This design comes from an exercise in tuning for small area, a short achievable clock period and few clock cycles per item on the open sky130 flow, not from production work. At most, simulation tests tie the RTL to the original design; equivalence was not proved. The series may have gaps, and a smaller design here may also do less where the tests do not look. Only the layout flow was run in run 8; the RTL was not checked for function there. Power and IR drop assume default switching activity.

Fig. 1: run 1, power grid
Bar = 100 µm. Pins as bars on the die edge.
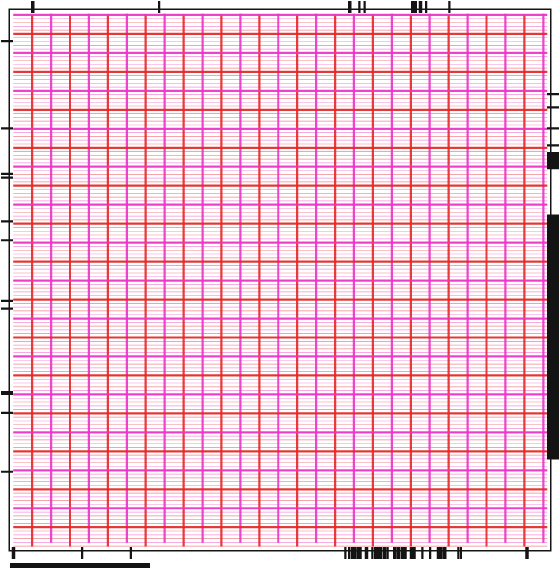
Fig. 2: run 1, logic cells by family
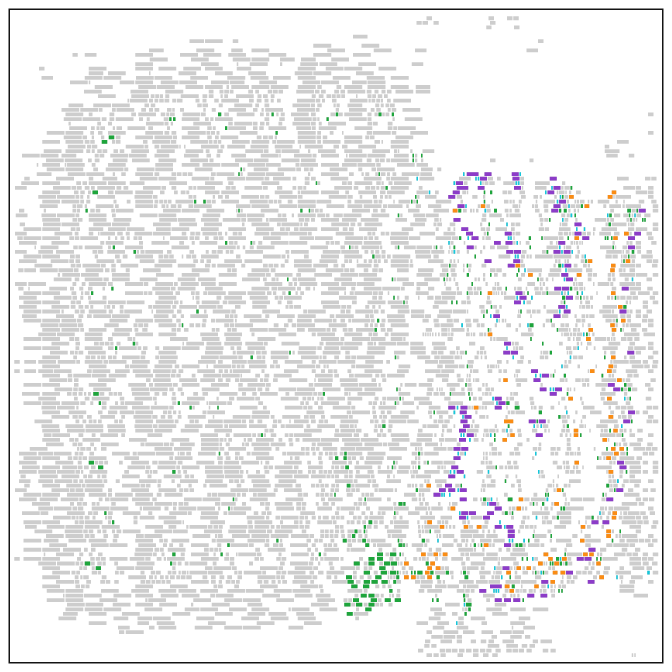
Fig. 3: run 1, M1 wires
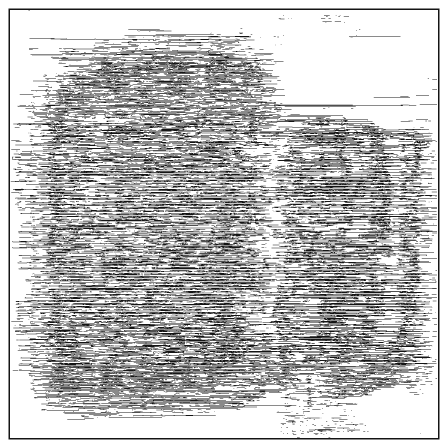
`run.sh`:
```
#!/bin/bash
# synth_recipe.tcl (not shown) runs the flow's synth.tcl, then flattens the netlist and writes it again
# the make line also repeats each setting of config.mk as NAME=value (left out here)
make -C /OpenROAD-flow-scripts/flow DESIGN_CONFIG=/design/flow/config.mk WORK_HOME=/design/flow/orfs CLKGATE_MAP_FILE= SYNTH_SCRIPT=/design/flow/synth_recipe.tcl finish
```
`design.v`:
```
`timescale 1ns / 1ps
module myCPU (
    input  wire         cpu_rst,
    input  wire         cpu_clk,
    output wire [15:0]  inst_addr,
    input  wire [31:0]  inst,
    output wire [31:0]  ram_addr,
    input  wire [31:0]  ram_rdata,
    output wire         ram_wen,
    output wire [31:0]  ram_wdata,
    output reg          debug_wb_have_inst,
    output reg  [31:0]  debug_wb_pc,
    output reg          debug_wb_ena,
    output reg  [ 4:0]  debug_wb_reg,
    output reg  [31:0]  debug_wb_value
);
    reg         v2;          
    reg  [29:0] pc2;         
    reg  [31:0] A, B, C;     
    reg         cin;         
    reg  [ 4:0] rd2;
    reg         s_wr;        
    reg         s_hasrd;     
    reg         s_sw, s_lw, s_jal, s_jalr, s_br;
    reg         s_add, s_and, s_or, s_xor, s_sl, s_sr, s_sra;
    reg  [ 1:0] s_bop;       
    wire [31:0] sum = A + B + {31'b0, cin};
    wire [31:0] a_rev;
    genvar gi;
    generate
        for (gi = 0; gi < 32; gi = gi + 1) begin : g_rev
            assign a_rev[gi] = A[31 - gi];
        end
    endgenerate
    wire [31:0] sh_in   = s_sl ? a_rev : A;
    wire        sh_fill = s_sra & A[31];
    wire [32:0] sh_ext  = {sh_fill, sh_in};
    wire [32:0] sh_out  = $signed(sh_ext) >>> B[4:0];
    wire [31:0] sh_res;
    generate
        for (gi = 0; gi < 32; gi = gi + 1) begin : g_rev2
            assign sh_res[gi] = s_sl ? sh_out[31 - gi] : sh_out[gi];
        end
    endgenerate
    wire [29:0] pc4 = pc2 + 30'd1;
    wire [29:0] tgt = pc2 + C[31:2];
    wire [31:0] wD = ({32{s_add}}        & sum)
                   | ({32{s_and}}        & (A & B))
                   | ({32{s_or}}         & (A | B))
                   | ({32{s_xor}}        & (A ^ B))
                   | ({32{s_sl | s_sr}}  & sh_res)
                   | ({32{s_jal | s_jalr}} & {pc4, 2'b00})
                   | ({32{s_lw}}         & ram_rdata);
    wire eq   = (A == B);
    wire lt   = $signed(A) < $signed(B);
    wire cond = s_bop[1] ? (lt ^ s_bop[0]) : (eq ^ s_bop[0]);
    wire take = s_jal | (s_br & cond);
    wire [29:0] npc = s_jalr ? sum[31:2] : (take ? tgt : pc4);
    assign inst_addr = npc[15:0];
    assign ram_addr  = sum;
    assign ram_wdata = C;
    assign ram_wen   = s_sw;
    reg [31:0] regs [1:31];
    reg [31:1] valid;
    integer i;
    always @(posedge cpu_clk) begin
        for (i = 1; i < 32; i = i + 1)
            if (s_wr && rd2 == i) regs[i] <= wD;
    end
    always @(posedge cpu_clk or posedge cpu_rst) begin
        if (cpu_rst) valid <= 31'b0;
        else for (i = 1; i < 32; i = i + 1)
            if (s_wr && rd2 == i) valid[i] <= 1'b1;
    end
    wire [4:0] op = inst[6:2];
    wire d_lui  = (op == 5'b01101);
    wire d_jal  = (op == 5'b11011);
    wire d_jalr = (op == 5'b11001);
    wire d_br   = (op == 5'b11000);
    wire d_lw   = (op == 5'b00000);
    wire d_sw   = (op == 5'b01000);
    wire d_opi  = (op == 5'b00100);
    wire d_op   = (op == 5'b01100);
    wire [2:0] f3 = inst[14:12];
    wire d_alu  = d_op | d_opi;
    wire d_sub  = d_op & (f3 == 3'b000) & inst[30];
    wire [4:0] rs1 = d_lui ? 5'd0 : inst[19:15];
    wire [4:0] rs2 = inst[24:20];
    wire [4:0] rd  = inst[11:7];
    reg [31:0] rf1, rf2;
    always @(*) begin
        rf1 = 32'b0;
        rf2 = 32'b0;
        for (i = 1; i < 32; i = i + 1) begin
            rf1 = rf1 | ({32{(rs1 == i) & valid[i]}} & regs[i]);
            rf2 = rf2 | ({32{(rs2 == i) & valid[i]}} & regs[i]);
        end
    end
    wire [31:0] rv1 = (s_wr && rd2 == rs1) ? wD : rf1;
    wire [31:0] rv2 = (s_wr && rd2 == rs2) ? wD : rf2;
    wire [31:0] imm_i = {{20{inst[31]}}, inst[31:20]};
    wire [31:0] imm_s = {{20{inst[31]}}, inst[31:25], inst[11:7]};
    wire [31:0] imm_b = {{20{inst[31]}}, inst[7], inst[30:25], inst[11:8], 1'b0};
    wire [31:0] imm_u = {inst[31:12], 12'b0};
    wire [31:0] imm_j = {{12{inst[31]}}, inst[19:12], inst[20], inst[30:21], 1'b0};
    wire        use_imm = !(d_op | d_br);
    wire [31:0] imm     = d_sw ? imm_s : (d_lui ? imm_u : imm_i);
    always @(posedge cpu_clk) begin
        A   <= rv1;
        B   <= use_imm ? imm : (d_sub ? ~rv2 : rv2);
        C   <= d_sw ? rv2 : (d_jal ? imm_j : imm_b);
        cin <= d_sub;
        rd2 <= rd;
        s_hasrd <= !(d_sw | d_br);
        s_lw  <= d_lw;
        s_add <= (d_alu & (f3 == 3'b000)) | d_lui;
        s_and <= d_alu & (f3 == 3'b111);
        s_or  <= d_alu & (f3 == 3'b110);
        s_xor <= d_alu & (f3 == 3'b100);
        s_sl  <= d_alu & (f3 == 3'b001);
        s_sr  <= d_alu & (f3 == 3'b101);
        s_sra <= inst[30];
        s_bop <= {f3[2], f3[0]};
    end
    always @(posedge cpu_clk or posedge cpu_rst) begin
        if (cpu_rst) begin
            v2     <= 1'b0;
            pc2    <= {30{1'b1}};   
            s_wr   <= 1'b0;
            s_sw   <= 1'b0;
            s_jal  <= 1'b0;
            s_jalr <= 1'b0;
            s_br   <= 1'b0;
        end else begin
            v2     <= 1'b1;
            pc2    <= npc;
            s_wr   <= !(d_sw | d_br) && rd != 5'd0;
            s_sw   <= d_sw;
            s_jal  <= d_jal;
            s_jalr <= d_jalr;
            s_br   <= d_br;
        end
    end
    always @(posedge cpu_clk or posedge cpu_rst) begin
        if (cpu_rst) debug_wb_have_inst <= 1'b0;
        else         debug_wb_have_inst <= v2;
    end
    always @(posedge cpu_clk) begin
        debug_wb_pc    <= {pc2, 2'b00};
        debug_wb_ena   <= s_hasrd;
        debug_wb_reg   <= rd2;
        debug_wb_value <= wD;
    end
endmodule
```
`constraint.sdc`:
```
create_clock -name core_clock -period 20.0 [get_ports {cpu_clk}]
set_input_delay 4.0000 -clock core_clock [delete_from_list [all_inputs] [get_ports {cpu_clk}]]
set_output_delay 4.0000 -clock core_clock [all_outputs]
set_load 0.01 [all_outputs]
```
`config.mk`:
```
export PLATFORM = sky130hd
export DESIGN_NAME = myCPU
export DESIGN_NICKNAME = myCPU
export VERILOG_FILES = /design/flow/design.v
export SDC_FILE = /design/flow/constraint.sdc
export NUM_CORES = 4
export LEC_CHECK = 0
export CAP_MARGIN = 20
export CORE_MARGIN = 2
export CORE_UTILIZATION = 40
export SLEW_MARGIN = 20
```
==> impl_metrics.env, run 1 <==
export IMPL_synth_edff_count=992
export IMPL_via_per_inst=7.537
export IMPL_cp_arrival_ns=6.30
export IMPL_overflow=0
export IMPL_wl_um=298900
export IMPL_cts_setup_buffers=0
export IMPL_min_to="debug_wb_ena"
export IMPL_core_area_mm2=0.1457
export IMPL_cts_sinks=1241
export IMPL_synthArstFlopShare_pct=5.479
export IMPL_drtPass1Iterations=10
export IMPL_grt_max_degree=69
export IMPL_largest_reg_flops=992
export IMPL_cap_violations=0
export IMPL_timing_setup_tns_ns=0
export IMPL_max_slew_margin_pct=11.76
export IMPL_nets=4989
export IMPL_r2r_end="C[6]"
export IMPL_cp_required_ns=16.00
export IMPL_path_cells="inv_1 > ha_1 > or4_1 > nor4b_1 > nand3b_1 > o32a_1 > a21o_1 > a31oi_4 > buf_4 > mux2_2 > a21oi_1 > clkdlybuf4s50_1"
export IMPL_hp_start="s_hasrd"
export IMPL_reg2reg_from="B[2]"
export IMPL_cts_root_buffer="clkbuf_16"
export IMPL_num_fill_cells=12918
export IMPL_final_cell_mix="992 x edfxtp_1, 398 x a22oi_1, 279 x a221oi_1"
export IMPL_status="timing/DRC/antenna clean"
export IMPL_htree_levels=4
export IMPL_rows=140
export IMPL_vias=51656
export IMPL_seq_area_mm2=0.03515
export IMPL_place_area_mm2=0.06347
export IMPL_critPathLaunch="A[18]"
export IMPL_cpPeakStageDelay_ns=0.64
export IMPL_ys_seq_area_share_pct=59.89
Testbench counts for the RTL of run 1, summed over its fixed seeds: cycles 22,894, instrs 22,862.
-- Fig. 1 (at the start) --
legend:
  red:
    net: VSS
  magenta:
    net: VDD
met1 rails: 141
met5 straps: 28
Die Y: 387.1 µm
VDD IR max: 70.83 µV

-- Fig. 2 (at the start) --
legend:
  green:
    family: NOR gates
    cells: 320
  orange:
    family: XOR/XNOR gates
    cells: 94
  purple:
    family: adder and majority cells
    cells: 129
  cyan:
    family: inverters
    cells: 117

-- Fig. 3 (at the start) --
wire length on this layer: 100 mm
longest straight run: 144 µm
nets with wire on the layer: 4669

==> run 1: cell usage after synthesis, types with 36 or more instances <==
library cell | number | area, µm²
edfxtp_1 | 992 | 29790
or2_2 | 38 | 237.7
clkbuf_1 | 327 | 1227
inv_1 | 114 | 427.9
nor3_1 | 81 | 405.4
a22o_1 | 260 | 2277
a222oi_1 | 67 | 670.6
ha_1 | 126 | 1577
dfxtp_1 | 181 | 3623
nor2_1 | 192 | 720.7
a21o_1 | 36 | 270.3
nand3_1 | 127 | 635.6
mux2_2 | 36 | 405.4
a21oi_1 | 166 | 830.8
o21ai_0 | 119 | 595.6
a221oi_1 | 279 | 2444
dfrtp_1 | 38 | 950.9
buf_1 | 44 | 165.2
nand4_1 | 139 | 869.6
nand2_1 | 194 | 728.2
a22oi_1 | 398 | 2988
xnor2_1 | 62 | 543.0
and3_1 | 81 | 506.7
mux2i_1 | 52 | 520.5
==> run 1: metrics by stage <==
stage               instances  power, mW  hold slack (ns)  util [%]
CTS                      6821      7.351           0.3289     46.80
detailed placement       6573      4.731           0.3160     43.55
finish                   6854      7.423           0.3275     46.89
global placement         6573      4.727           0.3166     43.55
global route             6826      7.596           0.3324     46.85
floorplan                4651      3.995           0.3096         -
==> run 1: layout make-up <==
cell class | count | area share [%]
Multi-Input combinational cell | 2887 | 32.06
Tap cell | 1917 | 3.510
Clock inverter | 78 | 1.503
Inverter | 117 | 0.6444
Antenna cell | 32 | 0.1172
Sequential cell | 1241 | 51.44
Clock buffer | 170 | 5.421
Timing Repair Buffer | 412 | 5.311
==> run 1: where the power goes <==
part	total (mW)	leakage (nW)	switching (mW)	internal, mW
clock network	2.67	2.28	1.13	1.53
registers	3.13	11.5	0.145	2.98
logic	1.63	10.2	1.03	0.598
total	7.42	24.0	2.31	5.11
==> run 1: routing by layer <==
metal	up-vias	part of all wire [%]	track usage (%)
met5	-	0.13	0.6380
met4	20	8.5	25.06
met3	1561	17	16.78
met2	5693	41	55.40
met1	25178	34	46.80
li1	19204	-	-
==> run 1: cells by family (layout without fill, tap and decap cells) <==
group,Yosys count,in the layout,synth area share (%)
other,2,35,0.01279
AOI/OAI and AO/OA,1553,1553,20.36
DFF,1241,1241,59.89
and+or+nand+nor,972,972,8.418
xor gates and xnor gates,94,94,1.403
buffers and inverters,523,777,3.581
muxes,136,136,3.547
adders and majority gates,129,129,2.788
==> run 2, diff against run 1 <==
==> flow/run.sh (new file) <==
#!/bin/bash
set -euo pipefail
bash standard.sh SETUP_SLACK_MARGIN=13 finish > standard_finish.log 2>&1
==> standard.sh (new file) <==
#!/bin/bash
# synth_recipe.tcl (not shown) runs the flow's synth.tcl, then flattens the netlist and writes it again
# the make line also repeats each setting of config.mk as NAME=value (left out here)
make -C /OpenROAD-flow-scripts/flow DESIGN_CONFIG=/design/flow/config.mk WORK_HOME=/design/flow/orfs CLKGATE_MAP_FILE= SYNTH_SCRIPT=/design/flow/synth_recipe.tcl "${@:-finish}"
removed: run.sh
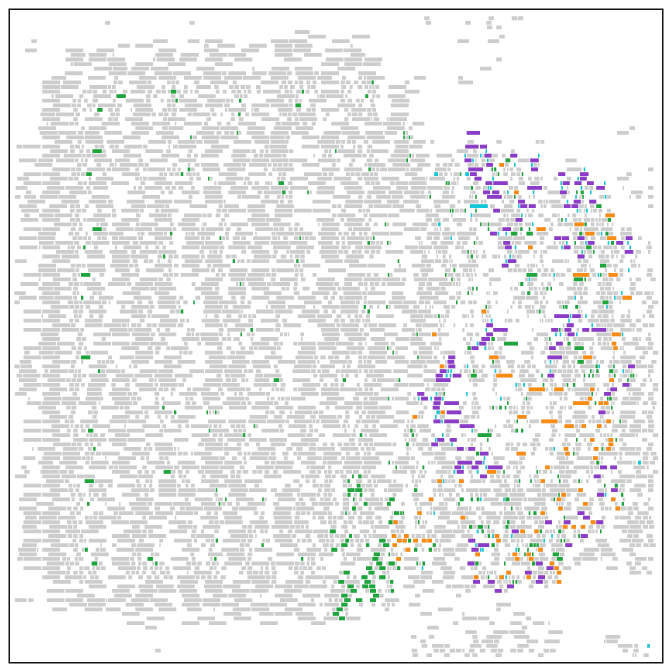
Fig. 4. Logic cells by family (run 2).
legend:
  orange:
    family: XOR/XNOR gates
    cells: 94
  purple:
    family: adder and majority cells
    cells: 129
  green:
    family: NOR gates
    cells: 320
  cyan:
    family: inverters
    cells: 118
most common cell after layout, fill and taps aside: edfxtp_1
Finished Layout Cells: 6992
fraction of area in multi-input gates: 32.64%

==> run 2 against run 1 <==
Count of clock-buffer cells in the layout rose by 14. Sequential power about the same. Via count grew 1.9%. Global-route usage grew 0.59 points. Die area did not move. Non-clock buffer count grew 144. Final cell count is 2.0% higher. Core utilization grew 2.1 points. Sequential share of layout area is 2.1 points lower. Combinational power up about 20%.
==> impl_metrics.env, run 2 <==
export IMPL_holdWs_ns=0.3298
export IMPL_switching_share_pct=31.70
export IMPL_p_comb_mw=1.96
export IMPL_slew_viol_final=0
export IMPL_cap_violations=0
export IMPL_vias=52615
export IMPL_synth_most_common_cell="edfxtp_1"
export IMPL_htree_levels=4
export IMPL_synth_edff_count=992
export IMPL_largest_reg_flops=992
export IMPL_status="timing/DRC/antenna clean"
export IMPL_synth_top_cell_area_share_pct=50.75
export IMPL_post_place_cells=6551
export IMPL_power_group_top="sequential cells"
export IMPL_final_util_pct=48.99
export IMPL_overflow=0
export IMPL_grt_max_degree=69
export IMPL_ir_worst_vdd_uv=72.91
export IMPL_synthTopCellsByCount="992 x edfxtp_1, 398 x a22oi_1, 327 x clkbuf_1, 279 x a221oi_1, 260 x a22o_1"
export IMPL_synth_top_area_cell="edfxtp_1"
export IMPL_power_frac_seq_pct=40.5
export IMPL_cts_root_buffer="clkbuf_16"
export IMPL_pwr_share_comb_pct=25.2
export IMPL_seq_cell_power_mw=3.15
export IMPL_netlist_top_cells_area="edfxtp_1 51%, dfxtp_1 6.2%, a22oi_1 5.1%"
export IMPL_seq_area_mm2=0.03524
export IMPL_p_clk_mw=2.67
export IMPL_max_slew_margin_pct=6.819
export IMPL_nets=5137
export IMPL_final_cell_mix="992 x edfxtp_1, 398 x a22oi_1, 279 x a221oi_1"
export IMPL_ys_seq_area_share_pct=59.89
export IMPL_drtPass1Iterations=12
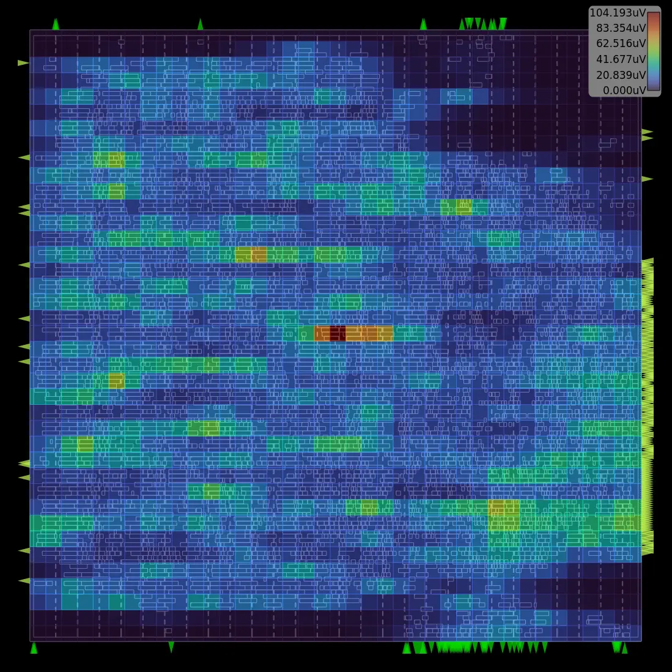
Fig. 5. IR drop map (run 2).
Sw Pwr: 2.467 mW
Power Total: 7.781 mW
Power Density: 109.0 mW/mm²

-- run 2: cell types whose count changed in the layout (fill, tap and decap cells not counted), moves of 22 or more --
cell | before | now
buf_4 | 197 | 251
and3_2 | 56 | 34
and3_4 | 5 | 28
buf_6 | 1 | 92
dfxtp_1 | 179 | 144
clkdlybuf4s50_1 | 213 | 162
ha_1 | 126 | 101
a21oi_1 | 166 | 143
-- run 2: layout make-up --
| class | count | share of cell area (%) |
|---|---|---|
| flip-flops and latches | 1241 | 49.36 |
| multi-input cells | 2888 | 32.64 |
| repair buffers | 556 | 7.292 |
| clock buffers | 184 | 5.342 |
| well taps | 1917 | 3.360 |
| clock inverters | 68 | 1.264 |
| inverters | 117 | 0.6712 |
| diodes | 20 | 0.07010 |
| repair inverters | 1 | 0.007010 |
-- run 2: layer usage --
metal | part of all wire (%) | global-route usage, %
met2 | 40 | 55.26
met3 | 17 | 17.92
met1 | 34 | 47.27
met5 | 0.074 | 0
met4 | 9.0 | 26.88
-- run 2: repair_timing --
action	in CTS	in global routing
setup endpoints to repair	135	86
cloned	7	1
pin swaps	70	74
buffers inserted	108	53
gates resized for setup	493	149
-- run 2: cell families after synthesis --
group	Yosys count	share of synthesized area, %
buffers and inverters	523	3.581
multiplexers	136	3.547
AND/OR/NAND/NOR	972	8.418
other	2	0.01279
adder cells (fa/ha/maj)	129	2.788
AO/OA/AOI/OAI	1553	20.36
XOR/XNOR	94	1.403
flip-flops	1241	59.89
-- run 2: path summary, 6_finish.rpt --
| check | endpoint | slack [ns] | startpoint | depth (start not counted) |
|---|---|---|---|---|
| min | debug_wb_ena | 0.33 | s_hasrd | 0 |
| max reg2reg | B[21] | 14.97 | s_sl | 10 |
| max in group asynchronous | valid[6] | 15.47 | cpu_rst | 3 |
| max | inst_addr[3] | 11.49 | A[18] | 15 |
| min reg2reg | debug_wb_ena | 0.33 | s_hasrd | 0 |
| min in group asynchronous | debug_wb_have_inst | 3.87 | cpu_rst | 3 |
-- run 2: critical path, cell delays in order, from the launching register on --
cell and delay (ns):
dfxtp_4 0.36, inv_2 0.05, ha_4 0.24, or4_4 0.56, nor4b_4 0.34, nand3b_1 0.27
o2bb2ai_2 0.21, o32a_4 0.30, a21o_4 0.25, a31oi_4 0.23, buf_6 0.13, buf_8 0.11
mux2i_1 0.18, nor2_1 0.07, nor2_2 0.23, buf_2 0.19
==> run 3: a larger rewrite; changed files in full <==
==> design.v <==
module addr_add (
    input  wire [31:0] a,
    input  wire [11:0] imm,
    output wire [31:0] s
);
    wire [12:0] lo  = {1'b0, a[11:0]} + {1'b0, imm};
    wire        c   = lo[12];
    wire        sg  = imm[11];
    wire [19:0] inc = a[31:12] + 20'd1;
    wire [19:0] dec = a[31:12] - 20'd1;
    assign s[11:0]  = lo[11:0];
    assign s[31:12] = (c & !sg) ? inc : (!c & sg) ? dec : a[31:12];
endmodule
module cmp32 (
    input  wire [31:0] x,
    input  wire        a31,
    input  wire [31:0] b,
    output wire        eq,
    output wire        lt
);
    wire [31:0] l0, e0;
    wire [15:0] l1, e1;
    wire [ 7:0] l2, e2;
    wire [ 3:0] l3, e3;
    wire [ 1:0] l4, e4;
    genvar g;
    generate
        for (g = 0; g < 32; g = g + 1) begin : g0
            if (g == 31) begin : g_sign
                assign l0[g] = x[g] & a31;
            end else begin : g_mag
                assign l0[g] = x[g] & b[g];
            end
            assign e0[g] = ~x[g];
        end
        for (g = 0; g < 16; g = g + 1) begin : g1
            assign l1[g] = l0[2*g+1] | (e0[2*g+1] & l0[2*g]);
            assign e1[g] = e0[2*g+1] & e0[2*g];
        end
        for (g = 0; g < 8; g = g + 1) begin : g2
            assign l2[g] = l1[2*g+1] | (e1[2*g+1] & l1[2*g]);
            assign e2[g] = e1[2*g+1] & e1[2*g];
        end
        for (g = 0; g < 4; g = g + 1) begin : g3
            assign l3[g] = l2[2*g+1] | (e2[2*g+1] & l2[2*g]);
            assign e3[g] = e2[2*g+1] & e2[2*g];
        end
        for (g = 0; g < 2; g = g + 1) begin : g4
            assign l4[g] = l3[2*g+1] | (e3[2*g+1] & l3[2*g]);
            assign e4[g] = e3[2*g+1] & e3[2*g];
        end
    endgenerate
    assign lt = l4[1] | (e4[1] & l4[0]);
    assign eq = e4[1] & e4[0];
endmodule
module rf_read (
    input  wire [ 4:0]       sel,
    input  wire [31:1]       valid,
    input  wire [32*31-1:0]  regs,      
    output reg  [31:0]       q
);
    integer i;
    always @(*) begin
        q = 32'b0;
        for (i = 1; i < 32; i = i + 1)
            q = q | ({32{(sel == i) & valid[i]}} & regs[32*i-1 -: 32]);
    end
endmodule
`timescale 1ns / 1ps
module myCPU (
    input  wire         cpu_rst,
    input  wire         cpu_clk,
    output wire [15:0]  inst_addr,
    input  wire [31:0]  inst,
    output wire [31:0]  ram_addr,
    input  wire [31:0]  ram_rdata,
    output wire         ram_wen,
    output wire [31:0]  ram_wdata,
    output reg          debug_wb_have_inst,
    output reg  [31:0]  debug_wb_pc,
    output reg          debug_wb_ena,
    output reg  [ 4:0]  debug_wb_reg,
    output reg  [31:0]  debug_wb_value
);
    reg         v2;          
    reg  [29:0] pc2;         
    reg  [29:0] tgt2;        
    reg  [31:0] A, B;        
    reg  [31:0] X;           
    reg  [ 7:0] uhi2;        
    reg         s_imm;       
    reg  [11:0] imm2;        
    reg  [ 4:0] rd2;
    reg         s_wr;        
    reg         s_hasrd;     
    reg         s_sw, s_lw, s_jal, s_jalr, s_sub;
    reg         s_lui, s_add, s_and, s_or, s_xor, s_sl, s_sr, s_sra;
    reg         s_beq, s_bne, s_blt, s_bge;
    wire [31:0] addr;
    addr_add u_addr (.a(A), .imm(imm2), .s(addr));
    wire [31:0] opB = s_imm ? {{20{imm2[11]}}, imm2} : B;
    wire [31:0] sum = A + (s_sub ? ~opB : opB) + {31'b0, s_sub};
    wire [31:0] a_rev;
    genvar gi;
    generate
        for (gi = 0; gi < 32; gi = gi + 1) begin : g_rev
            assign a_rev[gi] = A[31 - gi];
        end
    endgenerate
    wire [31:0] sh_in   = s_sl ? a_rev : A;
    wire        sh_fill = s_sra & A[31];
    wire [32:0] sh_ext  = {sh_fill, sh_in};
    wire [32:0] sh_out  = $signed(sh_ext) >>> opB[4:0];
    wire [31:0] sh_res;
    generate
        for (gi = 0; gi < 32; gi = gi + 1) begin : g_rev2
            assign sh_res[gi] = s_sl ? sh_out[31 - gi] : sh_out[gi];
        end
    endgenerate
    wire [29:0] pc4 = pc2 + 30'd1;
    wire [31:0] wD = ({32{s_add}}        & sum)
                   | ({32{s_and}}        & (A & opB))
                   | ({32{s_or}}         & (A | opB))
                   | ({32{s_xor}}        & (A ^ opB))
                   | ({32{s_sl | s_sr}}  & sh_res)
                   | ({32{s_jal | s_jalr}} & {pc4, 2'b00})
                   | ({32{s_lui}}        & {imm2, uhi2, 12'b0})
                   | ({32{s_lw}}         & ram_rdata);
    wire eq, lt;
    cmp32 u_cmp (.x(X), .a31(A[31]), .b(B), .eq(eq), .lt(lt));
    wire take = s_jal | (s_beq & eq) | (s_bne & ~eq) | (s_blt & lt) | (s_bge & ~lt);
    wire [29:0] nseq = s_jalr ? addr[31:2] : pc4;
    wire [29:0] npc  = take ? tgt2 : nseq;
    assign inst_addr = npc[15:0];
    assign ram_addr  = addr;
    assign ram_wdata = B;
    assign ram_wen   = s_sw;
    reg [31:0] regs [1:31];
    reg [31:1] valid;
    integer i;
    always @(posedge cpu_clk) begin
        for (i = 1; i < 32; i = i + 1)
            if (s_wr && rd2 == i) regs[i] <= wD;
    end
    always @(posedge cpu_clk or posedge cpu_rst) begin
        if (cpu_rst) valid <= 31'b0;
        else for (i = 1; i < 32; i = i + 1)
            if (s_wr && rd2 == i) valid[i] <= 1'b1;
    end
    wire i2 = inst[2], i3 = inst[3], i4 = inst[4], i5 = inst[5], i6 = inst[6];
    wire d_lui  = ~i6 & i4 & i2;
    wire d_jal  = i3;
    wire d_jalr = i6 & i2 & ~i3;
    wire d_br   = i6 & ~i2;
    wire d_lw   = ~i6 & ~i5 & ~i4;
    wire d_sw   = ~i6 & i5 & ~i4;
    wire d_opi  = ~i6 & ~i5 & i4;
    wire d_op   = ~i6 & i5 & i4 & ~i2;
    wire [2:0] f3 = inst[14:12];
    wire d_alu  = d_op | d_opi;
    wire [4:0] rs1 = inst[19:15];
    wire [4:0] rs2 = inst[24:20];
    wire [4:0] rd  = inst[11:7];
    wire byp1 = s_wr && rd2 == rs1;
    wire byp2 = s_wr && rd2 == rs2;
    wire [32*31-1:0] regs_flat;
    generate
        for (gi = 1; gi < 32; gi = gi + 1) begin : g_flat
            assign regs_flat[32*gi-1 -: 32] = regs[gi];
        end
    endgenerate
    wire [31:0] rf1, rf2;
    rf_read u_rd1 (.sel(rs1), .valid(valid), .regs(regs_flat), .q(rf1));
    rf_read u_rd2 (.sel(rs2), .valid(valid), .regs(regs_flat), .q(rf2));
    wire [31:0] rv1 = byp1 ? wD : rf1;
    wire [31:0] rv2 = byp2 ? wD : rf2;
    wire [31:0] imm_b = {{20{inst[31]}}, inst[7], inst[30:25], inst[11:8], 1'b0};
    wire [31:0] imm_j = {{12{inst[31]}}, inst[19:12], inst[20], inst[30:21], 1'b0};
    wire [31:0] off   = i3 ? imm_j : imm_b;    
    always @(posedge cpu_clk) begin
        A     <= rv1;
        B     <= rv2;
        X     <= rv1 ^ rv2;
        uhi2  <= inst[19:12];
        s_imm <= d_opi;
        imm2  <= d_sw ? {inst[31:25], inst[11:7]} : inst[31:20];
        tgt2  <= npc + off[31:2];
        rd2   <= rd;
        s_hasrd <= !(d_sw | d_br);
        s_lw  <= d_lw;
        s_sub <= d_op & inst[30];
        s_add <= d_alu & (f3 == 3'b000);
        s_lui <= d_lui;
        s_and <= d_alu & (f3 == 3'b111);
        s_or  <= d_alu & (f3 == 3'b110);
        s_xor <= d_alu & (f3 == 3'b100);
        s_sl  <= d_alu & (f3 == 3'b001);
        s_sr  <= d_alu & (f3 == 3'b101);
        s_sra <= inst[30];
    end
    always @(posedge cpu_clk or posedge cpu_rst) begin
        if (cpu_rst) begin
            v2     <= 1'b0;
            pc2    <= {30{1'b1}};   
            s_wr   <= 1'b0;
            s_sw   <= 1'b0;
            s_jal  <= 1'b0;
            s_jalr <= 1'b0;
            s_beq  <= 1'b0;
            s_bne  <= 1'b0;
            s_blt  <= 1'b0;
            s_bge  <= 1'b0;
        end else begin
            v2     <= 1'b1;
            pc2    <= npc;
            s_wr   <= !(d_sw | d_br) && rd != 5'd0;
            s_sw   <= d_sw;
            s_jal  <= d_jal;
            s_jalr <= d_jalr;
            s_beq  <= d_br & (f3 == 3'b000);
            s_bne  <= d_br & (f3 == 3'b001);
            s_blt  <= d_br & (f3 == 3'b100);
            s_bge  <= d_br & (f3 == 3'b101);
        end
    end
    always @(posedge cpu_clk or posedge cpu_rst) begin
        if (cpu_rst) debug_wb_have_inst <= 1'b0;
        else         debug_wb_have_inst <= v2;
    end
    always @(posedge cpu_clk) begin
        debug_wb_pc    <= {pc2, 2'b00};
        debug_wb_ena   <= s_hasrd;
        debug_wb_reg   <= rd2;
        debug_wb_value <= wD;
    end
endmodule
==> flow/run.sh <==
#!/bin/bash
# The standard layout (standard.sh), with three changes to how it is made:
#  - repair_timing aims for a larger setup margin under the design's own SDC,
#  - sizing may swap a cell for one of another footprint,
#  - ports are buffered with buf_2 instead of the default delay-cell buffer.
set -euo pipefail
bash standard.sh SETUP_SLACK_MARGIN=13 MATCH_CELL_FOOTPRINT=0 \
  "BUFFER_PORTS_ARGS=-buffer_cell sky130_fd_sc_hd__buf_2" finish > standard_finish.log 2>&1
==> config.mk <==
export PLATFORM = sky130hd
export DESIGN_NAME = myCPU
export DESIGN_NICKNAME = myCPU
export VERILOG_FILES = /design/flow/design.v
export SDC_FILE = /design/flow/constraint.sdc
export NUM_CORES = 4
export LEC_CHECK = 0
export CAP_MARGIN = 20
export CORE_MARGIN = 2
export CORE_UTILIZATION = 40
export CTS_BUF_LIST = sky130_fd_sc_hd__clkbuf_16
export CTS_CLUSTER_DIAMETER = 200
export CTS_CLUSTER_SIZE = 20
export SLEW_MARGIN = 20
==> run 3 against run 2 <==
Register-to-register slack worse by 1.6 ns. Sequential cell count is 52 higher. Fmax is 8.2% higher. Sequential share of layout area up 3.0 points. Via count rose by 1.5%. Synthesized area up 4.3%. Worst setup slack better by 0.65 ns. Global-route usage down 0.87 points. Core utilization is 3.4 points lower. Final cell count rose by 3.1%. Clock power fell by 39%.
==> impl_metrics.env, run 3 <==
export IMPL_ir_worst_vdd_uv=66.60
export IMPL_overflow=0
export IMPL_critPathLaunch="A[1]"
export IMPL_synthTopCellsByCount="992 x edfxtp_1, 424 x a22oi_1, 344 x clkbuf_1, 273 x a221oi_1, 262 x nand2_1"
export IMPL_final_common_cell="edfxtp_1"
export IMPL_largest_reg_flops=992
export IMPL_drtPass1Iterations=10
export IMPL_dieArea_mm2=0.1563
export IMPL_ys_seq_area_share_pct=59.12
export IMPL_synth_top_area_cell="edfxtp_1"
export IMPL_netlist_top_cells_area="edfxtp_1 49%, dfxtp_1 7.5%, a22oi_1 5.2%"
export IMPL_period_share_pct=39.32
export IMPL_cts_tree="built"
export IMPL_synth_top_cell_area_share_pct=48.64
export IMPL_grt_max_degree=72
export IMPL_htree_levels=3
export IMPL_synth_most_common_cell="edfxtp_1"
export IMPL_synth_warnings=3
export IMPL_slew_viol_final=0
export IMPL_vias=53388
export IMPL_stdcell_count=7209
export IMPL_status="timing/DRC/antenna clean"
export IMPL_final_cell_mix="992 x edfxtp_1, 422 x a22oi_1, 271 x a221oi_1"
export IMPL_power_total_mw=7.698
export IMPL_cap_violations=0
export IMPL_num_fill_cells=13619
export IMPL_core_area_mm2=0.1519
export IMPL_fin_ws_ns=12.14
export IMPL_reg2reg_from="s_imm"
export IMPL_first_iter_violations=12012
export IMPL_hp_start="s_hasrd"
export IMPL_synthArstFlopShare_pct=5.491
export IMPL_nets=5321
export IMPL_final_util_pct=45.58
export IMPL_synth_edff_count=992
export IMPL_max_slew_margin_pct=17.08
export IMPL_cts_root_buffer="clkbuf_16"
export IMPL_holdWs_ns=0.3378
export IMPL_post_place_cells=6981
Testbench counts for the RTL of run 3, summed over its fixed seeds: cycles 22,894, instrs 22,862.
[run 3: cell types whose count changed after synthesis, sizes merged, moves of 19 or more]
cell / delta
a21boi: +19
a22oi: +26
dfxtp: +49
mux2i: +60
mux4: -32
nand2: +67
nor2: -40
o21a: +27
xnor2: +39
xor2: +19
[run 3: final timing paths]
check	slack (ns)	cells past startpoint	endpoint
max	12.14	14	ram_addr[24]
min	0.34	0	debug_wb_ena
max reg2reg	13.38	16	X[30]
min reg2reg	0.34	0	debug_wb_ena
max in group asynchronous	15.99	3	valid[22]
min in group asynchronous	3.51	3	valid[4]
[run 3: what timing repair did]
action	4_1_cts	5_1_grt
setup buffers	52	30
endpoints found under the setup margin	46	49
pin swaps	42	54
cloned	3	1
gates resized for setup	182	88
[run 3: area by class of cell]
cell class,count,area (µm²),share of cell area [%]
antenna,13,32.53,0.04698
clock buffer,76,1902,2.747
clock inverter,52,290.3,0.4192
inverter,118,447.9,0.6469
multi-input combinational,3140,24340,35.16
sequential,1293,36250,52.36
tap,2030,2540,3.668
timing repair buffer,487,3430,4.953
[run 3: metal layers]
layer  GRT usage [%]  wire length (µm)
met1           45.82            102800
met3           16.62             52060
met4           25.17             27190
met2           55.58            128500
met5          0.1232                54
[run 3: report_power, final]
part	switching (mW)	internal [mW]	leakage, nW
registers	0.213	3.34	11.8
clock network	0.933	0.702	1.23
logic	1.64	0.871	11.7
[run 3: worst max-delay path, cell delays in order (launching register included)]
cell and delay [ns]:
dfxtp_2 0.33, buf_6 0.13, clkinvlp_4 0.12, fa_2 0.41, nor2b_2 0.14, o31a_1 0.18, o21ai_2 0.08, a21o_4 0.23
a211oi_4 0.27, buf_6 0.15, buf_6 0.10, nand4_1 0.18, o22a_1 0.31, xnor2_2 0.29, buf_2 0.20
[run 3: cells by family (layout without fill, tap and decap cells)]
kind of cell | after synthesis | count (layout) | share of synthesized area, %
other cells | 2 | 16 | 0.01226
xor+xnor | 153 | 153 | 2.223
simple gates | 1021 | 1021 | 8.485
mux | 158 | 158 | 2.997
compound gates | 1664 | 1664 | 20.89
flops | 1293 | 1293 | 59.12
buf+inv | 527 | 733 | 3.361
fa+ha+maj | 141 | 141 | 2.917
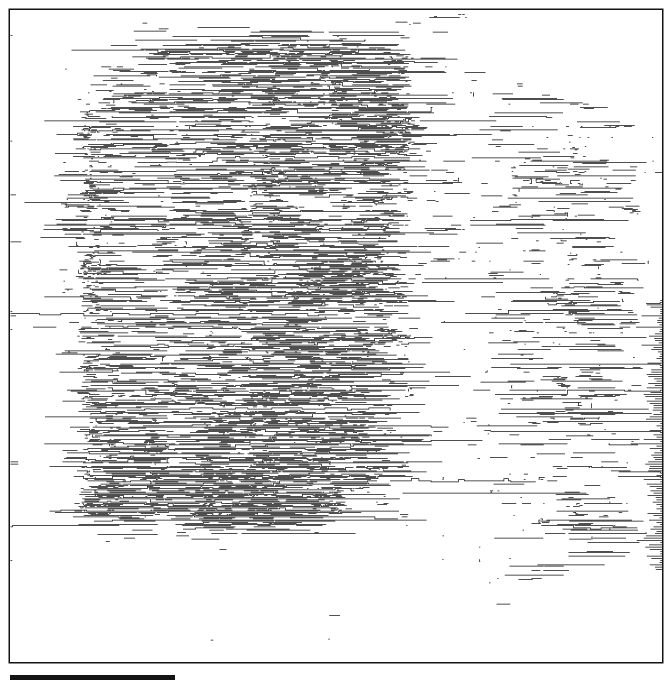
Fig. 6. Met3 routing (run 3).
Bar = 100 µm.
share of all routed wire: 17%
main direction: horizontal
nets with wire on the layer: 1076
longest straight run: 196 µm

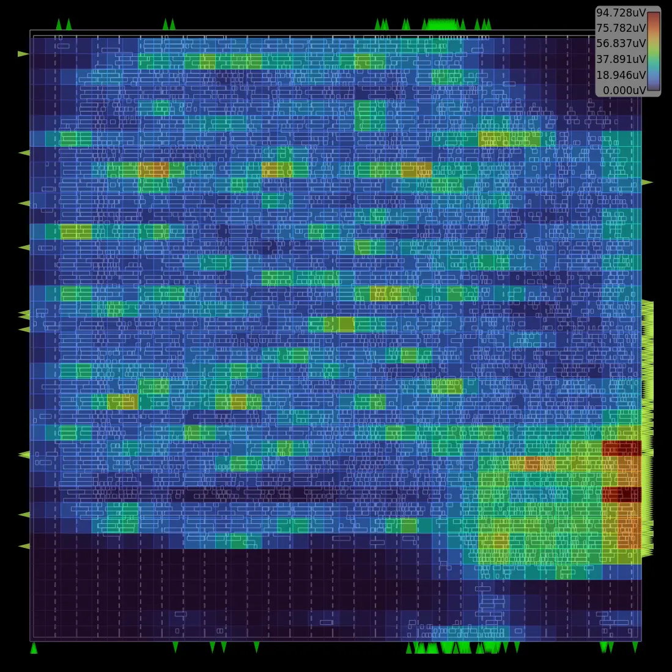
Fig. 7. IR drop map (run 3).
Power Density: 111.2 mW/mm²
Sw Pwr: 2.789 mW

==> run 4, diff against run 3 <==
--- a/design.v
+++ b/design.v
@@ -2,40 +2,107 @@
     input  wire [31:0] a,
-    input  wire [11:0] imm,
+    input  wire        sg,
+    input  wire [11:0] lo0,
+    input  wire [11:4] lo1,
+    input  wire [ 2:0] co0,
+    input  wire [ 2:1] co1,
+    input  wire [ 3:0] ones,
+    input  wire [ 3:0] zeros,
     output wire [31:0] s
 );
-    wire [12:0] lo  = {1'b0, a[11:0]} + {1'b0, imm};
-    wire        c   = lo[12];
-    wire        sg  = imm[11];
-    wire [19:0] inc = a[31:12] + 20'd1;
-    wire [19:0] dec = a[31:12] - 20'd1;
-    assign s[11:0]  = lo[11:0];
-    assign s[31:12] = (c & !sg) ? inc : (!c & sg) ? dec : a[31:12];
-endmodule
-module cmp32 (
-    input  wire [31:0] x,
-    input  wire        a31,
+    wire c4  = co0[0];
+    wire c8  = c4 ? co1[1] : co0[1];
+    wire c   = c8 ? co1[2] : co0[2];
+    assign s[3:0]  = lo0[3:0];
+    assign s[7:4]  = c4 ? lo1[7:4]  : lo0[7:4];
+    assign s[11:8] = c8 ? lo1[11:8] : lo0[11:8];
+    genvar i;
+    generate
+        for (i = 0; i < 20; i = i + 1) begin : g_hi
+            localparam integer K = i / 4;
+            localparam integer J = i % 4;
+            wire gi_one, gi_zero, in_one, in_zero;
+            if (K == 0) begin : g_k0
+                assign gi_one  = 1'b1;
+                assign gi_zero = 1'b1;
+            end else begin : g_kn
+                assign gi_one  = &ones[K-1:0];
+                assign gi_zero = &zeros[K-1:0];
+            end
+            if (J == 0) begin : g_j0
+                assign in_one  = 1'b1;
+                assign in_zero = 1'b1;
+            end else begin : g_jn
+                assign in_one  = &a[12+4*K+J-1 : 12+4*K];
+                assign in_zero = ~|a[12+4*K+J-1 : 12+4*K];
+            end
+            wire t_inc = gi_one & in_one;     
+            wire t_dec = gi_zero & in_zero;   
+            assign s[12+i] = a[12+i] ^ (c ? (~sg & t_inc) : (sg & t_dec));
+        end
+    endgenerate
+endmodule
+module addr_groups (
+    input  wire [11:0] a,
+    input  wire [11:0] b,
+    output wire [11:0] lo0,
+    output wire [11:4] lo1,
+    output wire [ 2:0] co0,
+    output wire [ 2:1] co1
+);
+    genvar k;
+    generate
+        for (k = 0; k < 3; k = k + 1) begin : g_grp
+            wire [4:0] s0 = {1'b0, a[4*k+3 -: 4]} + {1'b0, b[4*k+3 -: 4]};
+            assign lo0[4*k+3 -: 4] = s0[3:0];
+            assign co0[k] = s0[4];
+            if (k > 0) begin : g_c1
+                wire [4:0] s1 = {1'b0, a[4*k+3 -: 4]} + {1'b0, b[4*k+3 -: 4]} + 5'd1;
+                assign lo1[4*k+3 -: 4] = s1[3:0];
+                assign co1[k] = s1[4];
+            end
+        end
+    endgenerate
+endmodule
+module cmp_groups (
+    input  wire [31:0] a,
     input  wire [31:0] b,
-    output wire        eq,
-    output wire        lt
-);
-    wire [31:0] l0, e0;
-    wire [15:0] l1, e1;
-    wire [ 7:0] l2, e2;
-    wire [ 3:0] l3, e3;
-    wire [ 1:0] l4, e4;
+    output wire [ 7:0] ltg,
+    output wire [ 7:0] eqg
+);
+    wire [31:0] x = a ^ b;
+    wire [31:0] l, e;
     genvar g;
     generate
-        for (g = 0; g < 32; g = g + 1) begin : g0
+        for (g = 0; g < 32; g = g + 1) begin : g_bit
             if (g == 31) begin : g_sign
-                assign l0[g] = x[g] & a31;
+                assign l[g] = x[g] & a[g];
             end else begin : g_mag
-                assign l0[g] = x[g] & b[g];
+                assign l[g] = x[g] & b[g];
             end
-            assign e0[g] = ~x[g];
-        end
-        for (g = 0; g < 16; g = g + 1) begin : g1
-            assign l1[g] = l0[2*g+1] | (e0[2*g+1] & l0[2*g]);
-            assign e1[g] = e0[2*g+1] & e0[2*g];
-        end
-        for (g = 0; g < 8; g = g + 1) begin : g2
+            assign e[g] = ~x[g];
+        end
+        for (g = 0; g < 8; g = g + 1) begin : g_grp
+            assign eqg[g] = &e[4*g+3 -: 4];
+            assign ltg[g] = l[4*g+3]
+                          | (e[4*g+3] & l[4*g+2])
+                          | (e[4*g+3] & e[4*g+2] & l[4*g+1])
+                          | (e[4*g+3] & e[4*g+2] & e[4*g+1] & l[4*g]);
+        end
+    endgenerate
+endmodule
+module cmp_tree (
+    input  wire [7:0] ltg,
+    input  wire [7:0] eqg,
+    output wire       eq,
+    output wire       lt
+);
+    wire [3:0] l1, e1;
+    wire [1:0] l2, e2;
+    genvar g;
+    generate
+        for (g = 0; g < 4; g = g + 1) begin : g1
+            assign l1[g] = ltg[2*g+1] | (eqg[2*g+1] & ltg[2*g]);
+            assign e1[g] = eqg[2*g+1] & eqg[2*g];
+        end
+        for (g = 0; g < 2; g = g + 1) begin : g2
             assign l2[g] = l1[2*g+1] | (e1[2*g+1] & l1[2*g]);
@@ -43,13 +110,5 @@
         end
-        for (g = 0; g < 4; g = g + 1) begin : g3
-            assign l3[g] = l2[2*g+1] | (e2[2*g+1] & l2[2*g]);
-            assign e3[g] = e2[2*g+1] & e2[2*g];
-        end
-        for (g = 0; g < 2; g = g + 1) begin : g4
-            assign l4[g] = l3[2*g+1] | (e3[2*g+1] & l3[2*g]);
-            assign e4[g] = e3[2*g+1] & e3[2*g];
-        end
-    endgenerate
-    assign lt = l4[1] | (e4[1] & l4[0]);
-    assign eq = e4[1] & e4[0];
+    endgenerate
+    assign lt = l2[1] | (e2[1] & l2[0]);
+    assign eq = e2[1] & e2[0];
 endmodule
@@ -88,3 +147,8 @@
     reg  [31:0] A, B;        
-    reg  [31:0] X;           
+    reg  [ 7:0] LTG, EQG;    
+    reg  [ 3:0] ONES, ZEROS;  
+    reg  [11:0] LO0;         
+    reg  [11:4] LO1;         
+    reg  [ 2:0] CO0;         
+    reg  [ 2:1] CO1;         
     reg  [ 7:0] uhi2;        
@@ -99,3 +163,4 @@
     wire [31:0] addr;
-    addr_add u_addr (.a(A), .imm(imm2), .s(addr));
+    addr_add u_addr (.a(A), .sg(imm2[11]), .lo0(LO0), .lo1(LO1), .co0(CO0), .co1(CO1),
+                     .ones(ONES), .zeros(ZEROS), .s(addr));
     wire [31:0] opB = s_imm ? {{20{imm2[11]}}, imm2} : B;
@@ -129,3 +194,3 @@
     wire eq, lt;
-    cmp32 u_cmp (.x(X), .a31(A[31]), .b(B), .eq(eq), .lt(lt));
+    cmp_tree u_cmp (.ltg(LTG), .eqg(EQG), .eq(eq), .lt(lt));
     wire take = s_jal | (s_beq & eq) | (s_bne & ~eq) | (s_blt & lt) | (s_bge & ~lt);
@@ -176,2 +241,18 @@
     wire [31:0] rv2 = byp2 ? wD : rf2;
+    wire [7:0] ltg1, eqg1;
+    cmp_groups u_cmpg (.a(rv1), .b(rv2), .ltg(ltg1), .eqg(eqg1));
+    wire [11:0] off12 = d_sw ? {inst[31:25], inst[11:7]} : inst[31:20];
+    wire [11:0] lo0_1;
+    wire [11:4] lo1_1;
+    wire [ 2:0] co0_1;
+    wire [ 2:1] co1_1;
+    addr_groups u_addrg (.a(rv1[11:0]), .b(off12), .lo0(lo0_1), .lo1(lo1_1),
+                         .co0(co0_1), .co1(co1_1));
+    wire [3:0] ones1, zeros1;
+    generate
+        for (gi = 0; gi < 4; gi = gi + 1) begin : g_oz
+            assign ones1[gi]  = &rv1[12+4*gi+3 -: 4];
+            assign zeros1[gi] = ~|rv1[12+4*gi+3 -: 4];
+        end
+    endgenerate
     wire [31:0] imm_b = {{20{inst[31]}}, inst[7], inst[30:25], inst[11:8], 1'b0};
@@ -182,6 +263,13 @@
         B     <= rv2;
-        X     <= rv1 ^ rv2;
+        LTG   <= ltg1;
+        EQG   <= eqg1;
+        ONES  <= ones1;
+        LO0   <= lo0_1;
+        LO1   <= lo1_1;
+        CO0   <= co0_1;
+        CO1   <= co1_1;
+        ZEROS <= zeros1;
         uhi2  <= inst[19:12];
         s_imm <= d_opi;
-        imm2  <= d_sw ? {inst[31:25], inst[11:7]} : inst[31:20];
+        imm2  <= off12;
         tgt2  <= npc + off[31:2];
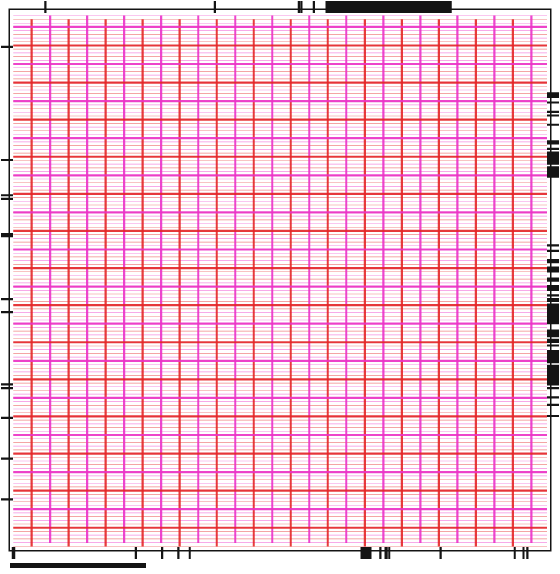
Fig. 8. Power grid (run 4).
Bar = 100 µm. Pins as bars on the die edge.
legend:
  red:
    net: VSS
  magenta:
    net: VDD
rows: 143
signal pins: 218
met4 straps: 28
met5 straps: 28
VDD IR max: 71.19 µV
CORE AREA: 0.1523 mm²

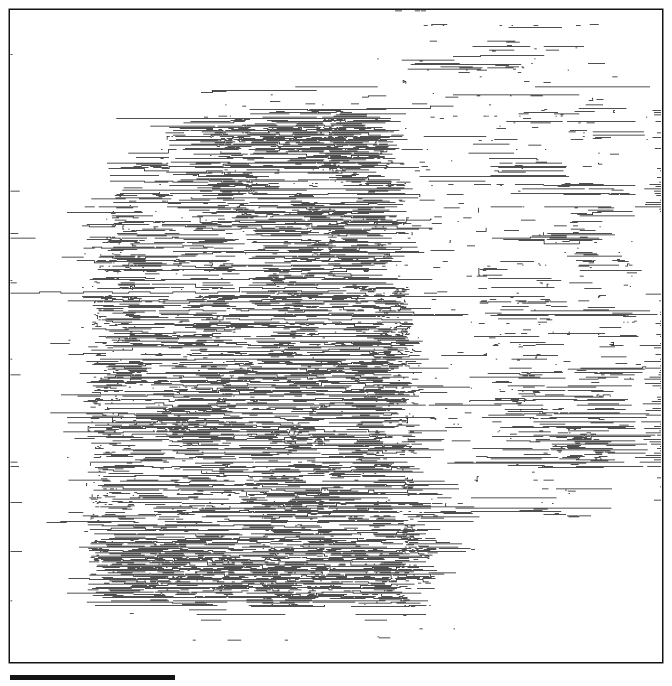
Fig. 9. Met3 routing (run 4).
Bar = 100 µm.
nets with wire on the layer: 1095
share of all routed wire: 17%
grt met3 use: 16.29%
via count: 53320
final WL: 311300 µm

==> run 4 against run 3 <==
Still clean. Worst setup slack better by 0.65 ns. Global-route usage up 0.058 points. Sequential power about the same. Sequential cell count up 17. Sequential share of layout area down 0.37 points. Register-to-register slack worse by 0.23 ns. Die area up 0.32%. Synthesized area up 0.32%. Fmax up 9.1%. Combinational power down 11%. Via count down 0.13%. Final area up 1.6%. Critical path type is now in -> reg. Critical endpoint is now LTG[5]. Largest power group unchanged.
==> impl_metrics.env, run 4 <==
export IMPL_status="timing/DRC/antenna clean"
export IMPL_crit_end="LTG[5]"
export IMPL_r2r_end="LTG[7]"
export IMPL_slew_viol_final=0
export IMPL_synthArstFlopShare_pct=5.420
export IMPL_overflow=0
export IMPL_rr_worst_depth=20
export IMPL_synth_edff_count=992
export IMPL_max_slew_margin_pct=13.23
export IMPL_stdcell_count=7206
export IMPL_final_util_pct=46.18
export IMPL_cts_root_buffer="clkbuf_16"
export IMPL_drc=0
export IMPL_p_switching_mw=2.645
export IMPL_grt_max_degree=59
export IMPL_synth_warnings=3
export IMPL_synthTopCellsByCount="992 x edfxtp_1, 338 x a22oi_1, 305 x a221oi_1, 282 x a22o_1, 278 x clkbuf_1"
export IMPL_power_frac_seq_pct=47.7
export IMPL_via_per_inst=7.399
export IMPL_critPathLaunch="inst[24]"
export IMPL_fin_ws_ns=12.79
export IMPL_drive_gt1_share_pct=19.22
export IMPL_drtPass1Iterations=11
export IMPL_reg2reg_from="s_imm"
export IMPL_synth_top_cell_area_share_pct=48.48
export IMPL_power_total_mw=7.447
export IMPL_largest_reg_flops=992
export IMPL_power_density_mw_per_mm2=105.9
export IMPL_r2r_setup_slack_ns=13.15
export IMPL_synth_top_area_cell="edfxtp_1"
export IMPL_dieArea_mm2=0.1568
export IMPL_intPower_mw=4.802
export IMPL_final_common_cell="edfxtp_1"
export IMPL_final_cell_mix="992 x edfxtp_1, 338 x a22oi_1, 287 x a221oi_1"
export IMPL_ys_seq_area_share_pct=59.48
export IMPL_holdWs_ns=0.3370
export IMPL_cap_violations=0
export IMPL_htree_levels=3
export IMPL_pwr_share_comb_pct=30.0
export IMPL_cts_tree="built"
export IMPL_nets=5339
export IMPL_netlist_top_cells_area="edfxtp_1 48%, dfxtp_1 8.0%, a221oi_1 4.3%"
export IMPL_post_place_cells=6977
export IMPL_synth_ff_latch_count=1310
export IMPL_first_iter_violations=11904
export IMPL_switching_share_pct=35.52
export IMPL_period_share_pct=36.06
export IMPL_synth_most_common_cell="edfxtp_1"
export IMPL_p_clk_share_pct=22.2
Testbench counts for the RTL of run 4, summed over its fixed seeds: cycles 22,894, instrs 22,862.
## run 4: power by group through the flow
stage,logic (mW),registers (mW),clock network [mW]
2_1_floorplan,1.12,3.53,0
3_3_place_gp,1.94,3.59,0
3_5_place_dp,1.95,3.59,0
4_1_cts,2.10,3.54,1.66
5_1_grt,2.33,3.57,1.75
6_report,2.24,3.55,1.66
## run 4: critical path: stages
cell,delay (ns)
clkbuf_4,0.23
nor3b_2,0.42
and3_4,0.61
buf_4,0.57
a221oi_1,0.18
nand4_1,0.16
nor3_2,0.08
a21oi_2,0.35
ha_1,0.33
a21o_1,0.18
a21oi_2,0.19
o21ai_0,0.11
a221o_1,0.36
## run 4: timing repair
action                     in CTS  in global routing
hold buffers                    0                  0
cloned                          0                  2
setup endpoints to repair      80                 56
setup buffers                  48                 31
resized for setup             284                165
pin swaps                      35                 52
## run 4: area by class of cell
| cell class | count | area [µm²] |
|---|---|---|
| Timing Repair Buffer | 489 | 3820 |
| Multi-Input combinational cell | 3102 | 24660 |
| Clock inverter | 61 | 319.1 |
| Fill cell | 13554 | 81950 |
| Tap cell | 2030 | 2540 |
| Clock buffer | 76 | 1902 |
| Antenna cell | 10 | 25.02 |
| Sequential cell | 1310 | 36560 |
| Inverter | 128 | 489.2 |
## run 4: worst min path at each step
stage | from | endpoint | slack [ns] | depth (start not counted)
after detailed placement | s_hasrd | debug_wb_ena | 0.32 | 0
final | s_hasrd | debug_wb_ena | 0.34 | 0
after global routing | s_hasrd | debug_wb_ena | 0.35 | 0
after global placement | s_hasrd | debug_wb_ena | 0.31 | 0
after CTS | s_hasrd | debug_wb_ena | 0.34 | 0
after floorplan | s_hasrd | debug_wb_ena | 0.31 | 0
## run 4: per-layer routing
metal	part of all wire, %	vias to the layer above	GRT usage [%]	wire length [µm]
li1	-	20148	-	-
met1	33	25723	46.16	103200
met2	40	5781	54.10	125300
met3	17	1648	16.29	51430
met4	9.9	20	28.36	30920
met5	0.16	-	0.8005	503
## run 4: cells by family after synthesis
kind of cell | Yosys count | share of synthesized area (%)
buffers and inverters | 517 | 3.419
AND/OR/NAND/NOR | 1029 | 8.589
other | 2 | 0.01222
adder cells (fa/ha/maj) | 173 | 3.560
AO/OA/AOI/OAI | 1564 | 19.59
flip-flops | 1310 | 59.48
XOR/XNOR | 151 | 2.152
multiplexers | 182 | 3.199
==> run 5, diff against run 4 <==
--- a/design.v
+++ b/design.v
@@ -68,4 +68,4 @@
     input  wire [31:0] b,
-    output wire [ 7:0] ltg,
-    output wire [ 7:0] eqg
+    output wire [15:0] ltg,
+    output wire [15:0] eqg
 );
@@ -83,8 +83,5 @@
         end
-        for (g = 0; g < 8; g = g + 1) begin : g_grp
-            assign eqg[g] = &e[4*g+3 -: 4];
-            assign ltg[g] = l[4*g+3]
-                          | (e[4*g+3] & l[4*g+2])
-                          | (e[4*g+3] & e[4*g+2] & l[4*g+1])
-                          | (e[4*g+3] & e[4*g+2] & e[4*g+1] & l[4*g]);
+        for (g = 0; g < 16; g = g + 1) begin : g_grp
+            assign eqg[g] = e[2*g+1] & e[2*g];
+            assign ltg[g] = l[2*g+1] | (e[2*g+1] & l[2*g]);
         end
@@ -93,12 +90,13 @@
 module cmp_tree (
-    input  wire [7:0] ltg,
-    input  wire [7:0] eqg,
-    output wire       eq,
-    output wire       lt
+    input  wire [15:0] ltg,
+    input  wire [15:0] eqg,
+    output wire        eq,
+    output wire        lt
 );
-    wire [3:0] l1, e1;
-    wire [1:0] l2, e2;
+    wire [7:0] l1, e1;
+    wire [3:0] l2, e2;
+    wire [1:0] l3, e3;
     genvar g;
     generate
-        for (g = 0; g < 4; g = g + 1) begin : g1
+        for (g = 0; g < 8; g = g + 1) begin : g1
             assign l1[g] = ltg[2*g+1] | (eqg[2*g+1] & ltg[2*g]);
@@ -106,3 +104,3 @@
         end
-        for (g = 0; g < 2; g = g + 1) begin : g2
+        for (g = 0; g < 4; g = g + 1) begin : g2
             assign l2[g] = l1[2*g+1] | (e1[2*g+1] & l1[2*g]);
@@ -110,5 +108,9 @@
         end
+        for (g = 0; g < 2; g = g + 1) begin : g3
+            assign l3[g] = l2[2*g+1] | (e2[2*g+1] & l2[2*g]);
+            assign e3[g] = e2[2*g+1] & e2[2*g];
+        end
     endgenerate
-    assign lt = l2[1] | (e2[1] & l2[0]);
-    assign eq = e2[1] & e2[0];
+    assign lt = l3[1] | (e3[1] & l3[0]);
+    assign eq = e3[1] & e3[0];
 endmodule
@@ -147,3 +149,3 @@
     reg  [31:0] A, B;        
-    reg  [ 7:0] LTG, EQG;    
+    reg  [15:0] LTG, EQG;    
     reg  [ 3:0] ONES, ZEROS;  
@@ -241,3 +243,3 @@
     wire [31:0] rv2 = byp2 ? wD : rf2;
-    wire [7:0] ltg1, eqg1;
+    wire [15:0] ltg1, eqg1;
     cmp_groups u_cmpg (.a(rv1), .b(rv2), .ltg(ltg1), .eqg(eqg1));
--- a/config.mk
+++ b/config.mk
@@ -12,3 +12,3 @@
 export CTS_CLUSTER_DIAMETER = 200
-export CTS_CLUSTER_SIZE = 20
+export CTS_CLUSTER_SIZE = 18
 export SLEW_MARGIN = 20
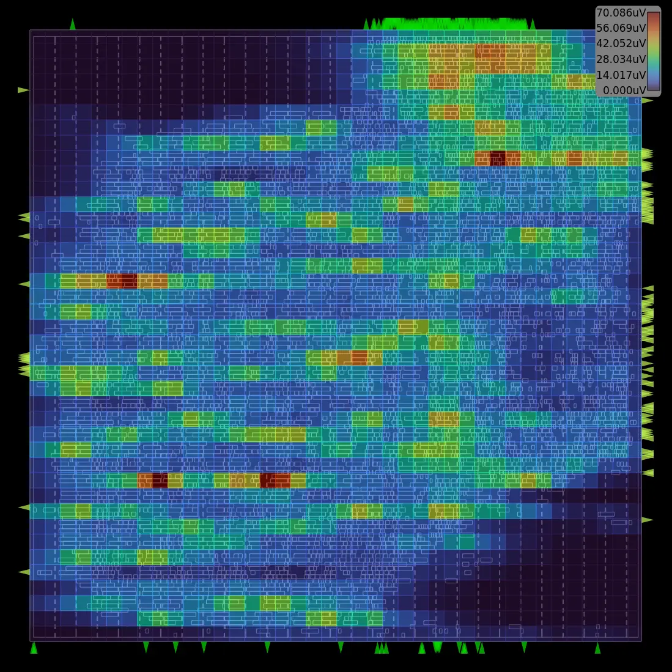
Fig. 10. IR drop map (run 5).
Pint: 4.901 mW
Power Total: 7.569 mW
Power Density: 106.6 mW/mm²
Sw Pwr: 2.668 mW

==> run 5 against run 4 <==
Sequential cell count increased by 16. Hold slack got worse by 0.0048 ns. Critical path type unchanged. Final area is 0.98% higher. Register-to-register slack better by 0.41 ns. Worst setup slack better by 0.057 ns. Via count grew 1.7%. Largest cell class unchanged. Count of clock-buffer cells in the layout rose by 7. Core utilization down 0.20 points. Sequential share of layout area hardly changed. Non-clock buffer count grew 12. Final cell count is 2.0% higher. Highest routed layer unchanged.
==> impl_metrics.env, run 5 <==
export IMPL_slew_viol_final=0
export IMPL_power_frac_seq_pct=47.8
export IMPL_path_cells="buf_8 > and3b_1 > and3_2 > buf_4 > a22o_1 > a221oi_1 > nand4_1 > nor3_4 > nand2_1 > o21ai_1 > buf_4 > inv_1 > ha_1 > a21o_1 > a21oi_1 > xnor2_1"
export IMPL_pwr_share_comb_pct=29.0
export IMPL_r2r_setup_slack_ns=13.56
export IMPL_overflow=0
export IMPL_wl_met3_um=50630
export IMPL_status="timing/DRC/antenna clean"
export IMPL_via_per_inst=7.375
export IMPL_wl_met1_um=102800
export IMPL_synth_top_area_cell="edfxtp_1"
export IMPL_switching_share_pct=35.25
export IMPL_final_common_cell="edfxtp_1"
export IMPL_synth_edff_count=992
export IMPL_r2r_end="CO1[2]"
export IMPL_hp_start="s_hasrd"
export IMPL_htree_levels=3
export IMPL_synth_ff_latch_count=1326
export IMPL_wl_met2_um=127800
export IMPL_final_cell_mix="992 x edfxtp_1, 384 x a22oi_1, 266 x a22o_1"
export IMPL_top_layer="met5"
export IMPL_synth_most_common_cell="edfxtp_1"
export IMPL_critPathBufInv=4
export IMPL_first_iter_violations=12761
export IMPL_final_util_pct=45.98
export IMPL_use_met2_pct=54.60
export IMPL_reg2reg_from="s_imm"
export IMPL_cts_root_buffer="clkbuf_16"
export IMPL_rr_worst_depth=21
export IMPL_crit_family="simple AND/OR/NAND/NOR gates"
export IMPL_synth_warnings=3
Testbench counts for the RTL of run 5, summed over its fixed seeds: cycles 22,894, instrs 22,862.
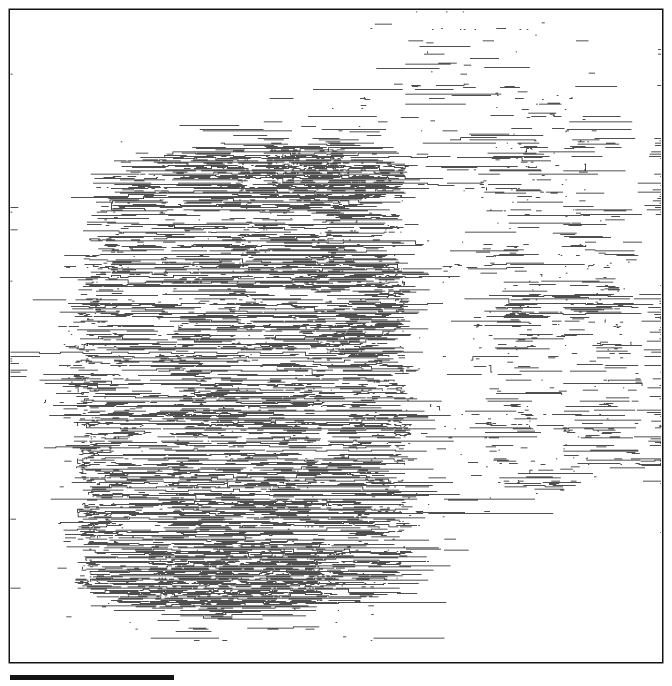
Fig. 11. Met3 routing (run 5).
Bar = 100 µm.
grt met3 use: 15.76%
final WL: 314500 µm
via count: 54215

## run 5: cell count changes in the layout (fill, tap and decap cells not counted), sizes merged, moves of 15 or more
cell,delta
mux2i,-53
a22oi,+47
nor2,+35
a221oi,-30
a21o,-23
mux2,+23
inv,+18
and2,+17
a22o,-16
dfxtp,+16
nor3,+15
## run 5: area by class of cell
type / instances / area (µm²)
Clock buffer: 83 / 2077
Sequential cell: 1326 / 36880
Clock inverter: 70 / 411.6
Fill cell: 13795 / 83410
Antenna cell: 17 / 42.54
Timing Repair Buffer: 501 / 3812
Inverter: 142 / 534.3
Multi-Input combinational cell: 3168 / 24680
Tap cell: 2044 / 2557
## run 5: worst max path at each step
| stage | from | to | slack (ns) | cells after the start |
|---|---|---|---|---|
| after global routing | inst[19] | LO0[3] | 12.84 | 16 |
| after floorplan | inst[17] | CO1[1] | 12.99 | 19 |
| after detailed placement | inst[15] | CO1[2] | 11.10 | 18 |
| after CTS | CO0[0] | inst_addr[15] | 12.85 | 11 |
| after global placement | inst[15] | CO1[2] | 11.14 | 18 |
| final | inst[19] | LO0[3] | 12.85 | 16 |
## run 5: power by group through the flow
stage | logic (mW) | registers, mW | clock network, mW
after floorplan | 1.13 | 3.58 | 0
after global placement | 1.91 | 3.66 | 0
after detailed placement | 1.91 | 3.66 | 0
after CTS | 2.05 | 3.60 | 1.75
after global routing | 2.30 | 3.63 | 1.85
final | 2.20 | 3.62 | 1.75
## run 5: kinds of logic after synthesis
logic type	share of synthesized area, %
mux	3.174
xor+xnor	2.278
other cells	0.01206
fa+ha+maj	3.433
simple gates	8.793
buf+inv	3.546
compound gates	19.57
flops	59.20
## run 5: timing repair
action                                 in CTS  in global routing
pin swaps                                  38                 33
gates resized for setup                   212                132
hold buffers                                0                  0
buffers inserted                           48                 39
setup endpoints to repair                  99                 69
gates cloned                                5                  2
endpoints found under the hold margin       0                  0
## run 5: through the flow
stage | area [µm²] | instances | total power, mW | setup slack (ns)
after floorplan | 62460 | 5030 | 4.707 | 12.99
after global placement | 66150 | 7084 | 5.562 | 11.14
after detailed placement | 66170 | 7085 | 5.569 | 11.10
after CTS | 70020 | 7291 | 7.405 | 12.85
after global routing | 70970 | 7337 | 7.777 | 12.84
final | 71000 | 7351 | 7.569 | 12.85
==> run 6, diff against run 5 <==
--- a/config.mk
+++ b/config.mk
@@ -9,3 +9,3 @@
 export CORE_MARGIN = 2
-export CORE_UTILIZATION = 40
+export CORE_UTILIZATION = 55
 export CTS_BUF_LIST = sky130_fd_sc_hd__clkbuf_16
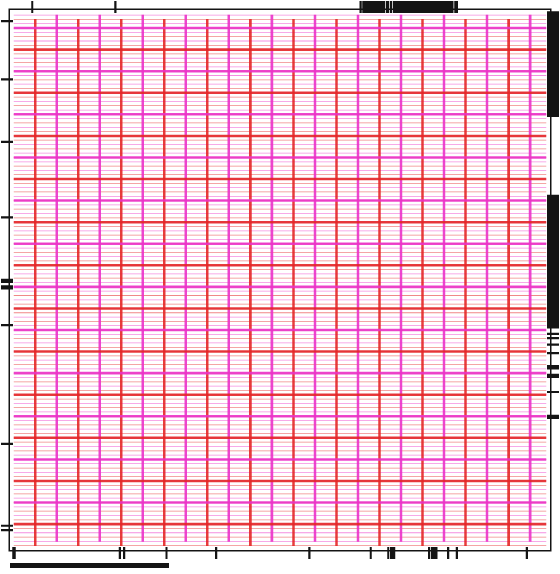
Fig. 12. Power grid (run 6).
Bar = 100 µm. Pins as bars on the die edge.
Die Y: 340.5 µm
Die Span X: 340.5 µm
VDD IR max: 92.41 µV
CORE AREA: 0.1123 mm²

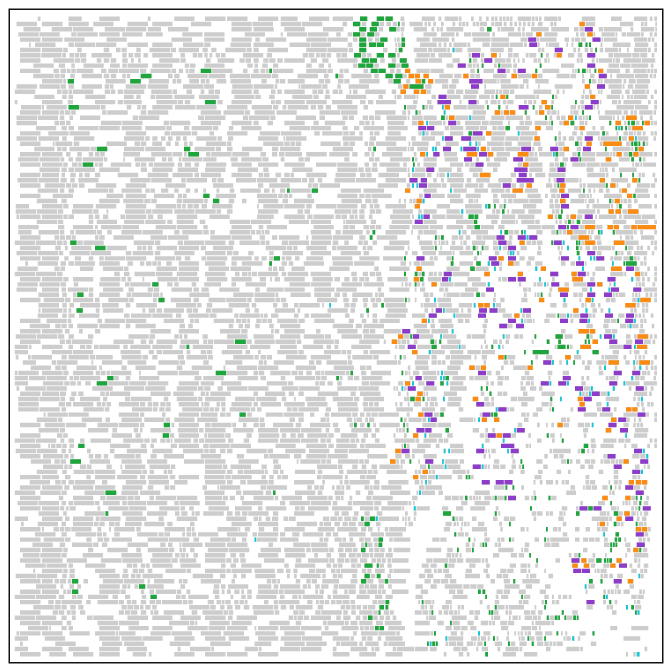
Fig. 13. Logic cells by family (run 6).
legend:
  purple:
    family: adder and majority cells
    cells: 170
  orange:
    family: XOR/XNOR gates
    cells: 162
  cyan:
    family: inverters
    cells: 142
  green:
    family: NOR gates
    cells: 364
fraction of area in multi-input gates: 35.20%
Finished Layout Cells: 6768

==> run 6 against run 5 <==
Still clean on timing, DRC and antenna. Clock skew grew 0.0027 ns. Die area is 27% lower. First-iteration DRC count decreased by 7.4%. Hold slack improved by 0.0014 ns. Via count increased by 0.44%. Total power is 0.39% lower. Critical endpoint is now EQG[9].
==> impl_metrics.env, run 6 <==
export IMPL_synth_most_common_cell="edfxtp_1"
export IMPL_p_leak_nw=25.39
export IMPL_slew_viol_final=0
export IMPL_wl_met1_um=96690
export IMPL_synth_top_area_cell="edfxtp_1"
export IMPL_r2r_setup_slack_ns=13.09
export IMPL_status="timing/DRC/antenna clean"
export IMPL_synth_edff_count=992
export IMPL_crit_end="EQG[9]"
export IMPL_top_layer="met5"
export IMPL_largest_reg_flops=992
export IMPL_multi_input_area_mm2=0.02467
export IMPL_vias=54454
export IMPL_wl_met3_um=51980
export IMPL_syn_to_final_growth_pct=12.54
export IMPL_synth_warnings=3
export IMPL_wl_met2_um=126100
export IMPL_cts_hold_buf=0
export IMPL_reg2reg_from="s_imm"
export IMPL_final_common_cell="edfxtp_1"
export IMPL_cts_root_buffer="clkbuf_16"
export IMPL_overflow=0
export IMPL_drc=0
export IMPL_first_iter_violations=11813
export IMPL_hp_start="s_hasrd"
export IMPL_cts_clk_slew_worst_paths_ns=0.10
export IMPL_rr_worst_depth=18
export IMPL_num_fill_cells=8794
export IMPL_synth_ff_latch_count=1326
export IMPL_critPathLaunch="inst[24]"
export IMPL_final_cell_mix="992 x edfxtp_1, 384 x a22oi_1, 266 x a22o_1, 266 x a221oi_1, 258 x dfxtp_1"
export IMPL_fin_ws_ns=12.81
export IMPL_via_per_inst=8.046
==> run 6: cell types whose count changed in the layout (fill, tap and decap cells not counted), sizes merged <==
cell    change
buf        -26
inv         -7
clkinv      -4
diode       -4
clkbuf      +2
and3        -1
nand3       +1
==> run 6: through the flow <==
| stage | utilization, % | area, µm² | total power [mW] | std cells |
|---|---|---|---|---|
| after floorplan | - | 62460 | 4.707 | 5030 |
| after global placement | 58.18 | 65360 | 5.561 | 6527 |
| after detailed placement | 58.18 | 65360 | 5.570 | 6527 |
| after CTS | 61.21 | 68770 | 7.335 | 6700 |
| after global routing | 62.36 | 70060 | 7.710 | 6755 |
| final | 62.39 | 70090 | 7.540 | 6768 |
==> run 6: logic make-up (layout without fill, tap and decap cells) <==
kind of cell,after synthesis,count (layout),synth area share (%)
compound gates,1583,1583,19.57
flops,1326,1326,59.20
simple gates,1085,1086,8.793
buf+inv,538,761,3.546
fa+ha+maj,170,170,3.433
mux,163,164,3.174
xor+xnor,162,162,2.278
other cells,2,16,0.01206
==> run 6: metal layers <==
metal  up-vias  GRT usage, %
met5         -         1.471
met4        22         38.77
met3      1835         22.86
met2      6061         73.24
met1     26106         60.29
li1      20430             -
==> run 6: what timing repair did <==
action | CTS | global route
gates cloned | 3 | 4
setup endpoints to repair | 89 | 66
pin swaps | 16 | 51
buffers inserted | 25 | 51
resized for setup | 174 | 172
==> run 6: worst max-delay path, cell delays in order <==
cell	delay [ns]
buf_2	0.37
nor3b_1	0.50
and3_2	0.54
buf_4	0.70
a22o_1	0.22
a221oi_1	0.05
nand4_1	0.22
nor3_4	0.09
a21oi_1	0.55
ha_1	0.34
and2_1	0.13
==> run 6: cell type report <==
class	count	share of cell area, %
clock buffer	86	3.070
multi-input combinational	3168	35.20
clock inverter	59	0.5034
antenna	13	0.04641
sequential	1326	52.62
inverter	142	0.7623
tap	1500	2.678
timing repair buffer	474	5.123
==> run 6: power by group <==
group / internal (mW) / switching (mW)
Sequential: 3.39 / 0.218
Clock: 0.791 / 0.968
Combinational: 0.715 / 1.46
Total: 4.89 / 2.64
==> run 7, diff against run 6 <==
--- a/design.v
+++ b/design.v
@@ -6,3 +6,4 @@
     input  wire [ 2:0] co0,
-    input  wire [ 2:1] co1,
+    input  wire [ 2:2] co1,
+    input  wire        c8,
     input  wire [ 3:0] ones,
@@ -12,3 +13,2 @@
     wire c4  = co0[0];
-    wire c8  = c4 ? co1[1] : co0[1];
     wire c   = c8 ? co1[2] : co0[2];
@@ -154,3 +154,4 @@
     reg  [ 2:0] CO0;         
-    reg  [ 2:1] CO1;         
+    reg  [ 2:2] CO1;         
+    reg         C8;          
     reg  [ 7:0] uhi2;        
@@ -165,3 +166,3 @@
     wire [31:0] addr;
-    addr_add u_addr (.a(A), .sg(imm2[11]), .lo0(LO0), .lo1(LO1), .co0(CO0), .co1(CO1),
+    addr_add u_addr (.a(A), .sg(imm2[11]), .lo0(LO0), .lo1(LO1), .co0(CO0), .co1(CO1), .c8(C8),
                      .ones(ONES), .zeros(ZEROS), .s(addr));
@@ -271,3 +272,4 @@
         CO0   <= co0_1;
-        CO1   <= co1_1;
+        CO1   <= co1_1[2];
+        C8    <= co0_1[0] ? co1_1[1] : co0_1[1];
         ZEROS <= zeros1;
--- a/config.mk
+++ b/config.mk
@@ -9,3 +9,3 @@
 export CORE_MARGIN = 2
-export CORE_UTILIZATION = 55
+export CORE_UTILIZATION = 40
 export CTS_BUF_LIST = sky130_fd_sc_hd__clkbuf_16
==> run 7 against run 6 <==
Still clean on timing, DRC and antenna. Global-route usage fell by 14 points. Register-to-register slack better by 0.30 ns. Final cell count up 6.9%. Core utilization decreased by 17 points. Critical path type unchanged. Largest power group unchanged.
==> impl_metrics.env, run 7 <==
export IMPL_post_route_cell_area_mm2=0.07033
export IMPL_p_leak_nw=25.12
export IMPL_final_util_pct=45.66
export IMPL_drc=0
export IMPL_r2r_setup_slack_ns=13.39
export IMPL_final_common_cell="edfxtp_1"
export IMPL_syn_to_final_growth_pct=13.37
export IMPL_synth_most_common_cell="edfxtp_1"
export IMPL_status="timing/DRC/antenna clean"
export IMPL_largest_reg_flops=992
export IMPL_core_area_mm2=0.1540
export IMPL_place_area_mm2=0.06594
export IMPL_synth_top_area_cell="edfxtp_1"
export IMPL_overflow=0
export IMPL_post_place_cells=7004
export IMPL_grt_util_all_layers_pct=37.21
export IMPL_hp_start="s_hasrd"
export IMPL_ir_worst_vdd_uv=84.39
export IMPL_via_per_inst=7.354
export IMPL_cts_clk_slew_worst_paths_ns=0.08
export IMPL_stdcell_count=7232
export IMPL_synth_ff_latch_count=1325
export IMPL_timing_setup_tns_ns=0
export IMPL_slew_viol_final=0
export IMPL_rr_worst_depth=18
export IMPL_fin_ws_ns=12.76
export IMPL_dieHeight_um=397.8
export IMPL_reg2reg_from="s_imm"
export IMPL_cts_root_buffer="clkbuf_16"
Testbench counts for the RTL of run 7, summed over its fixed seeds: cycles 22,894, instrs 22,862.
run 7: changes by cell type after synthesis, moves of 17 or more:
| cell | before | now |
|---|---|---|
| mux2_2 | 56 | 31 |
| nor2_1 | 217 | 159 |
| nand2_1 | 251 | 232 |
| buf_1 | 49 | 66 |
| mux2i_1 | 85 | 102 |
| inv_1 | 136 | 154 |
run 7: metal layers:
layer	track usage [%]	part of all wire, %	up-vias
met5	0.5751	0.15	-
met4	26.66	9.2	24
met3	14.84	16	1669
met2	53.36	41	5681
met1	45.31	33	25645
li1	-	-	20167
run 7: worst max-delay path: stages:
cell and delay (ns):
buf_2 0.23, nor2b_1 0.63, and3_2 0.56, buf_4 0.69
a22o_1 0.25, a221oi_1 0.05, nand4_1 0.13, nor3_1 0.05
buf_4 0.19, a21oi_2 0.53, ha_1 0.34, and2_1 0.15
run 7: cells by family after synthesis:
logic type,synth area share [%]
flip-flops,59.40
adder cells (fa/ha/maj),3.415
other,0.01211
buffers and inverters,3.518
AO/OA/AOI/OAI,19.45
AND/OR/NAND/NOR,8.499
XOR/XNOR,2.386
multiplexers,3.326
run 7: cell type report:
type	count	area, µm²
clock inverter	64	361.6
timing repair buffer	439	3234
inverter	158	601.8
clock buffer	85	2127
multi-input combinational	3092	24520
fill	13760	83720
antenna	24	60.06
timing repair inverter	1	5.005
tap	2044	2557
sequential	1325	36860
run 7: stage by stage:
step                hold WS (ns)  total power [mW]
floorplan                 0.3096             4.737
global placement          0.3166             5.607
detailed placement        0.3186             5.620
CTS                       0.3363             7.442
global route              0.3467             7.789
finish                    0.3350             7.578
run 7: timing repair:
item	in CTS	in global routing
gates cloned	4	2
resized for setup	224	99
endpoints found under the setup margin	74	62
buffers inserted	30	18
pin swaps	26	14
run 7: where the power goes:
| group | switching [mW] | total, mW | internal [mW] |
|---|---|---|---|
| registers | 0.228 | 3.62 | 3.39 |
| clock network | 0.977 | 1.76 | 0.781 |
| logic | 1.46 | 2.20 | 0.740 |
| total | 2.66 | 7.58 | 4.91 |
run 7: worst max-delay path by stage:
stage	startpoint	end	slack (ns)	cells past startpoint
after global routing	LTG[4]	inst_addr[1]	12.67	13
after detailed placement	inst[17]	C8	11.17	17
after global placement	inst[17]	C8	11.23	17
after CTS	EQG[9]	inst_addr[1]	12.74	13
after floorplan	inst[19]	C8	12.99	18
final	inst[24]	EQG[11]	12.76	12
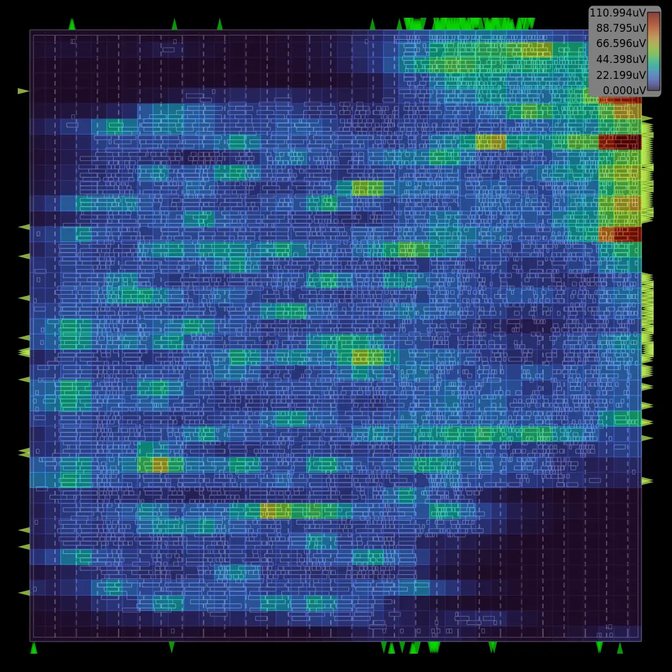
Fig. 14. IR drop map (run 7).
Power Density: 107.8 mW/mm²
Sw Pwr: 2.664 mW
Pint: 4.914 mW
Power Total: 7.578 mW

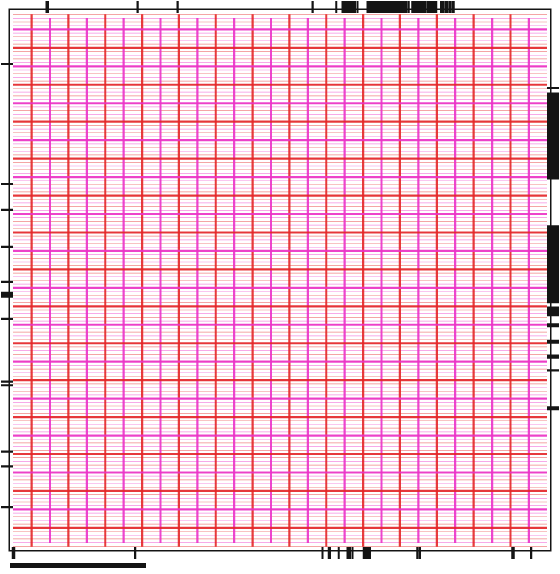
Fig. 15. Power grid (run 7).
Bar = 100 µm. Pins as bars on the die edge.
legend:
  magenta:
    net: VDD
  red:
    net: VSS
signal pins: 218
met5 straps: 28
rows: 144
met4 straps: 28

==> run 8: a larger rewrite; changed files in full <==
removed: flow/run.sh
removed: standard.sh
==> design.v <==
module ALU (
   input wire [31:0] A,
   input wire [31:0] B,
   input wire [ 2:0] alu_op,
   input wire [ 2:0] br_op,
   output reg [31:0] ALU_C,
   output reg        ALU_F
);
reg [31:0] sub_result;
always @(*) begin
   case (alu_op)
      3'b000: ALU_C = A + B;
      3'b001: ALU_C = A - B;
      3'b010: ALU_C = A & B;
      3'b011:  ALU_C = A | B;
      3'b100: ALU_C = A ^ B;
      3'b101: ALU_C = A << B[4:0];
      3'b110: ALU_C = A >> B[4:0];
      3'b111: ALU_C = $signed(A) >>> B[4:0];
      default: ALU_C = 0;
   endcase
end
always @(*) begin
   sub_result = A - B; 
   case (br_op)
      3'b111:
         ALU_F = 1'b0;
      3'b000:
         if (sub_result == 0)
            ALU_F = 1'b1;
         else
            ALU_F = 1'b0;
      3'b010:
         if ($signed(A) < $signed(B))
            ALU_F = 1'b1;
         else
            ALU_F = 1'b0;
      3'b001:
         if (sub_result != 0)
            ALU_F = 1'b1;
         else
            ALU_F = 1'b0;
      3'b011:
         if (!($signed(A) < $signed(B)))
            ALU_F = 1'b1;
         else
            ALU_F = 1'b0;
      default: ALU_F = 1'b0;
   endcase
end
endmodule   
module ALUB_MUX (
   input wire        alub_sel,
   input wire [31:0] rD2,
   input wire [31:0] ext,
   output reg [31:0] B
);
   always @(*) begin
      case (alub_sel)
         1'b0: B = rD2;
         1'b1: B = ext;
         default: B = rD2;
      endcase
   end
endmodule  
module Controller (
   input  wire [31:0] inst,
   output wire [ 2:0] sext_op,
   output wire [ 1:0] npc_op,
   output wire        ram_we,
   output wire [ 2:0] alu_op,
   output wire        alub_sel,
   output wire        rf_we,
   output wire [ 1:0] rf_wsel,
   output wire [ 2:0] br_op
);
   wire [6:0] opcode = inst[6:0];
   wire [2:0] funct3 = inst[14:12];
   wire [6:0] funct7 = inst[31:25];
   reg [16:0] ctrl_info;
   always @(*) begin
      case (opcode)
         7'b0110011:
            case (funct3)
               3'b000:
                  case (funct7)
                     7'b0000000: ctrl_info = 16'b111_00_0_000_0_1_00_111;      
                     7'b0100000: ctrl_info = 16'b111_00_0_001_0_1_00_111;      
                     default:    ctrl_info = 16'b111_00_0_000_0_0_00_111;     
                  endcase
               3'b111:  ctrl_info = 16'b111_00_0_010_0_1_00_111;      
               3'b110:  ctrl_info = 16'b111_00_0_011_0_1_00_111;      
               3'b100:  ctrl_info = 16'b111_00_0_100_0_1_00_111;      
               3'b001:  ctrl_info = 16'b111_00_0_101_0_1_00_111;      
               3'b101: 
                  case (funct7)
                     7'b0000000: ctrl_info = 16'b111_00_0_110_0_1_00_111;      
                     7'b0100000: ctrl_info = 16'b111_00_0_111_0_1_00_111;      
                     default:    ctrl_info = 16'b111_00_0_000_0_0_00_111;     
                  endcase
               default: ctrl_info = 16'b111_00_0_000_0_0_00_111;
            endcase
         7'b0010011:
            case (funct3)
               3'b000:  ctrl_info = 16'b000_00_0_000_1_1_00_111;      
               3'b111:  ctrl_info = 16'b000_00_0_010_1_1_00_111;      
               3'b110:  ctrl_info = 16'b000_00_0_011_1_1_00_111;      
               3'b100:  ctrl_info = 16'b000_00_0_100_1_1_00_111;      
               3'b001:  ctrl_info = 16'b000_00_0_101_1_1_00_111;      
               3'b101:
                  case(funct7)
                     7'b0000000:  ctrl_info = 16'b000_00_0_110_1_1_00_111;      
                     7'b0100000:  ctrl_info = 16'b000_00_0_111_1_1_00_111;      
                     default:     ctrl_info = 16'b111_00_0_000_0_0_00_111;     
                  endcase
               default: ctrl_info = 16'b111_00_0_000_0_0_00_111;    
            endcase
         7'b0000011: ctrl_info = 16'b000_00_0_000_1_1_01_111;   
         7'b1100111: ctrl_info = 16'b000_11_0_000_0_1_10_111;     
         7'b0100011: ctrl_info = 16'b001_00_1_000_1_0_10_111;     
         7'b1100011: 
            case (funct3)
               3'b000:  ctrl_info = 16'b010_10_0_000_0_0_00_000;      
               3'b001:  ctrl_info = 16'b010_10_0_000_0_0_00_001;      
               3'b100:  ctrl_info = 16'b010_10_0_000_0_0_00_010;      
               3'b101:  ctrl_info = 16'b010_10_0_000_0_0_00_011;      
               default: ctrl_info = 16'b111_00_0_000_0_0_00_111;     
            endcase
         7'b0110111: ctrl_info = 16'b011_00_0_000_0_1_11_111;    
         7'b1101111: ctrl_info = 16'b100_01_0_000_0_1_10_111;    
         default:   ctrl_info = 16'b111_00_0_000_0_0_00_111;   
      endcase
   end
   assign sext_op  = ctrl_info[15:13];
   assign npc_op   = ctrl_info[12:11];
   assign ram_we   = ctrl_info[10];
   assign alu_op   = ctrl_info[9:7];
   assign alub_sel = ctrl_info[6];
   assign rf_we    = ctrl_info[5];
   assign rf_wsel  = ctrl_info[4:3];
   assign br_op    = ctrl_info[2:0];
endmodule   
module NPC (
   input wire [31:0] pc,
   input wire [ 1:0] op,
   input wire [31:0] baseadr,
   input wire [31:0] offset,
   input wire        br,
   output reg [31:0] npc,
   output reg [31:0] pc4
);
   always @(*) begin
      case (op)
         2'b00:   npc = pc + 4;
         2'b01:   npc = pc + offset;
         2'b10:    if (br) begin
                        npc = pc + offset;
                     end 
                     else npc = pc + 4;
         2'b11:  npc = baseadr + offset;
         default:    npc = 32'h00000000;
      endcase
   end
   always @(*) begin
      pc4 = pc + 4;
   end
endmodule   
module PC (
   input wire        cpu_rst,
   input wire        cpu_clk,
   input wire [31:0] din,
   output reg [31:0] pc
);
   always @(posedge cpu_clk or posedge cpu_rst) begin
      if (cpu_rst) begin
         pc <= 32'h00000000;
      end else pc <= din;
   end
endmodule   
module RF (
   input  wire        cpu_clk,
   input  wire        cpu_rst,
   input  wire [ 4:0] rR1,    
   input  wire [ 4:0] rR2,    
   input  wire [ 4:0] wR,     
   input  wire        we,     
   input  wire [31:0] wD,     
   output reg  [31:0] rD1,    
   output reg  [31:0] rD2     
);
   reg [31:0] registers [31:0];    
   integer i;
   always @(posedge cpu_clk) begin
      if (cpu_rst) begin
         for (i = 0; i < 32; i = i + 1) begin
            registers[i] <= 0;
         end
      end
      if (we) begin
         if (wR == 0) begin
            registers[wR] <= 0;
         end
         else registers[wR] <= wD;
      end
   end
   always @(*) begin
      rD1 = registers[rR1];
      rD2 = registers[rR2];
   end
endmodule   
module RF_MUX (
   input wire [ 1:0] rf_wsel,
   input wire [31:0] pc4,
   input wire [31:0] ext,
   input wire [31:0] ALU_C,
   input wire [31:0] rdo,
   output reg [31:0] wD
);
   always @(*) begin
      case (rf_wsel)
         2'b00: wD = ALU_C;
         2'b01: wD = rdo;
         2'b10: wD = pc4;
         2'b11: wD = ext;
         default: wD = 32'h00000000;
      endcase
   end
endmodule   
module SEXT (
   input wire [ 2:0] op,
   input wire [24:0] din,
   output reg [31:0] ext
);
   always @(*) begin
      case (op)
         3'b000: ext = {(din[24]? 20'hFFFFF : 20'h00000), din[24:13]};
         3'b001: ext = {(din[24]? 20'hFFFFF : 20'h00000), din[24:18], din[4:0]};
         3'b010: ext = {(din[24]? 20'hFFFFF : 20'h00000), din[0], din[23:18], din[4:1], 1'b0};
         3'b011: ext = {din[24:5], 12'h000};
         3'b100: ext = {(din[24]? 12'hFFF : 12'h000), din[12:5], din[13], din[23:14], 1'b0};
         default: ext = 32'h00000000;
      endcase
   end
endmodule  
`timescale 1ns / 1ps
module myCPU (
    input  wire         cpu_rst,
    input  wire         cpu_clk,
    output wire [15:0]  inst_addr,
    input  wire [31:0]  inst
    ,
    output wire [31:0] ram_addr,
    input  wire [31:0] ram_rdata,
    output wire        ram_wen,
    output wire [31:0] ram_wdata,
    output reg         debug_wb_have_inst,
    output reg [31:0]  debug_wb_pc,
    output reg         debug_wb_ena,
    output reg [ 4:0]  debug_wb_reg,
    output reg [31:0]  debug_wb_value
);
    wire [31:0] npc_out;
    wire [31:0] pc_out;
    wire [31:0] pc4;
    wire [2:0] sext_op;
    wire [1:0] npc_op;
    wire ram_we;
    wire [2:0] alu_op;
    wire alub_sel;
    wire rf_we;
    wire [1:0] rf_wsel;
    wire [2:0] br_op;
    wire [31:0] ALU_C;
    wire ALU_F;
    wire [31:0] B;
    wire [31:0] ext;
    wire [24:0] sext_din = inst[31:7];
    wire [4:0] rR1 = inst[19:15];
    wire [4:0] rR2 = inst[24:20];
    wire [4:0] wR  = inst[11:7];
    wire [31:0] wD;
    wire [31:0] rD1;
    wire [31:0] rD2;
    wire [31:0] rdo = ram_rdata;
    assign ram_addr = ALU_C;
    assign ram_wen = ram_we;
    assign ram_wdata = rD2;
    assign inst_addr = pc_out[17:2]; 
    PC pc_inst (
        .cpu_rst(cpu_rst),
        .cpu_clk(cpu_clk),
        .din(npc_out),
        .pc(pc_out)
    );
    NPC npc_inst (
        .pc(pc_out),
        .op(npc_op),
        .baseadr(rD1),
        .offset(ext),
        .br(ALU_F),
        .npc(npc_out),
        .pc4(pc4)
    );
    SEXT sext_inst (
        .op(sext_op),
        .din(sext_din),
        .ext(ext)
    );
    RF rf_inst (
        .cpu_clk(cpu_clk),
        .cpu_rst(cpu_rst),
        .rR1(rR1),
        .rR2(rR2),
        .wR(wR),
        .we(rf_we),
        .wD(wD),
        .rD1(rD1),
        .rD2(rD2)
    );
    RF_MUX rf_mux_inst (
        .rf_wsel(rf_wsel),
        .pc4(pc4),
        .ext(ext),
        .ALU_C(ALU_C),
        .rdo(rdo),
        .wD(wD)
    );
    ALU alu_inst (
        .A(rD1),
        .B(B),
        .alu_op(alu_op),
        .br_op(br_op),
        .ALU_C(ALU_C),
        .ALU_F(ALU_F)
    );
    ALUB_MUX alub_mux_inst (
        .alub_sel(alub_sel),
        .rD2(rD2),
        .ext(ext),
        .B(B)
    );
    Controller controller_inst (
        .inst(inst),
        .sext_op(sext_op),
        .npc_op(npc_op),
        .ram_we(ram_we),
        .alu_op(alu_op),
        .alub_sel(alub_sel),
        .rf_we(rf_we),
        .rf_wsel(rf_wsel),
        .br_op(br_op)
    );
    always @(posedge cpu_clk) begin
        debug_wb_have_inst <= 1'b1 ;
        debug_wb_pc        <= pc_out ;
        debug_wb_ena       <= rf_we ;
        debug_wb_reg       <= inst[11:7] ;
        debug_wb_value     <= wD;
    end
endmodule
==> run.sh <==
#!/bin/bash
# synth_recipe.tcl (not shown) runs the flow's synth.tcl, then flattens the netlist and writes it again
# the make line also repeats each setting of config.mk as NAME=value (left out here)
make -C /OpenROAD-flow-scripts/flow DESIGN_CONFIG=/design/flow/config.mk WORK_HOME=/design/flow/orfs CLKGATE_MAP_FILE= SYNTH_SCRIPT=/design/flow/synth_recipe.tcl finish
==> config.mk <==
export PLATFORM = sky130hd
export DESIGN_NAME = myCPU
export DESIGN_NICKNAME = myCPU
export VERILOG_FILES = /design/flow/design.v
export SDC_FILE = /design/flow/constraint.sdc
export NUM_CORES = 4
export LEC_CHECK = 0
export CAP_MARGIN = 20
export CORE_MARGIN = 2
export CORE_UTILIZATION = 40
export SLEW_MARGIN = 20
==> run 8 against run 7 <==
Fmax shrank 57%. Clock power grew 36%. Largest cell class is now multi-input combinational cells. Global-route usage shrank 2.0 points. First-iteration DRC count shrank 14%. Die area grew 12%. Largest power group unchanged. Critical path depth grew 10. Synthesized area grew 12%.
==> impl_metrics.env, run 8 <==
export IMPL_synth_edff_count=1024
export IMPL_drtPass1Iterations=6
export IMPL_wl_met2_um=141400
export IMPL_cts_root_buffer="clkbuf_16"
export IMPL_period_share_pct=84.30
export IMPL_synth_ff_latch_count=1126
export IMPL_status="timing/DRC/antenna clean"
export IMPL_hold_violations=0
export IMPL_cap_violations=0
export IMPL_final_cell_mix="1136 x nor2_1, 1024 x edfxtp_1, 543 x mux2i_1"
export IMPL_path_common_cell="o21ai_0"
export IMPL_path_cells="clkdlybuf4s50_1 > nor2b_1 > or3_1 > a32oi_2 > a311o_2 > o31ai_4 > buf_4 > inv_2 > ha_1 > fa_1 > nor2b_1 > o21ai_0 > nand3_1 > a221o_1 > a221oi_1 > o21ai_0 > a22oi_1 > o31a_1 > nor2_1 > o21ai_0 > o2111ai_1 > clkdlybuf4s50_1"
export IMPL_synth_top_cell_area_share_pct=44.19
export IMPL_wl_met3_um=43170
export IMPL_rows=153
export IMPL_overflow=0
export IMPL_first_iter_violations=10417
export IMPL_cp_arrival_ns=12.86
export IMPL_cp_slowest_cell="clkdlybuf4s50_1"
export IMPL_io_pins=218
export IMPL_synthArstFlopShare_pct=2.842
export IMPL_synthTopCellsByCount="1142 x nor2_1, 1024 x edfxtp_1, 544 x mux2i_1, 372 x nand2_1, 352 x mux4_2"
export IMPL_drc=0
export IMPL_via_per_inst=6.776
export IMPL_ir_worst_vdd_uv=63.64
export IMPL_synth_flop_cell="edfxtp_1"
export IMPL_timing_setup_tns_ns=0
export IMPL_cpPeakStageDelay_ns=0.92
export IMPL_antenna_found_initial=11
export IMPL_avgSynthCellArea_um2=11.13
export IMPL_core_area_mm2=0.1734
export IMPL_grt_pass1_wl_um=441700
export IMPL_final_common_cell="nor2_1"
export IMPL_syn_to_final_growth_pct=12.88
export IMPL_synth_top_area_cell="edfxtp_1"
export IMPL_synth_most_common_cell="nor2_1"
export IMPL_setup_viol=0
export IMPL_top_layer="met5"
export IMPL_end_kind="output port"
export IMPL_cts_clk_slew_worst_paths_ns=0.05
export IMPL_fin_crit_ns=16.86
export IMPL_cts_hold_buf=0
export IMPL_final_util_pct=45.28
export IMPL_dieHeight_um=421.1
export IMPL_cts_resized=0
export IMPL_slew_viol_final=0
export IMPL_cp_max_fo=43
export IMPL_drtAntennaViolNets=0
export IMPL_htree_levels=4
export IMPL_wl_met1_um=113200
export IMPL_grt_util_all_layers_pct=35.18
export IMPL_p_leak_nw=29.96
export IMPL_port_buffers=216
export IMPL_r2r_setup_slack_ns=11.43
export IMPL_largest_reg_flops=1024
export IMPL_cts_setup_buffers=0
export IMPL_timing_fmax_ghz=0.05931
[run 8: layout make-up]
cell class	instances	area, µm²
fill	16020	94900
multi-input combinational	4457	34180
sequential	1126	32950
timing repair buffer	417	3769
clock buffer	175	3566
tap	2325	2909
clock inverter	59	619.3
inverter	143	538.0
antenna	2	5.005
[run 8: report_power, final]
group	internal [mW]	switching, mW
clock network	1.35	1.06
logic	0.815	1.65
registers	2.73	0.123
[run 8: critical path, delay by kind of cell]
family | cells | cell delay (ns)
fa+ha+maj | 2 | 0.89
simple gates | 5 | 1.26
compound gates | 11 | 3.96
buf+inv | 4 | 2.68
[run 8: logic make-up (layout without fill, tap and decap cells)]
family	count (synthesis)	after routing	synth area share, %
AND/OR/NAND/NOR	2076	2076	12.88
flip-flops	1126	1126	47.36
AO/OA/AOI/OAI	1115	1115	10.83
multiplexers	945	945	20.04
buffers and inverters	701	794	4.334
adder cells (fa/ha/maj)	164	164	2.992
XOR/XNOR	124	124	1.561
other	2	35	0.01079
[run 8: final timing paths]
kind | startpoint | to | depth (start not counted)
max | inst[14] | ram_addr[26] | 22
min | pc_inst.pc[28] | debug_wb_pc[28] | 0
max reg2reg | rf_inst.registers[13][0] | pc_inst.pc[1] | 22
min reg2reg | pc_inst.pc[28] | debug_wb_pc[28] | 0
max in group asynchronous | cpu_rst | pc_inst.pc[31] | 3
min in group asynchronous | cpu_rst | pc_inst.pc[7] | 3
[run 8: per-layer routing]
layer,global-route usage (%),vias up
li1,-,23549
met1,44.26,29190
met2,53.59,5057
met3,10.06,1169
met4,21.58,16
met5,0,-
[run 8: per-stage QoR]
stage / setup slack (ns) / hold WS [ns] / cell area (µm²) / power, mW / cells
5_1_grt: 2.846 / 0.4617 / 78540 / 7.908 / 8702
3_5_place_dp: 3.509 / 0.4385 / 74290 / 5.265 / 8466
2_1_floorplan: 6.118 / 0.3866 / 69700 / 4.230 / 6284
4_1_cts: 3.479 / 0.4507 / 78470 / 7.636 / 8700
3_3_place_gp: 3.559 / 0.4340 / 74290 / 5.260 / 8466
6_report: 3.139 / 0.4501 / 78540 / 7.719 / 8704
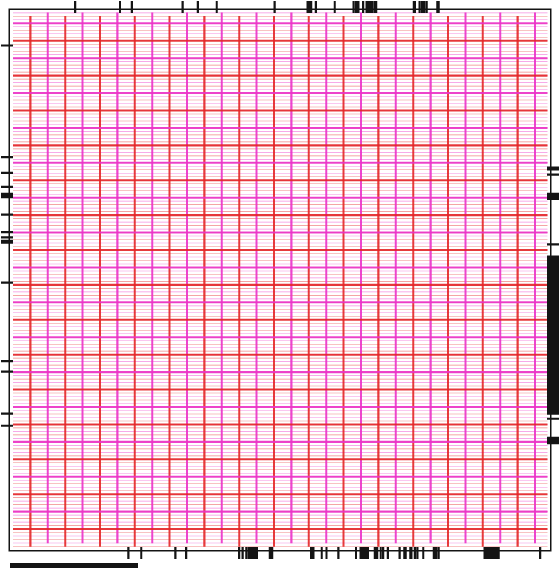
Fig. 16. Power grid (run 8).
Bar = 100 µm. Pins as bars on the die edge.
legend:
  red:
    net: VSS
  magenta:
    net: VDD
met4 straps: 30
met1 rails: 154
met5 straps: 30
signal pins: 218

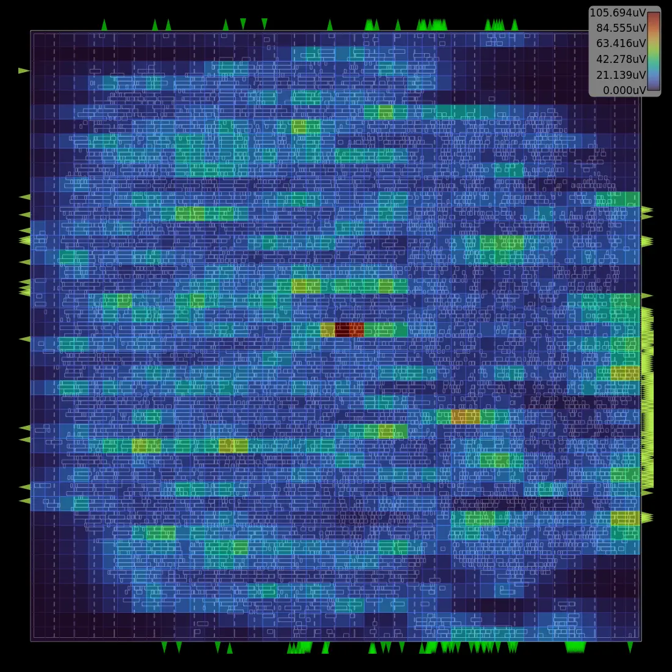
Fig. 17. IR drop map (run 8).
Power Density: 98.28 mW/mm²
Power Total: 7.719 mW
Pint: 4.885 mW
Sw Pwr: 2.833 mW


==> screenshots <==
Logic cells by family.
shot_01.png
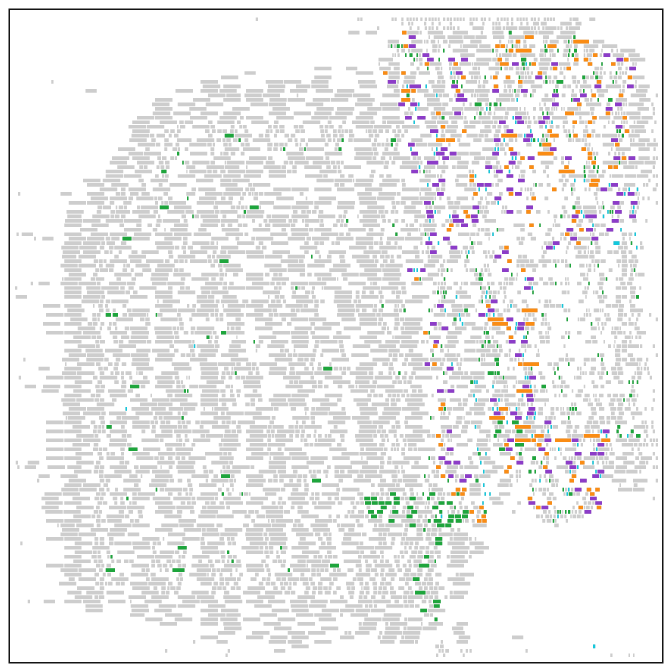
shot_02.png
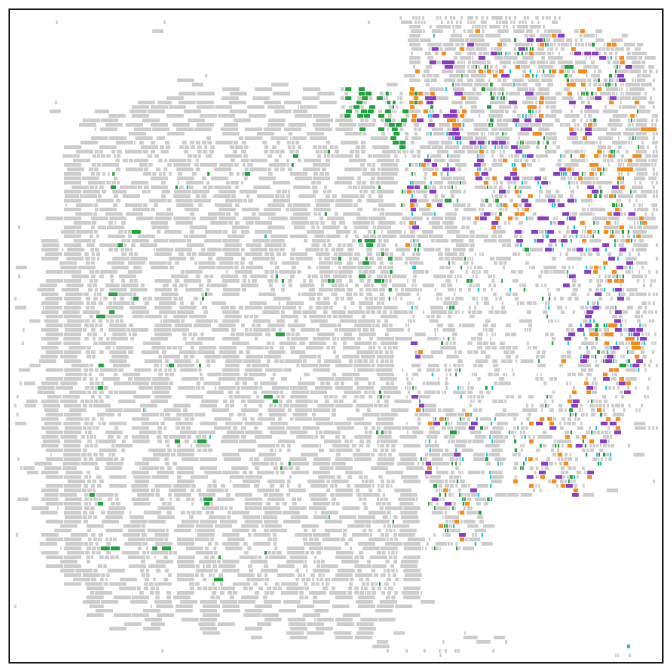
shot_03.png
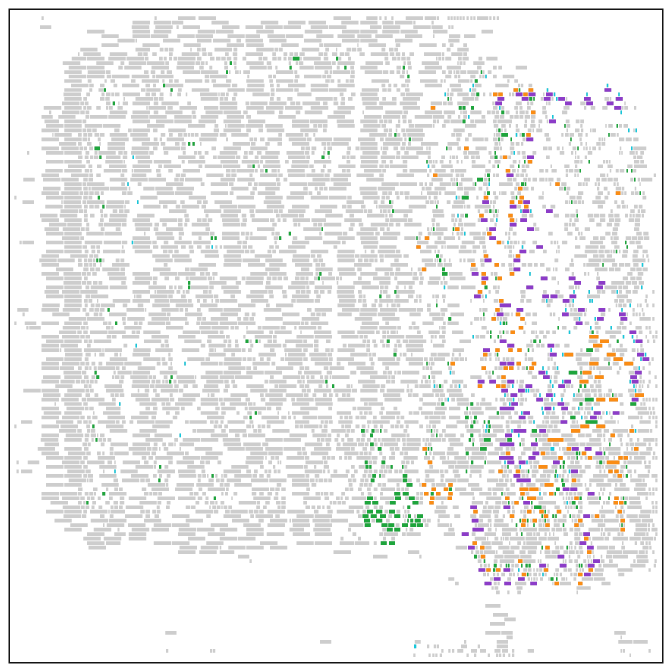
shot_04.png
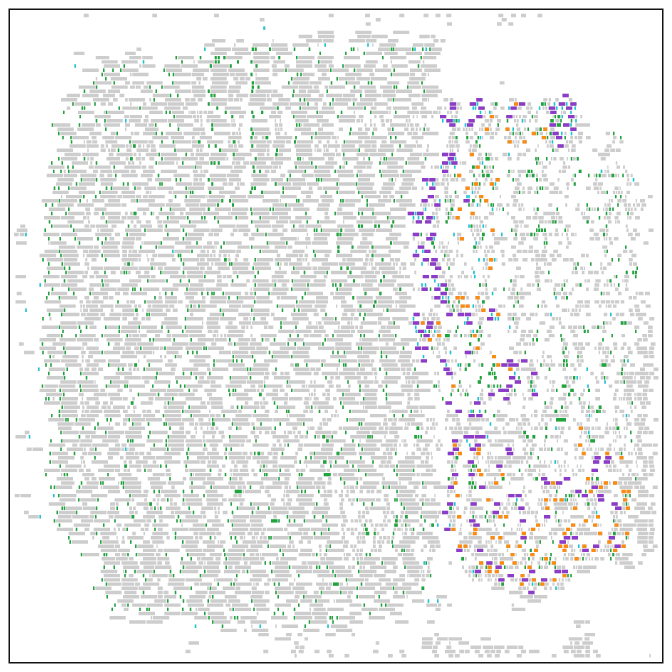
- run 8 = shot_04.png
- run 4 = shot_01.png
- run 3 = shot_03.png
- run 7 = shot_02.png
The one with the most cells is shot_04.png.

Key to shot_04.png:
legend:
  orange:
    family: XOR/XNOR gates
    cells: 124
  green:
    family: NOR gates
    cells: 1372
    where: widely spread
  purple:
    family: adder and majority cells
    cells: 164
    where: a vertical strip on the right
  cyan:
    family: inverters
    cells: 143


==> screenshots <==
Met3 routing.
Bar = 100 µm.
Plate I
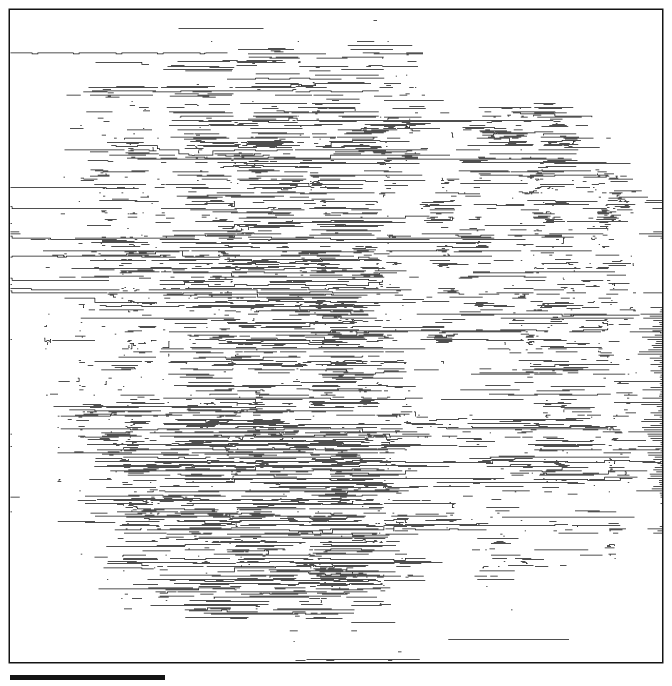
Plate II
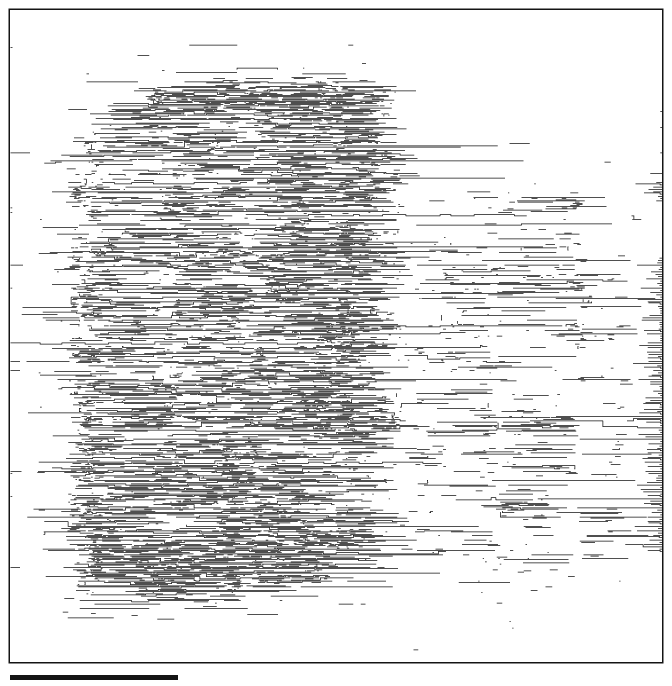
Of these, largest die: Plate I
- run 8 = Plate I
- run 1 = Plate II

==> port drivers added, routing unchanged <==
The results above use ideal ports. As a check the final layouts listed here were re-extracted and re-timed, cells and wires unchanged.
Step 1, drivers: a clkbuf_16 drives cpu_clk and a buf_2 each remaining input, both assumed.
Step 2 times the ports against the registers' clock, not the clock port: input delays grow and output delays shrink by t, the midpoint of the rising clock arrivals with the driver on.
Slacks: no drivers / after step 1 / after step 2; pairs: no drivers / after step 1.
run	t, ns	setup WS [ns]	hold slack, ns	worst slew at a driven data input, ns
run 1	0.865	9.704 / 9.625 / 10.490	0.327 / 0.327 / 0.327	0.16
run 2	0.865	11.488 / 11.404 / 11.966	0.330 / 0.330 / 0.330	0.17
run 3	0.783	12.135 / 12.056 / 12.087	0.338 / 0.338 / 0.338	0.14
run 4	0.799	12.788 / 12.815 / 12.044	0.337 / 0.337 / 0.337	0.07
run 5	0.824	12.846 / 12.853 / 12.042	0.332 / 0.332 / 0.332	0.11
run 6	0.780	12.812 / 12.850 / 12.070	0.334 / 0.334 / 0.334	0.10
run 7	0.808	12.764 / 12.636 / 11.828	0.335 / 0.335 / 0.335	0.21
run 8	0.905	3.139 / 3.109 / 3.109	0.450 / 0.450 / 0.450	0.07
After both steps setup and hold are still met in every run listed. The setup slack of run 7, which loses most, moves by -0.128 ns with the drivers and by -0.936 ns with both steps.
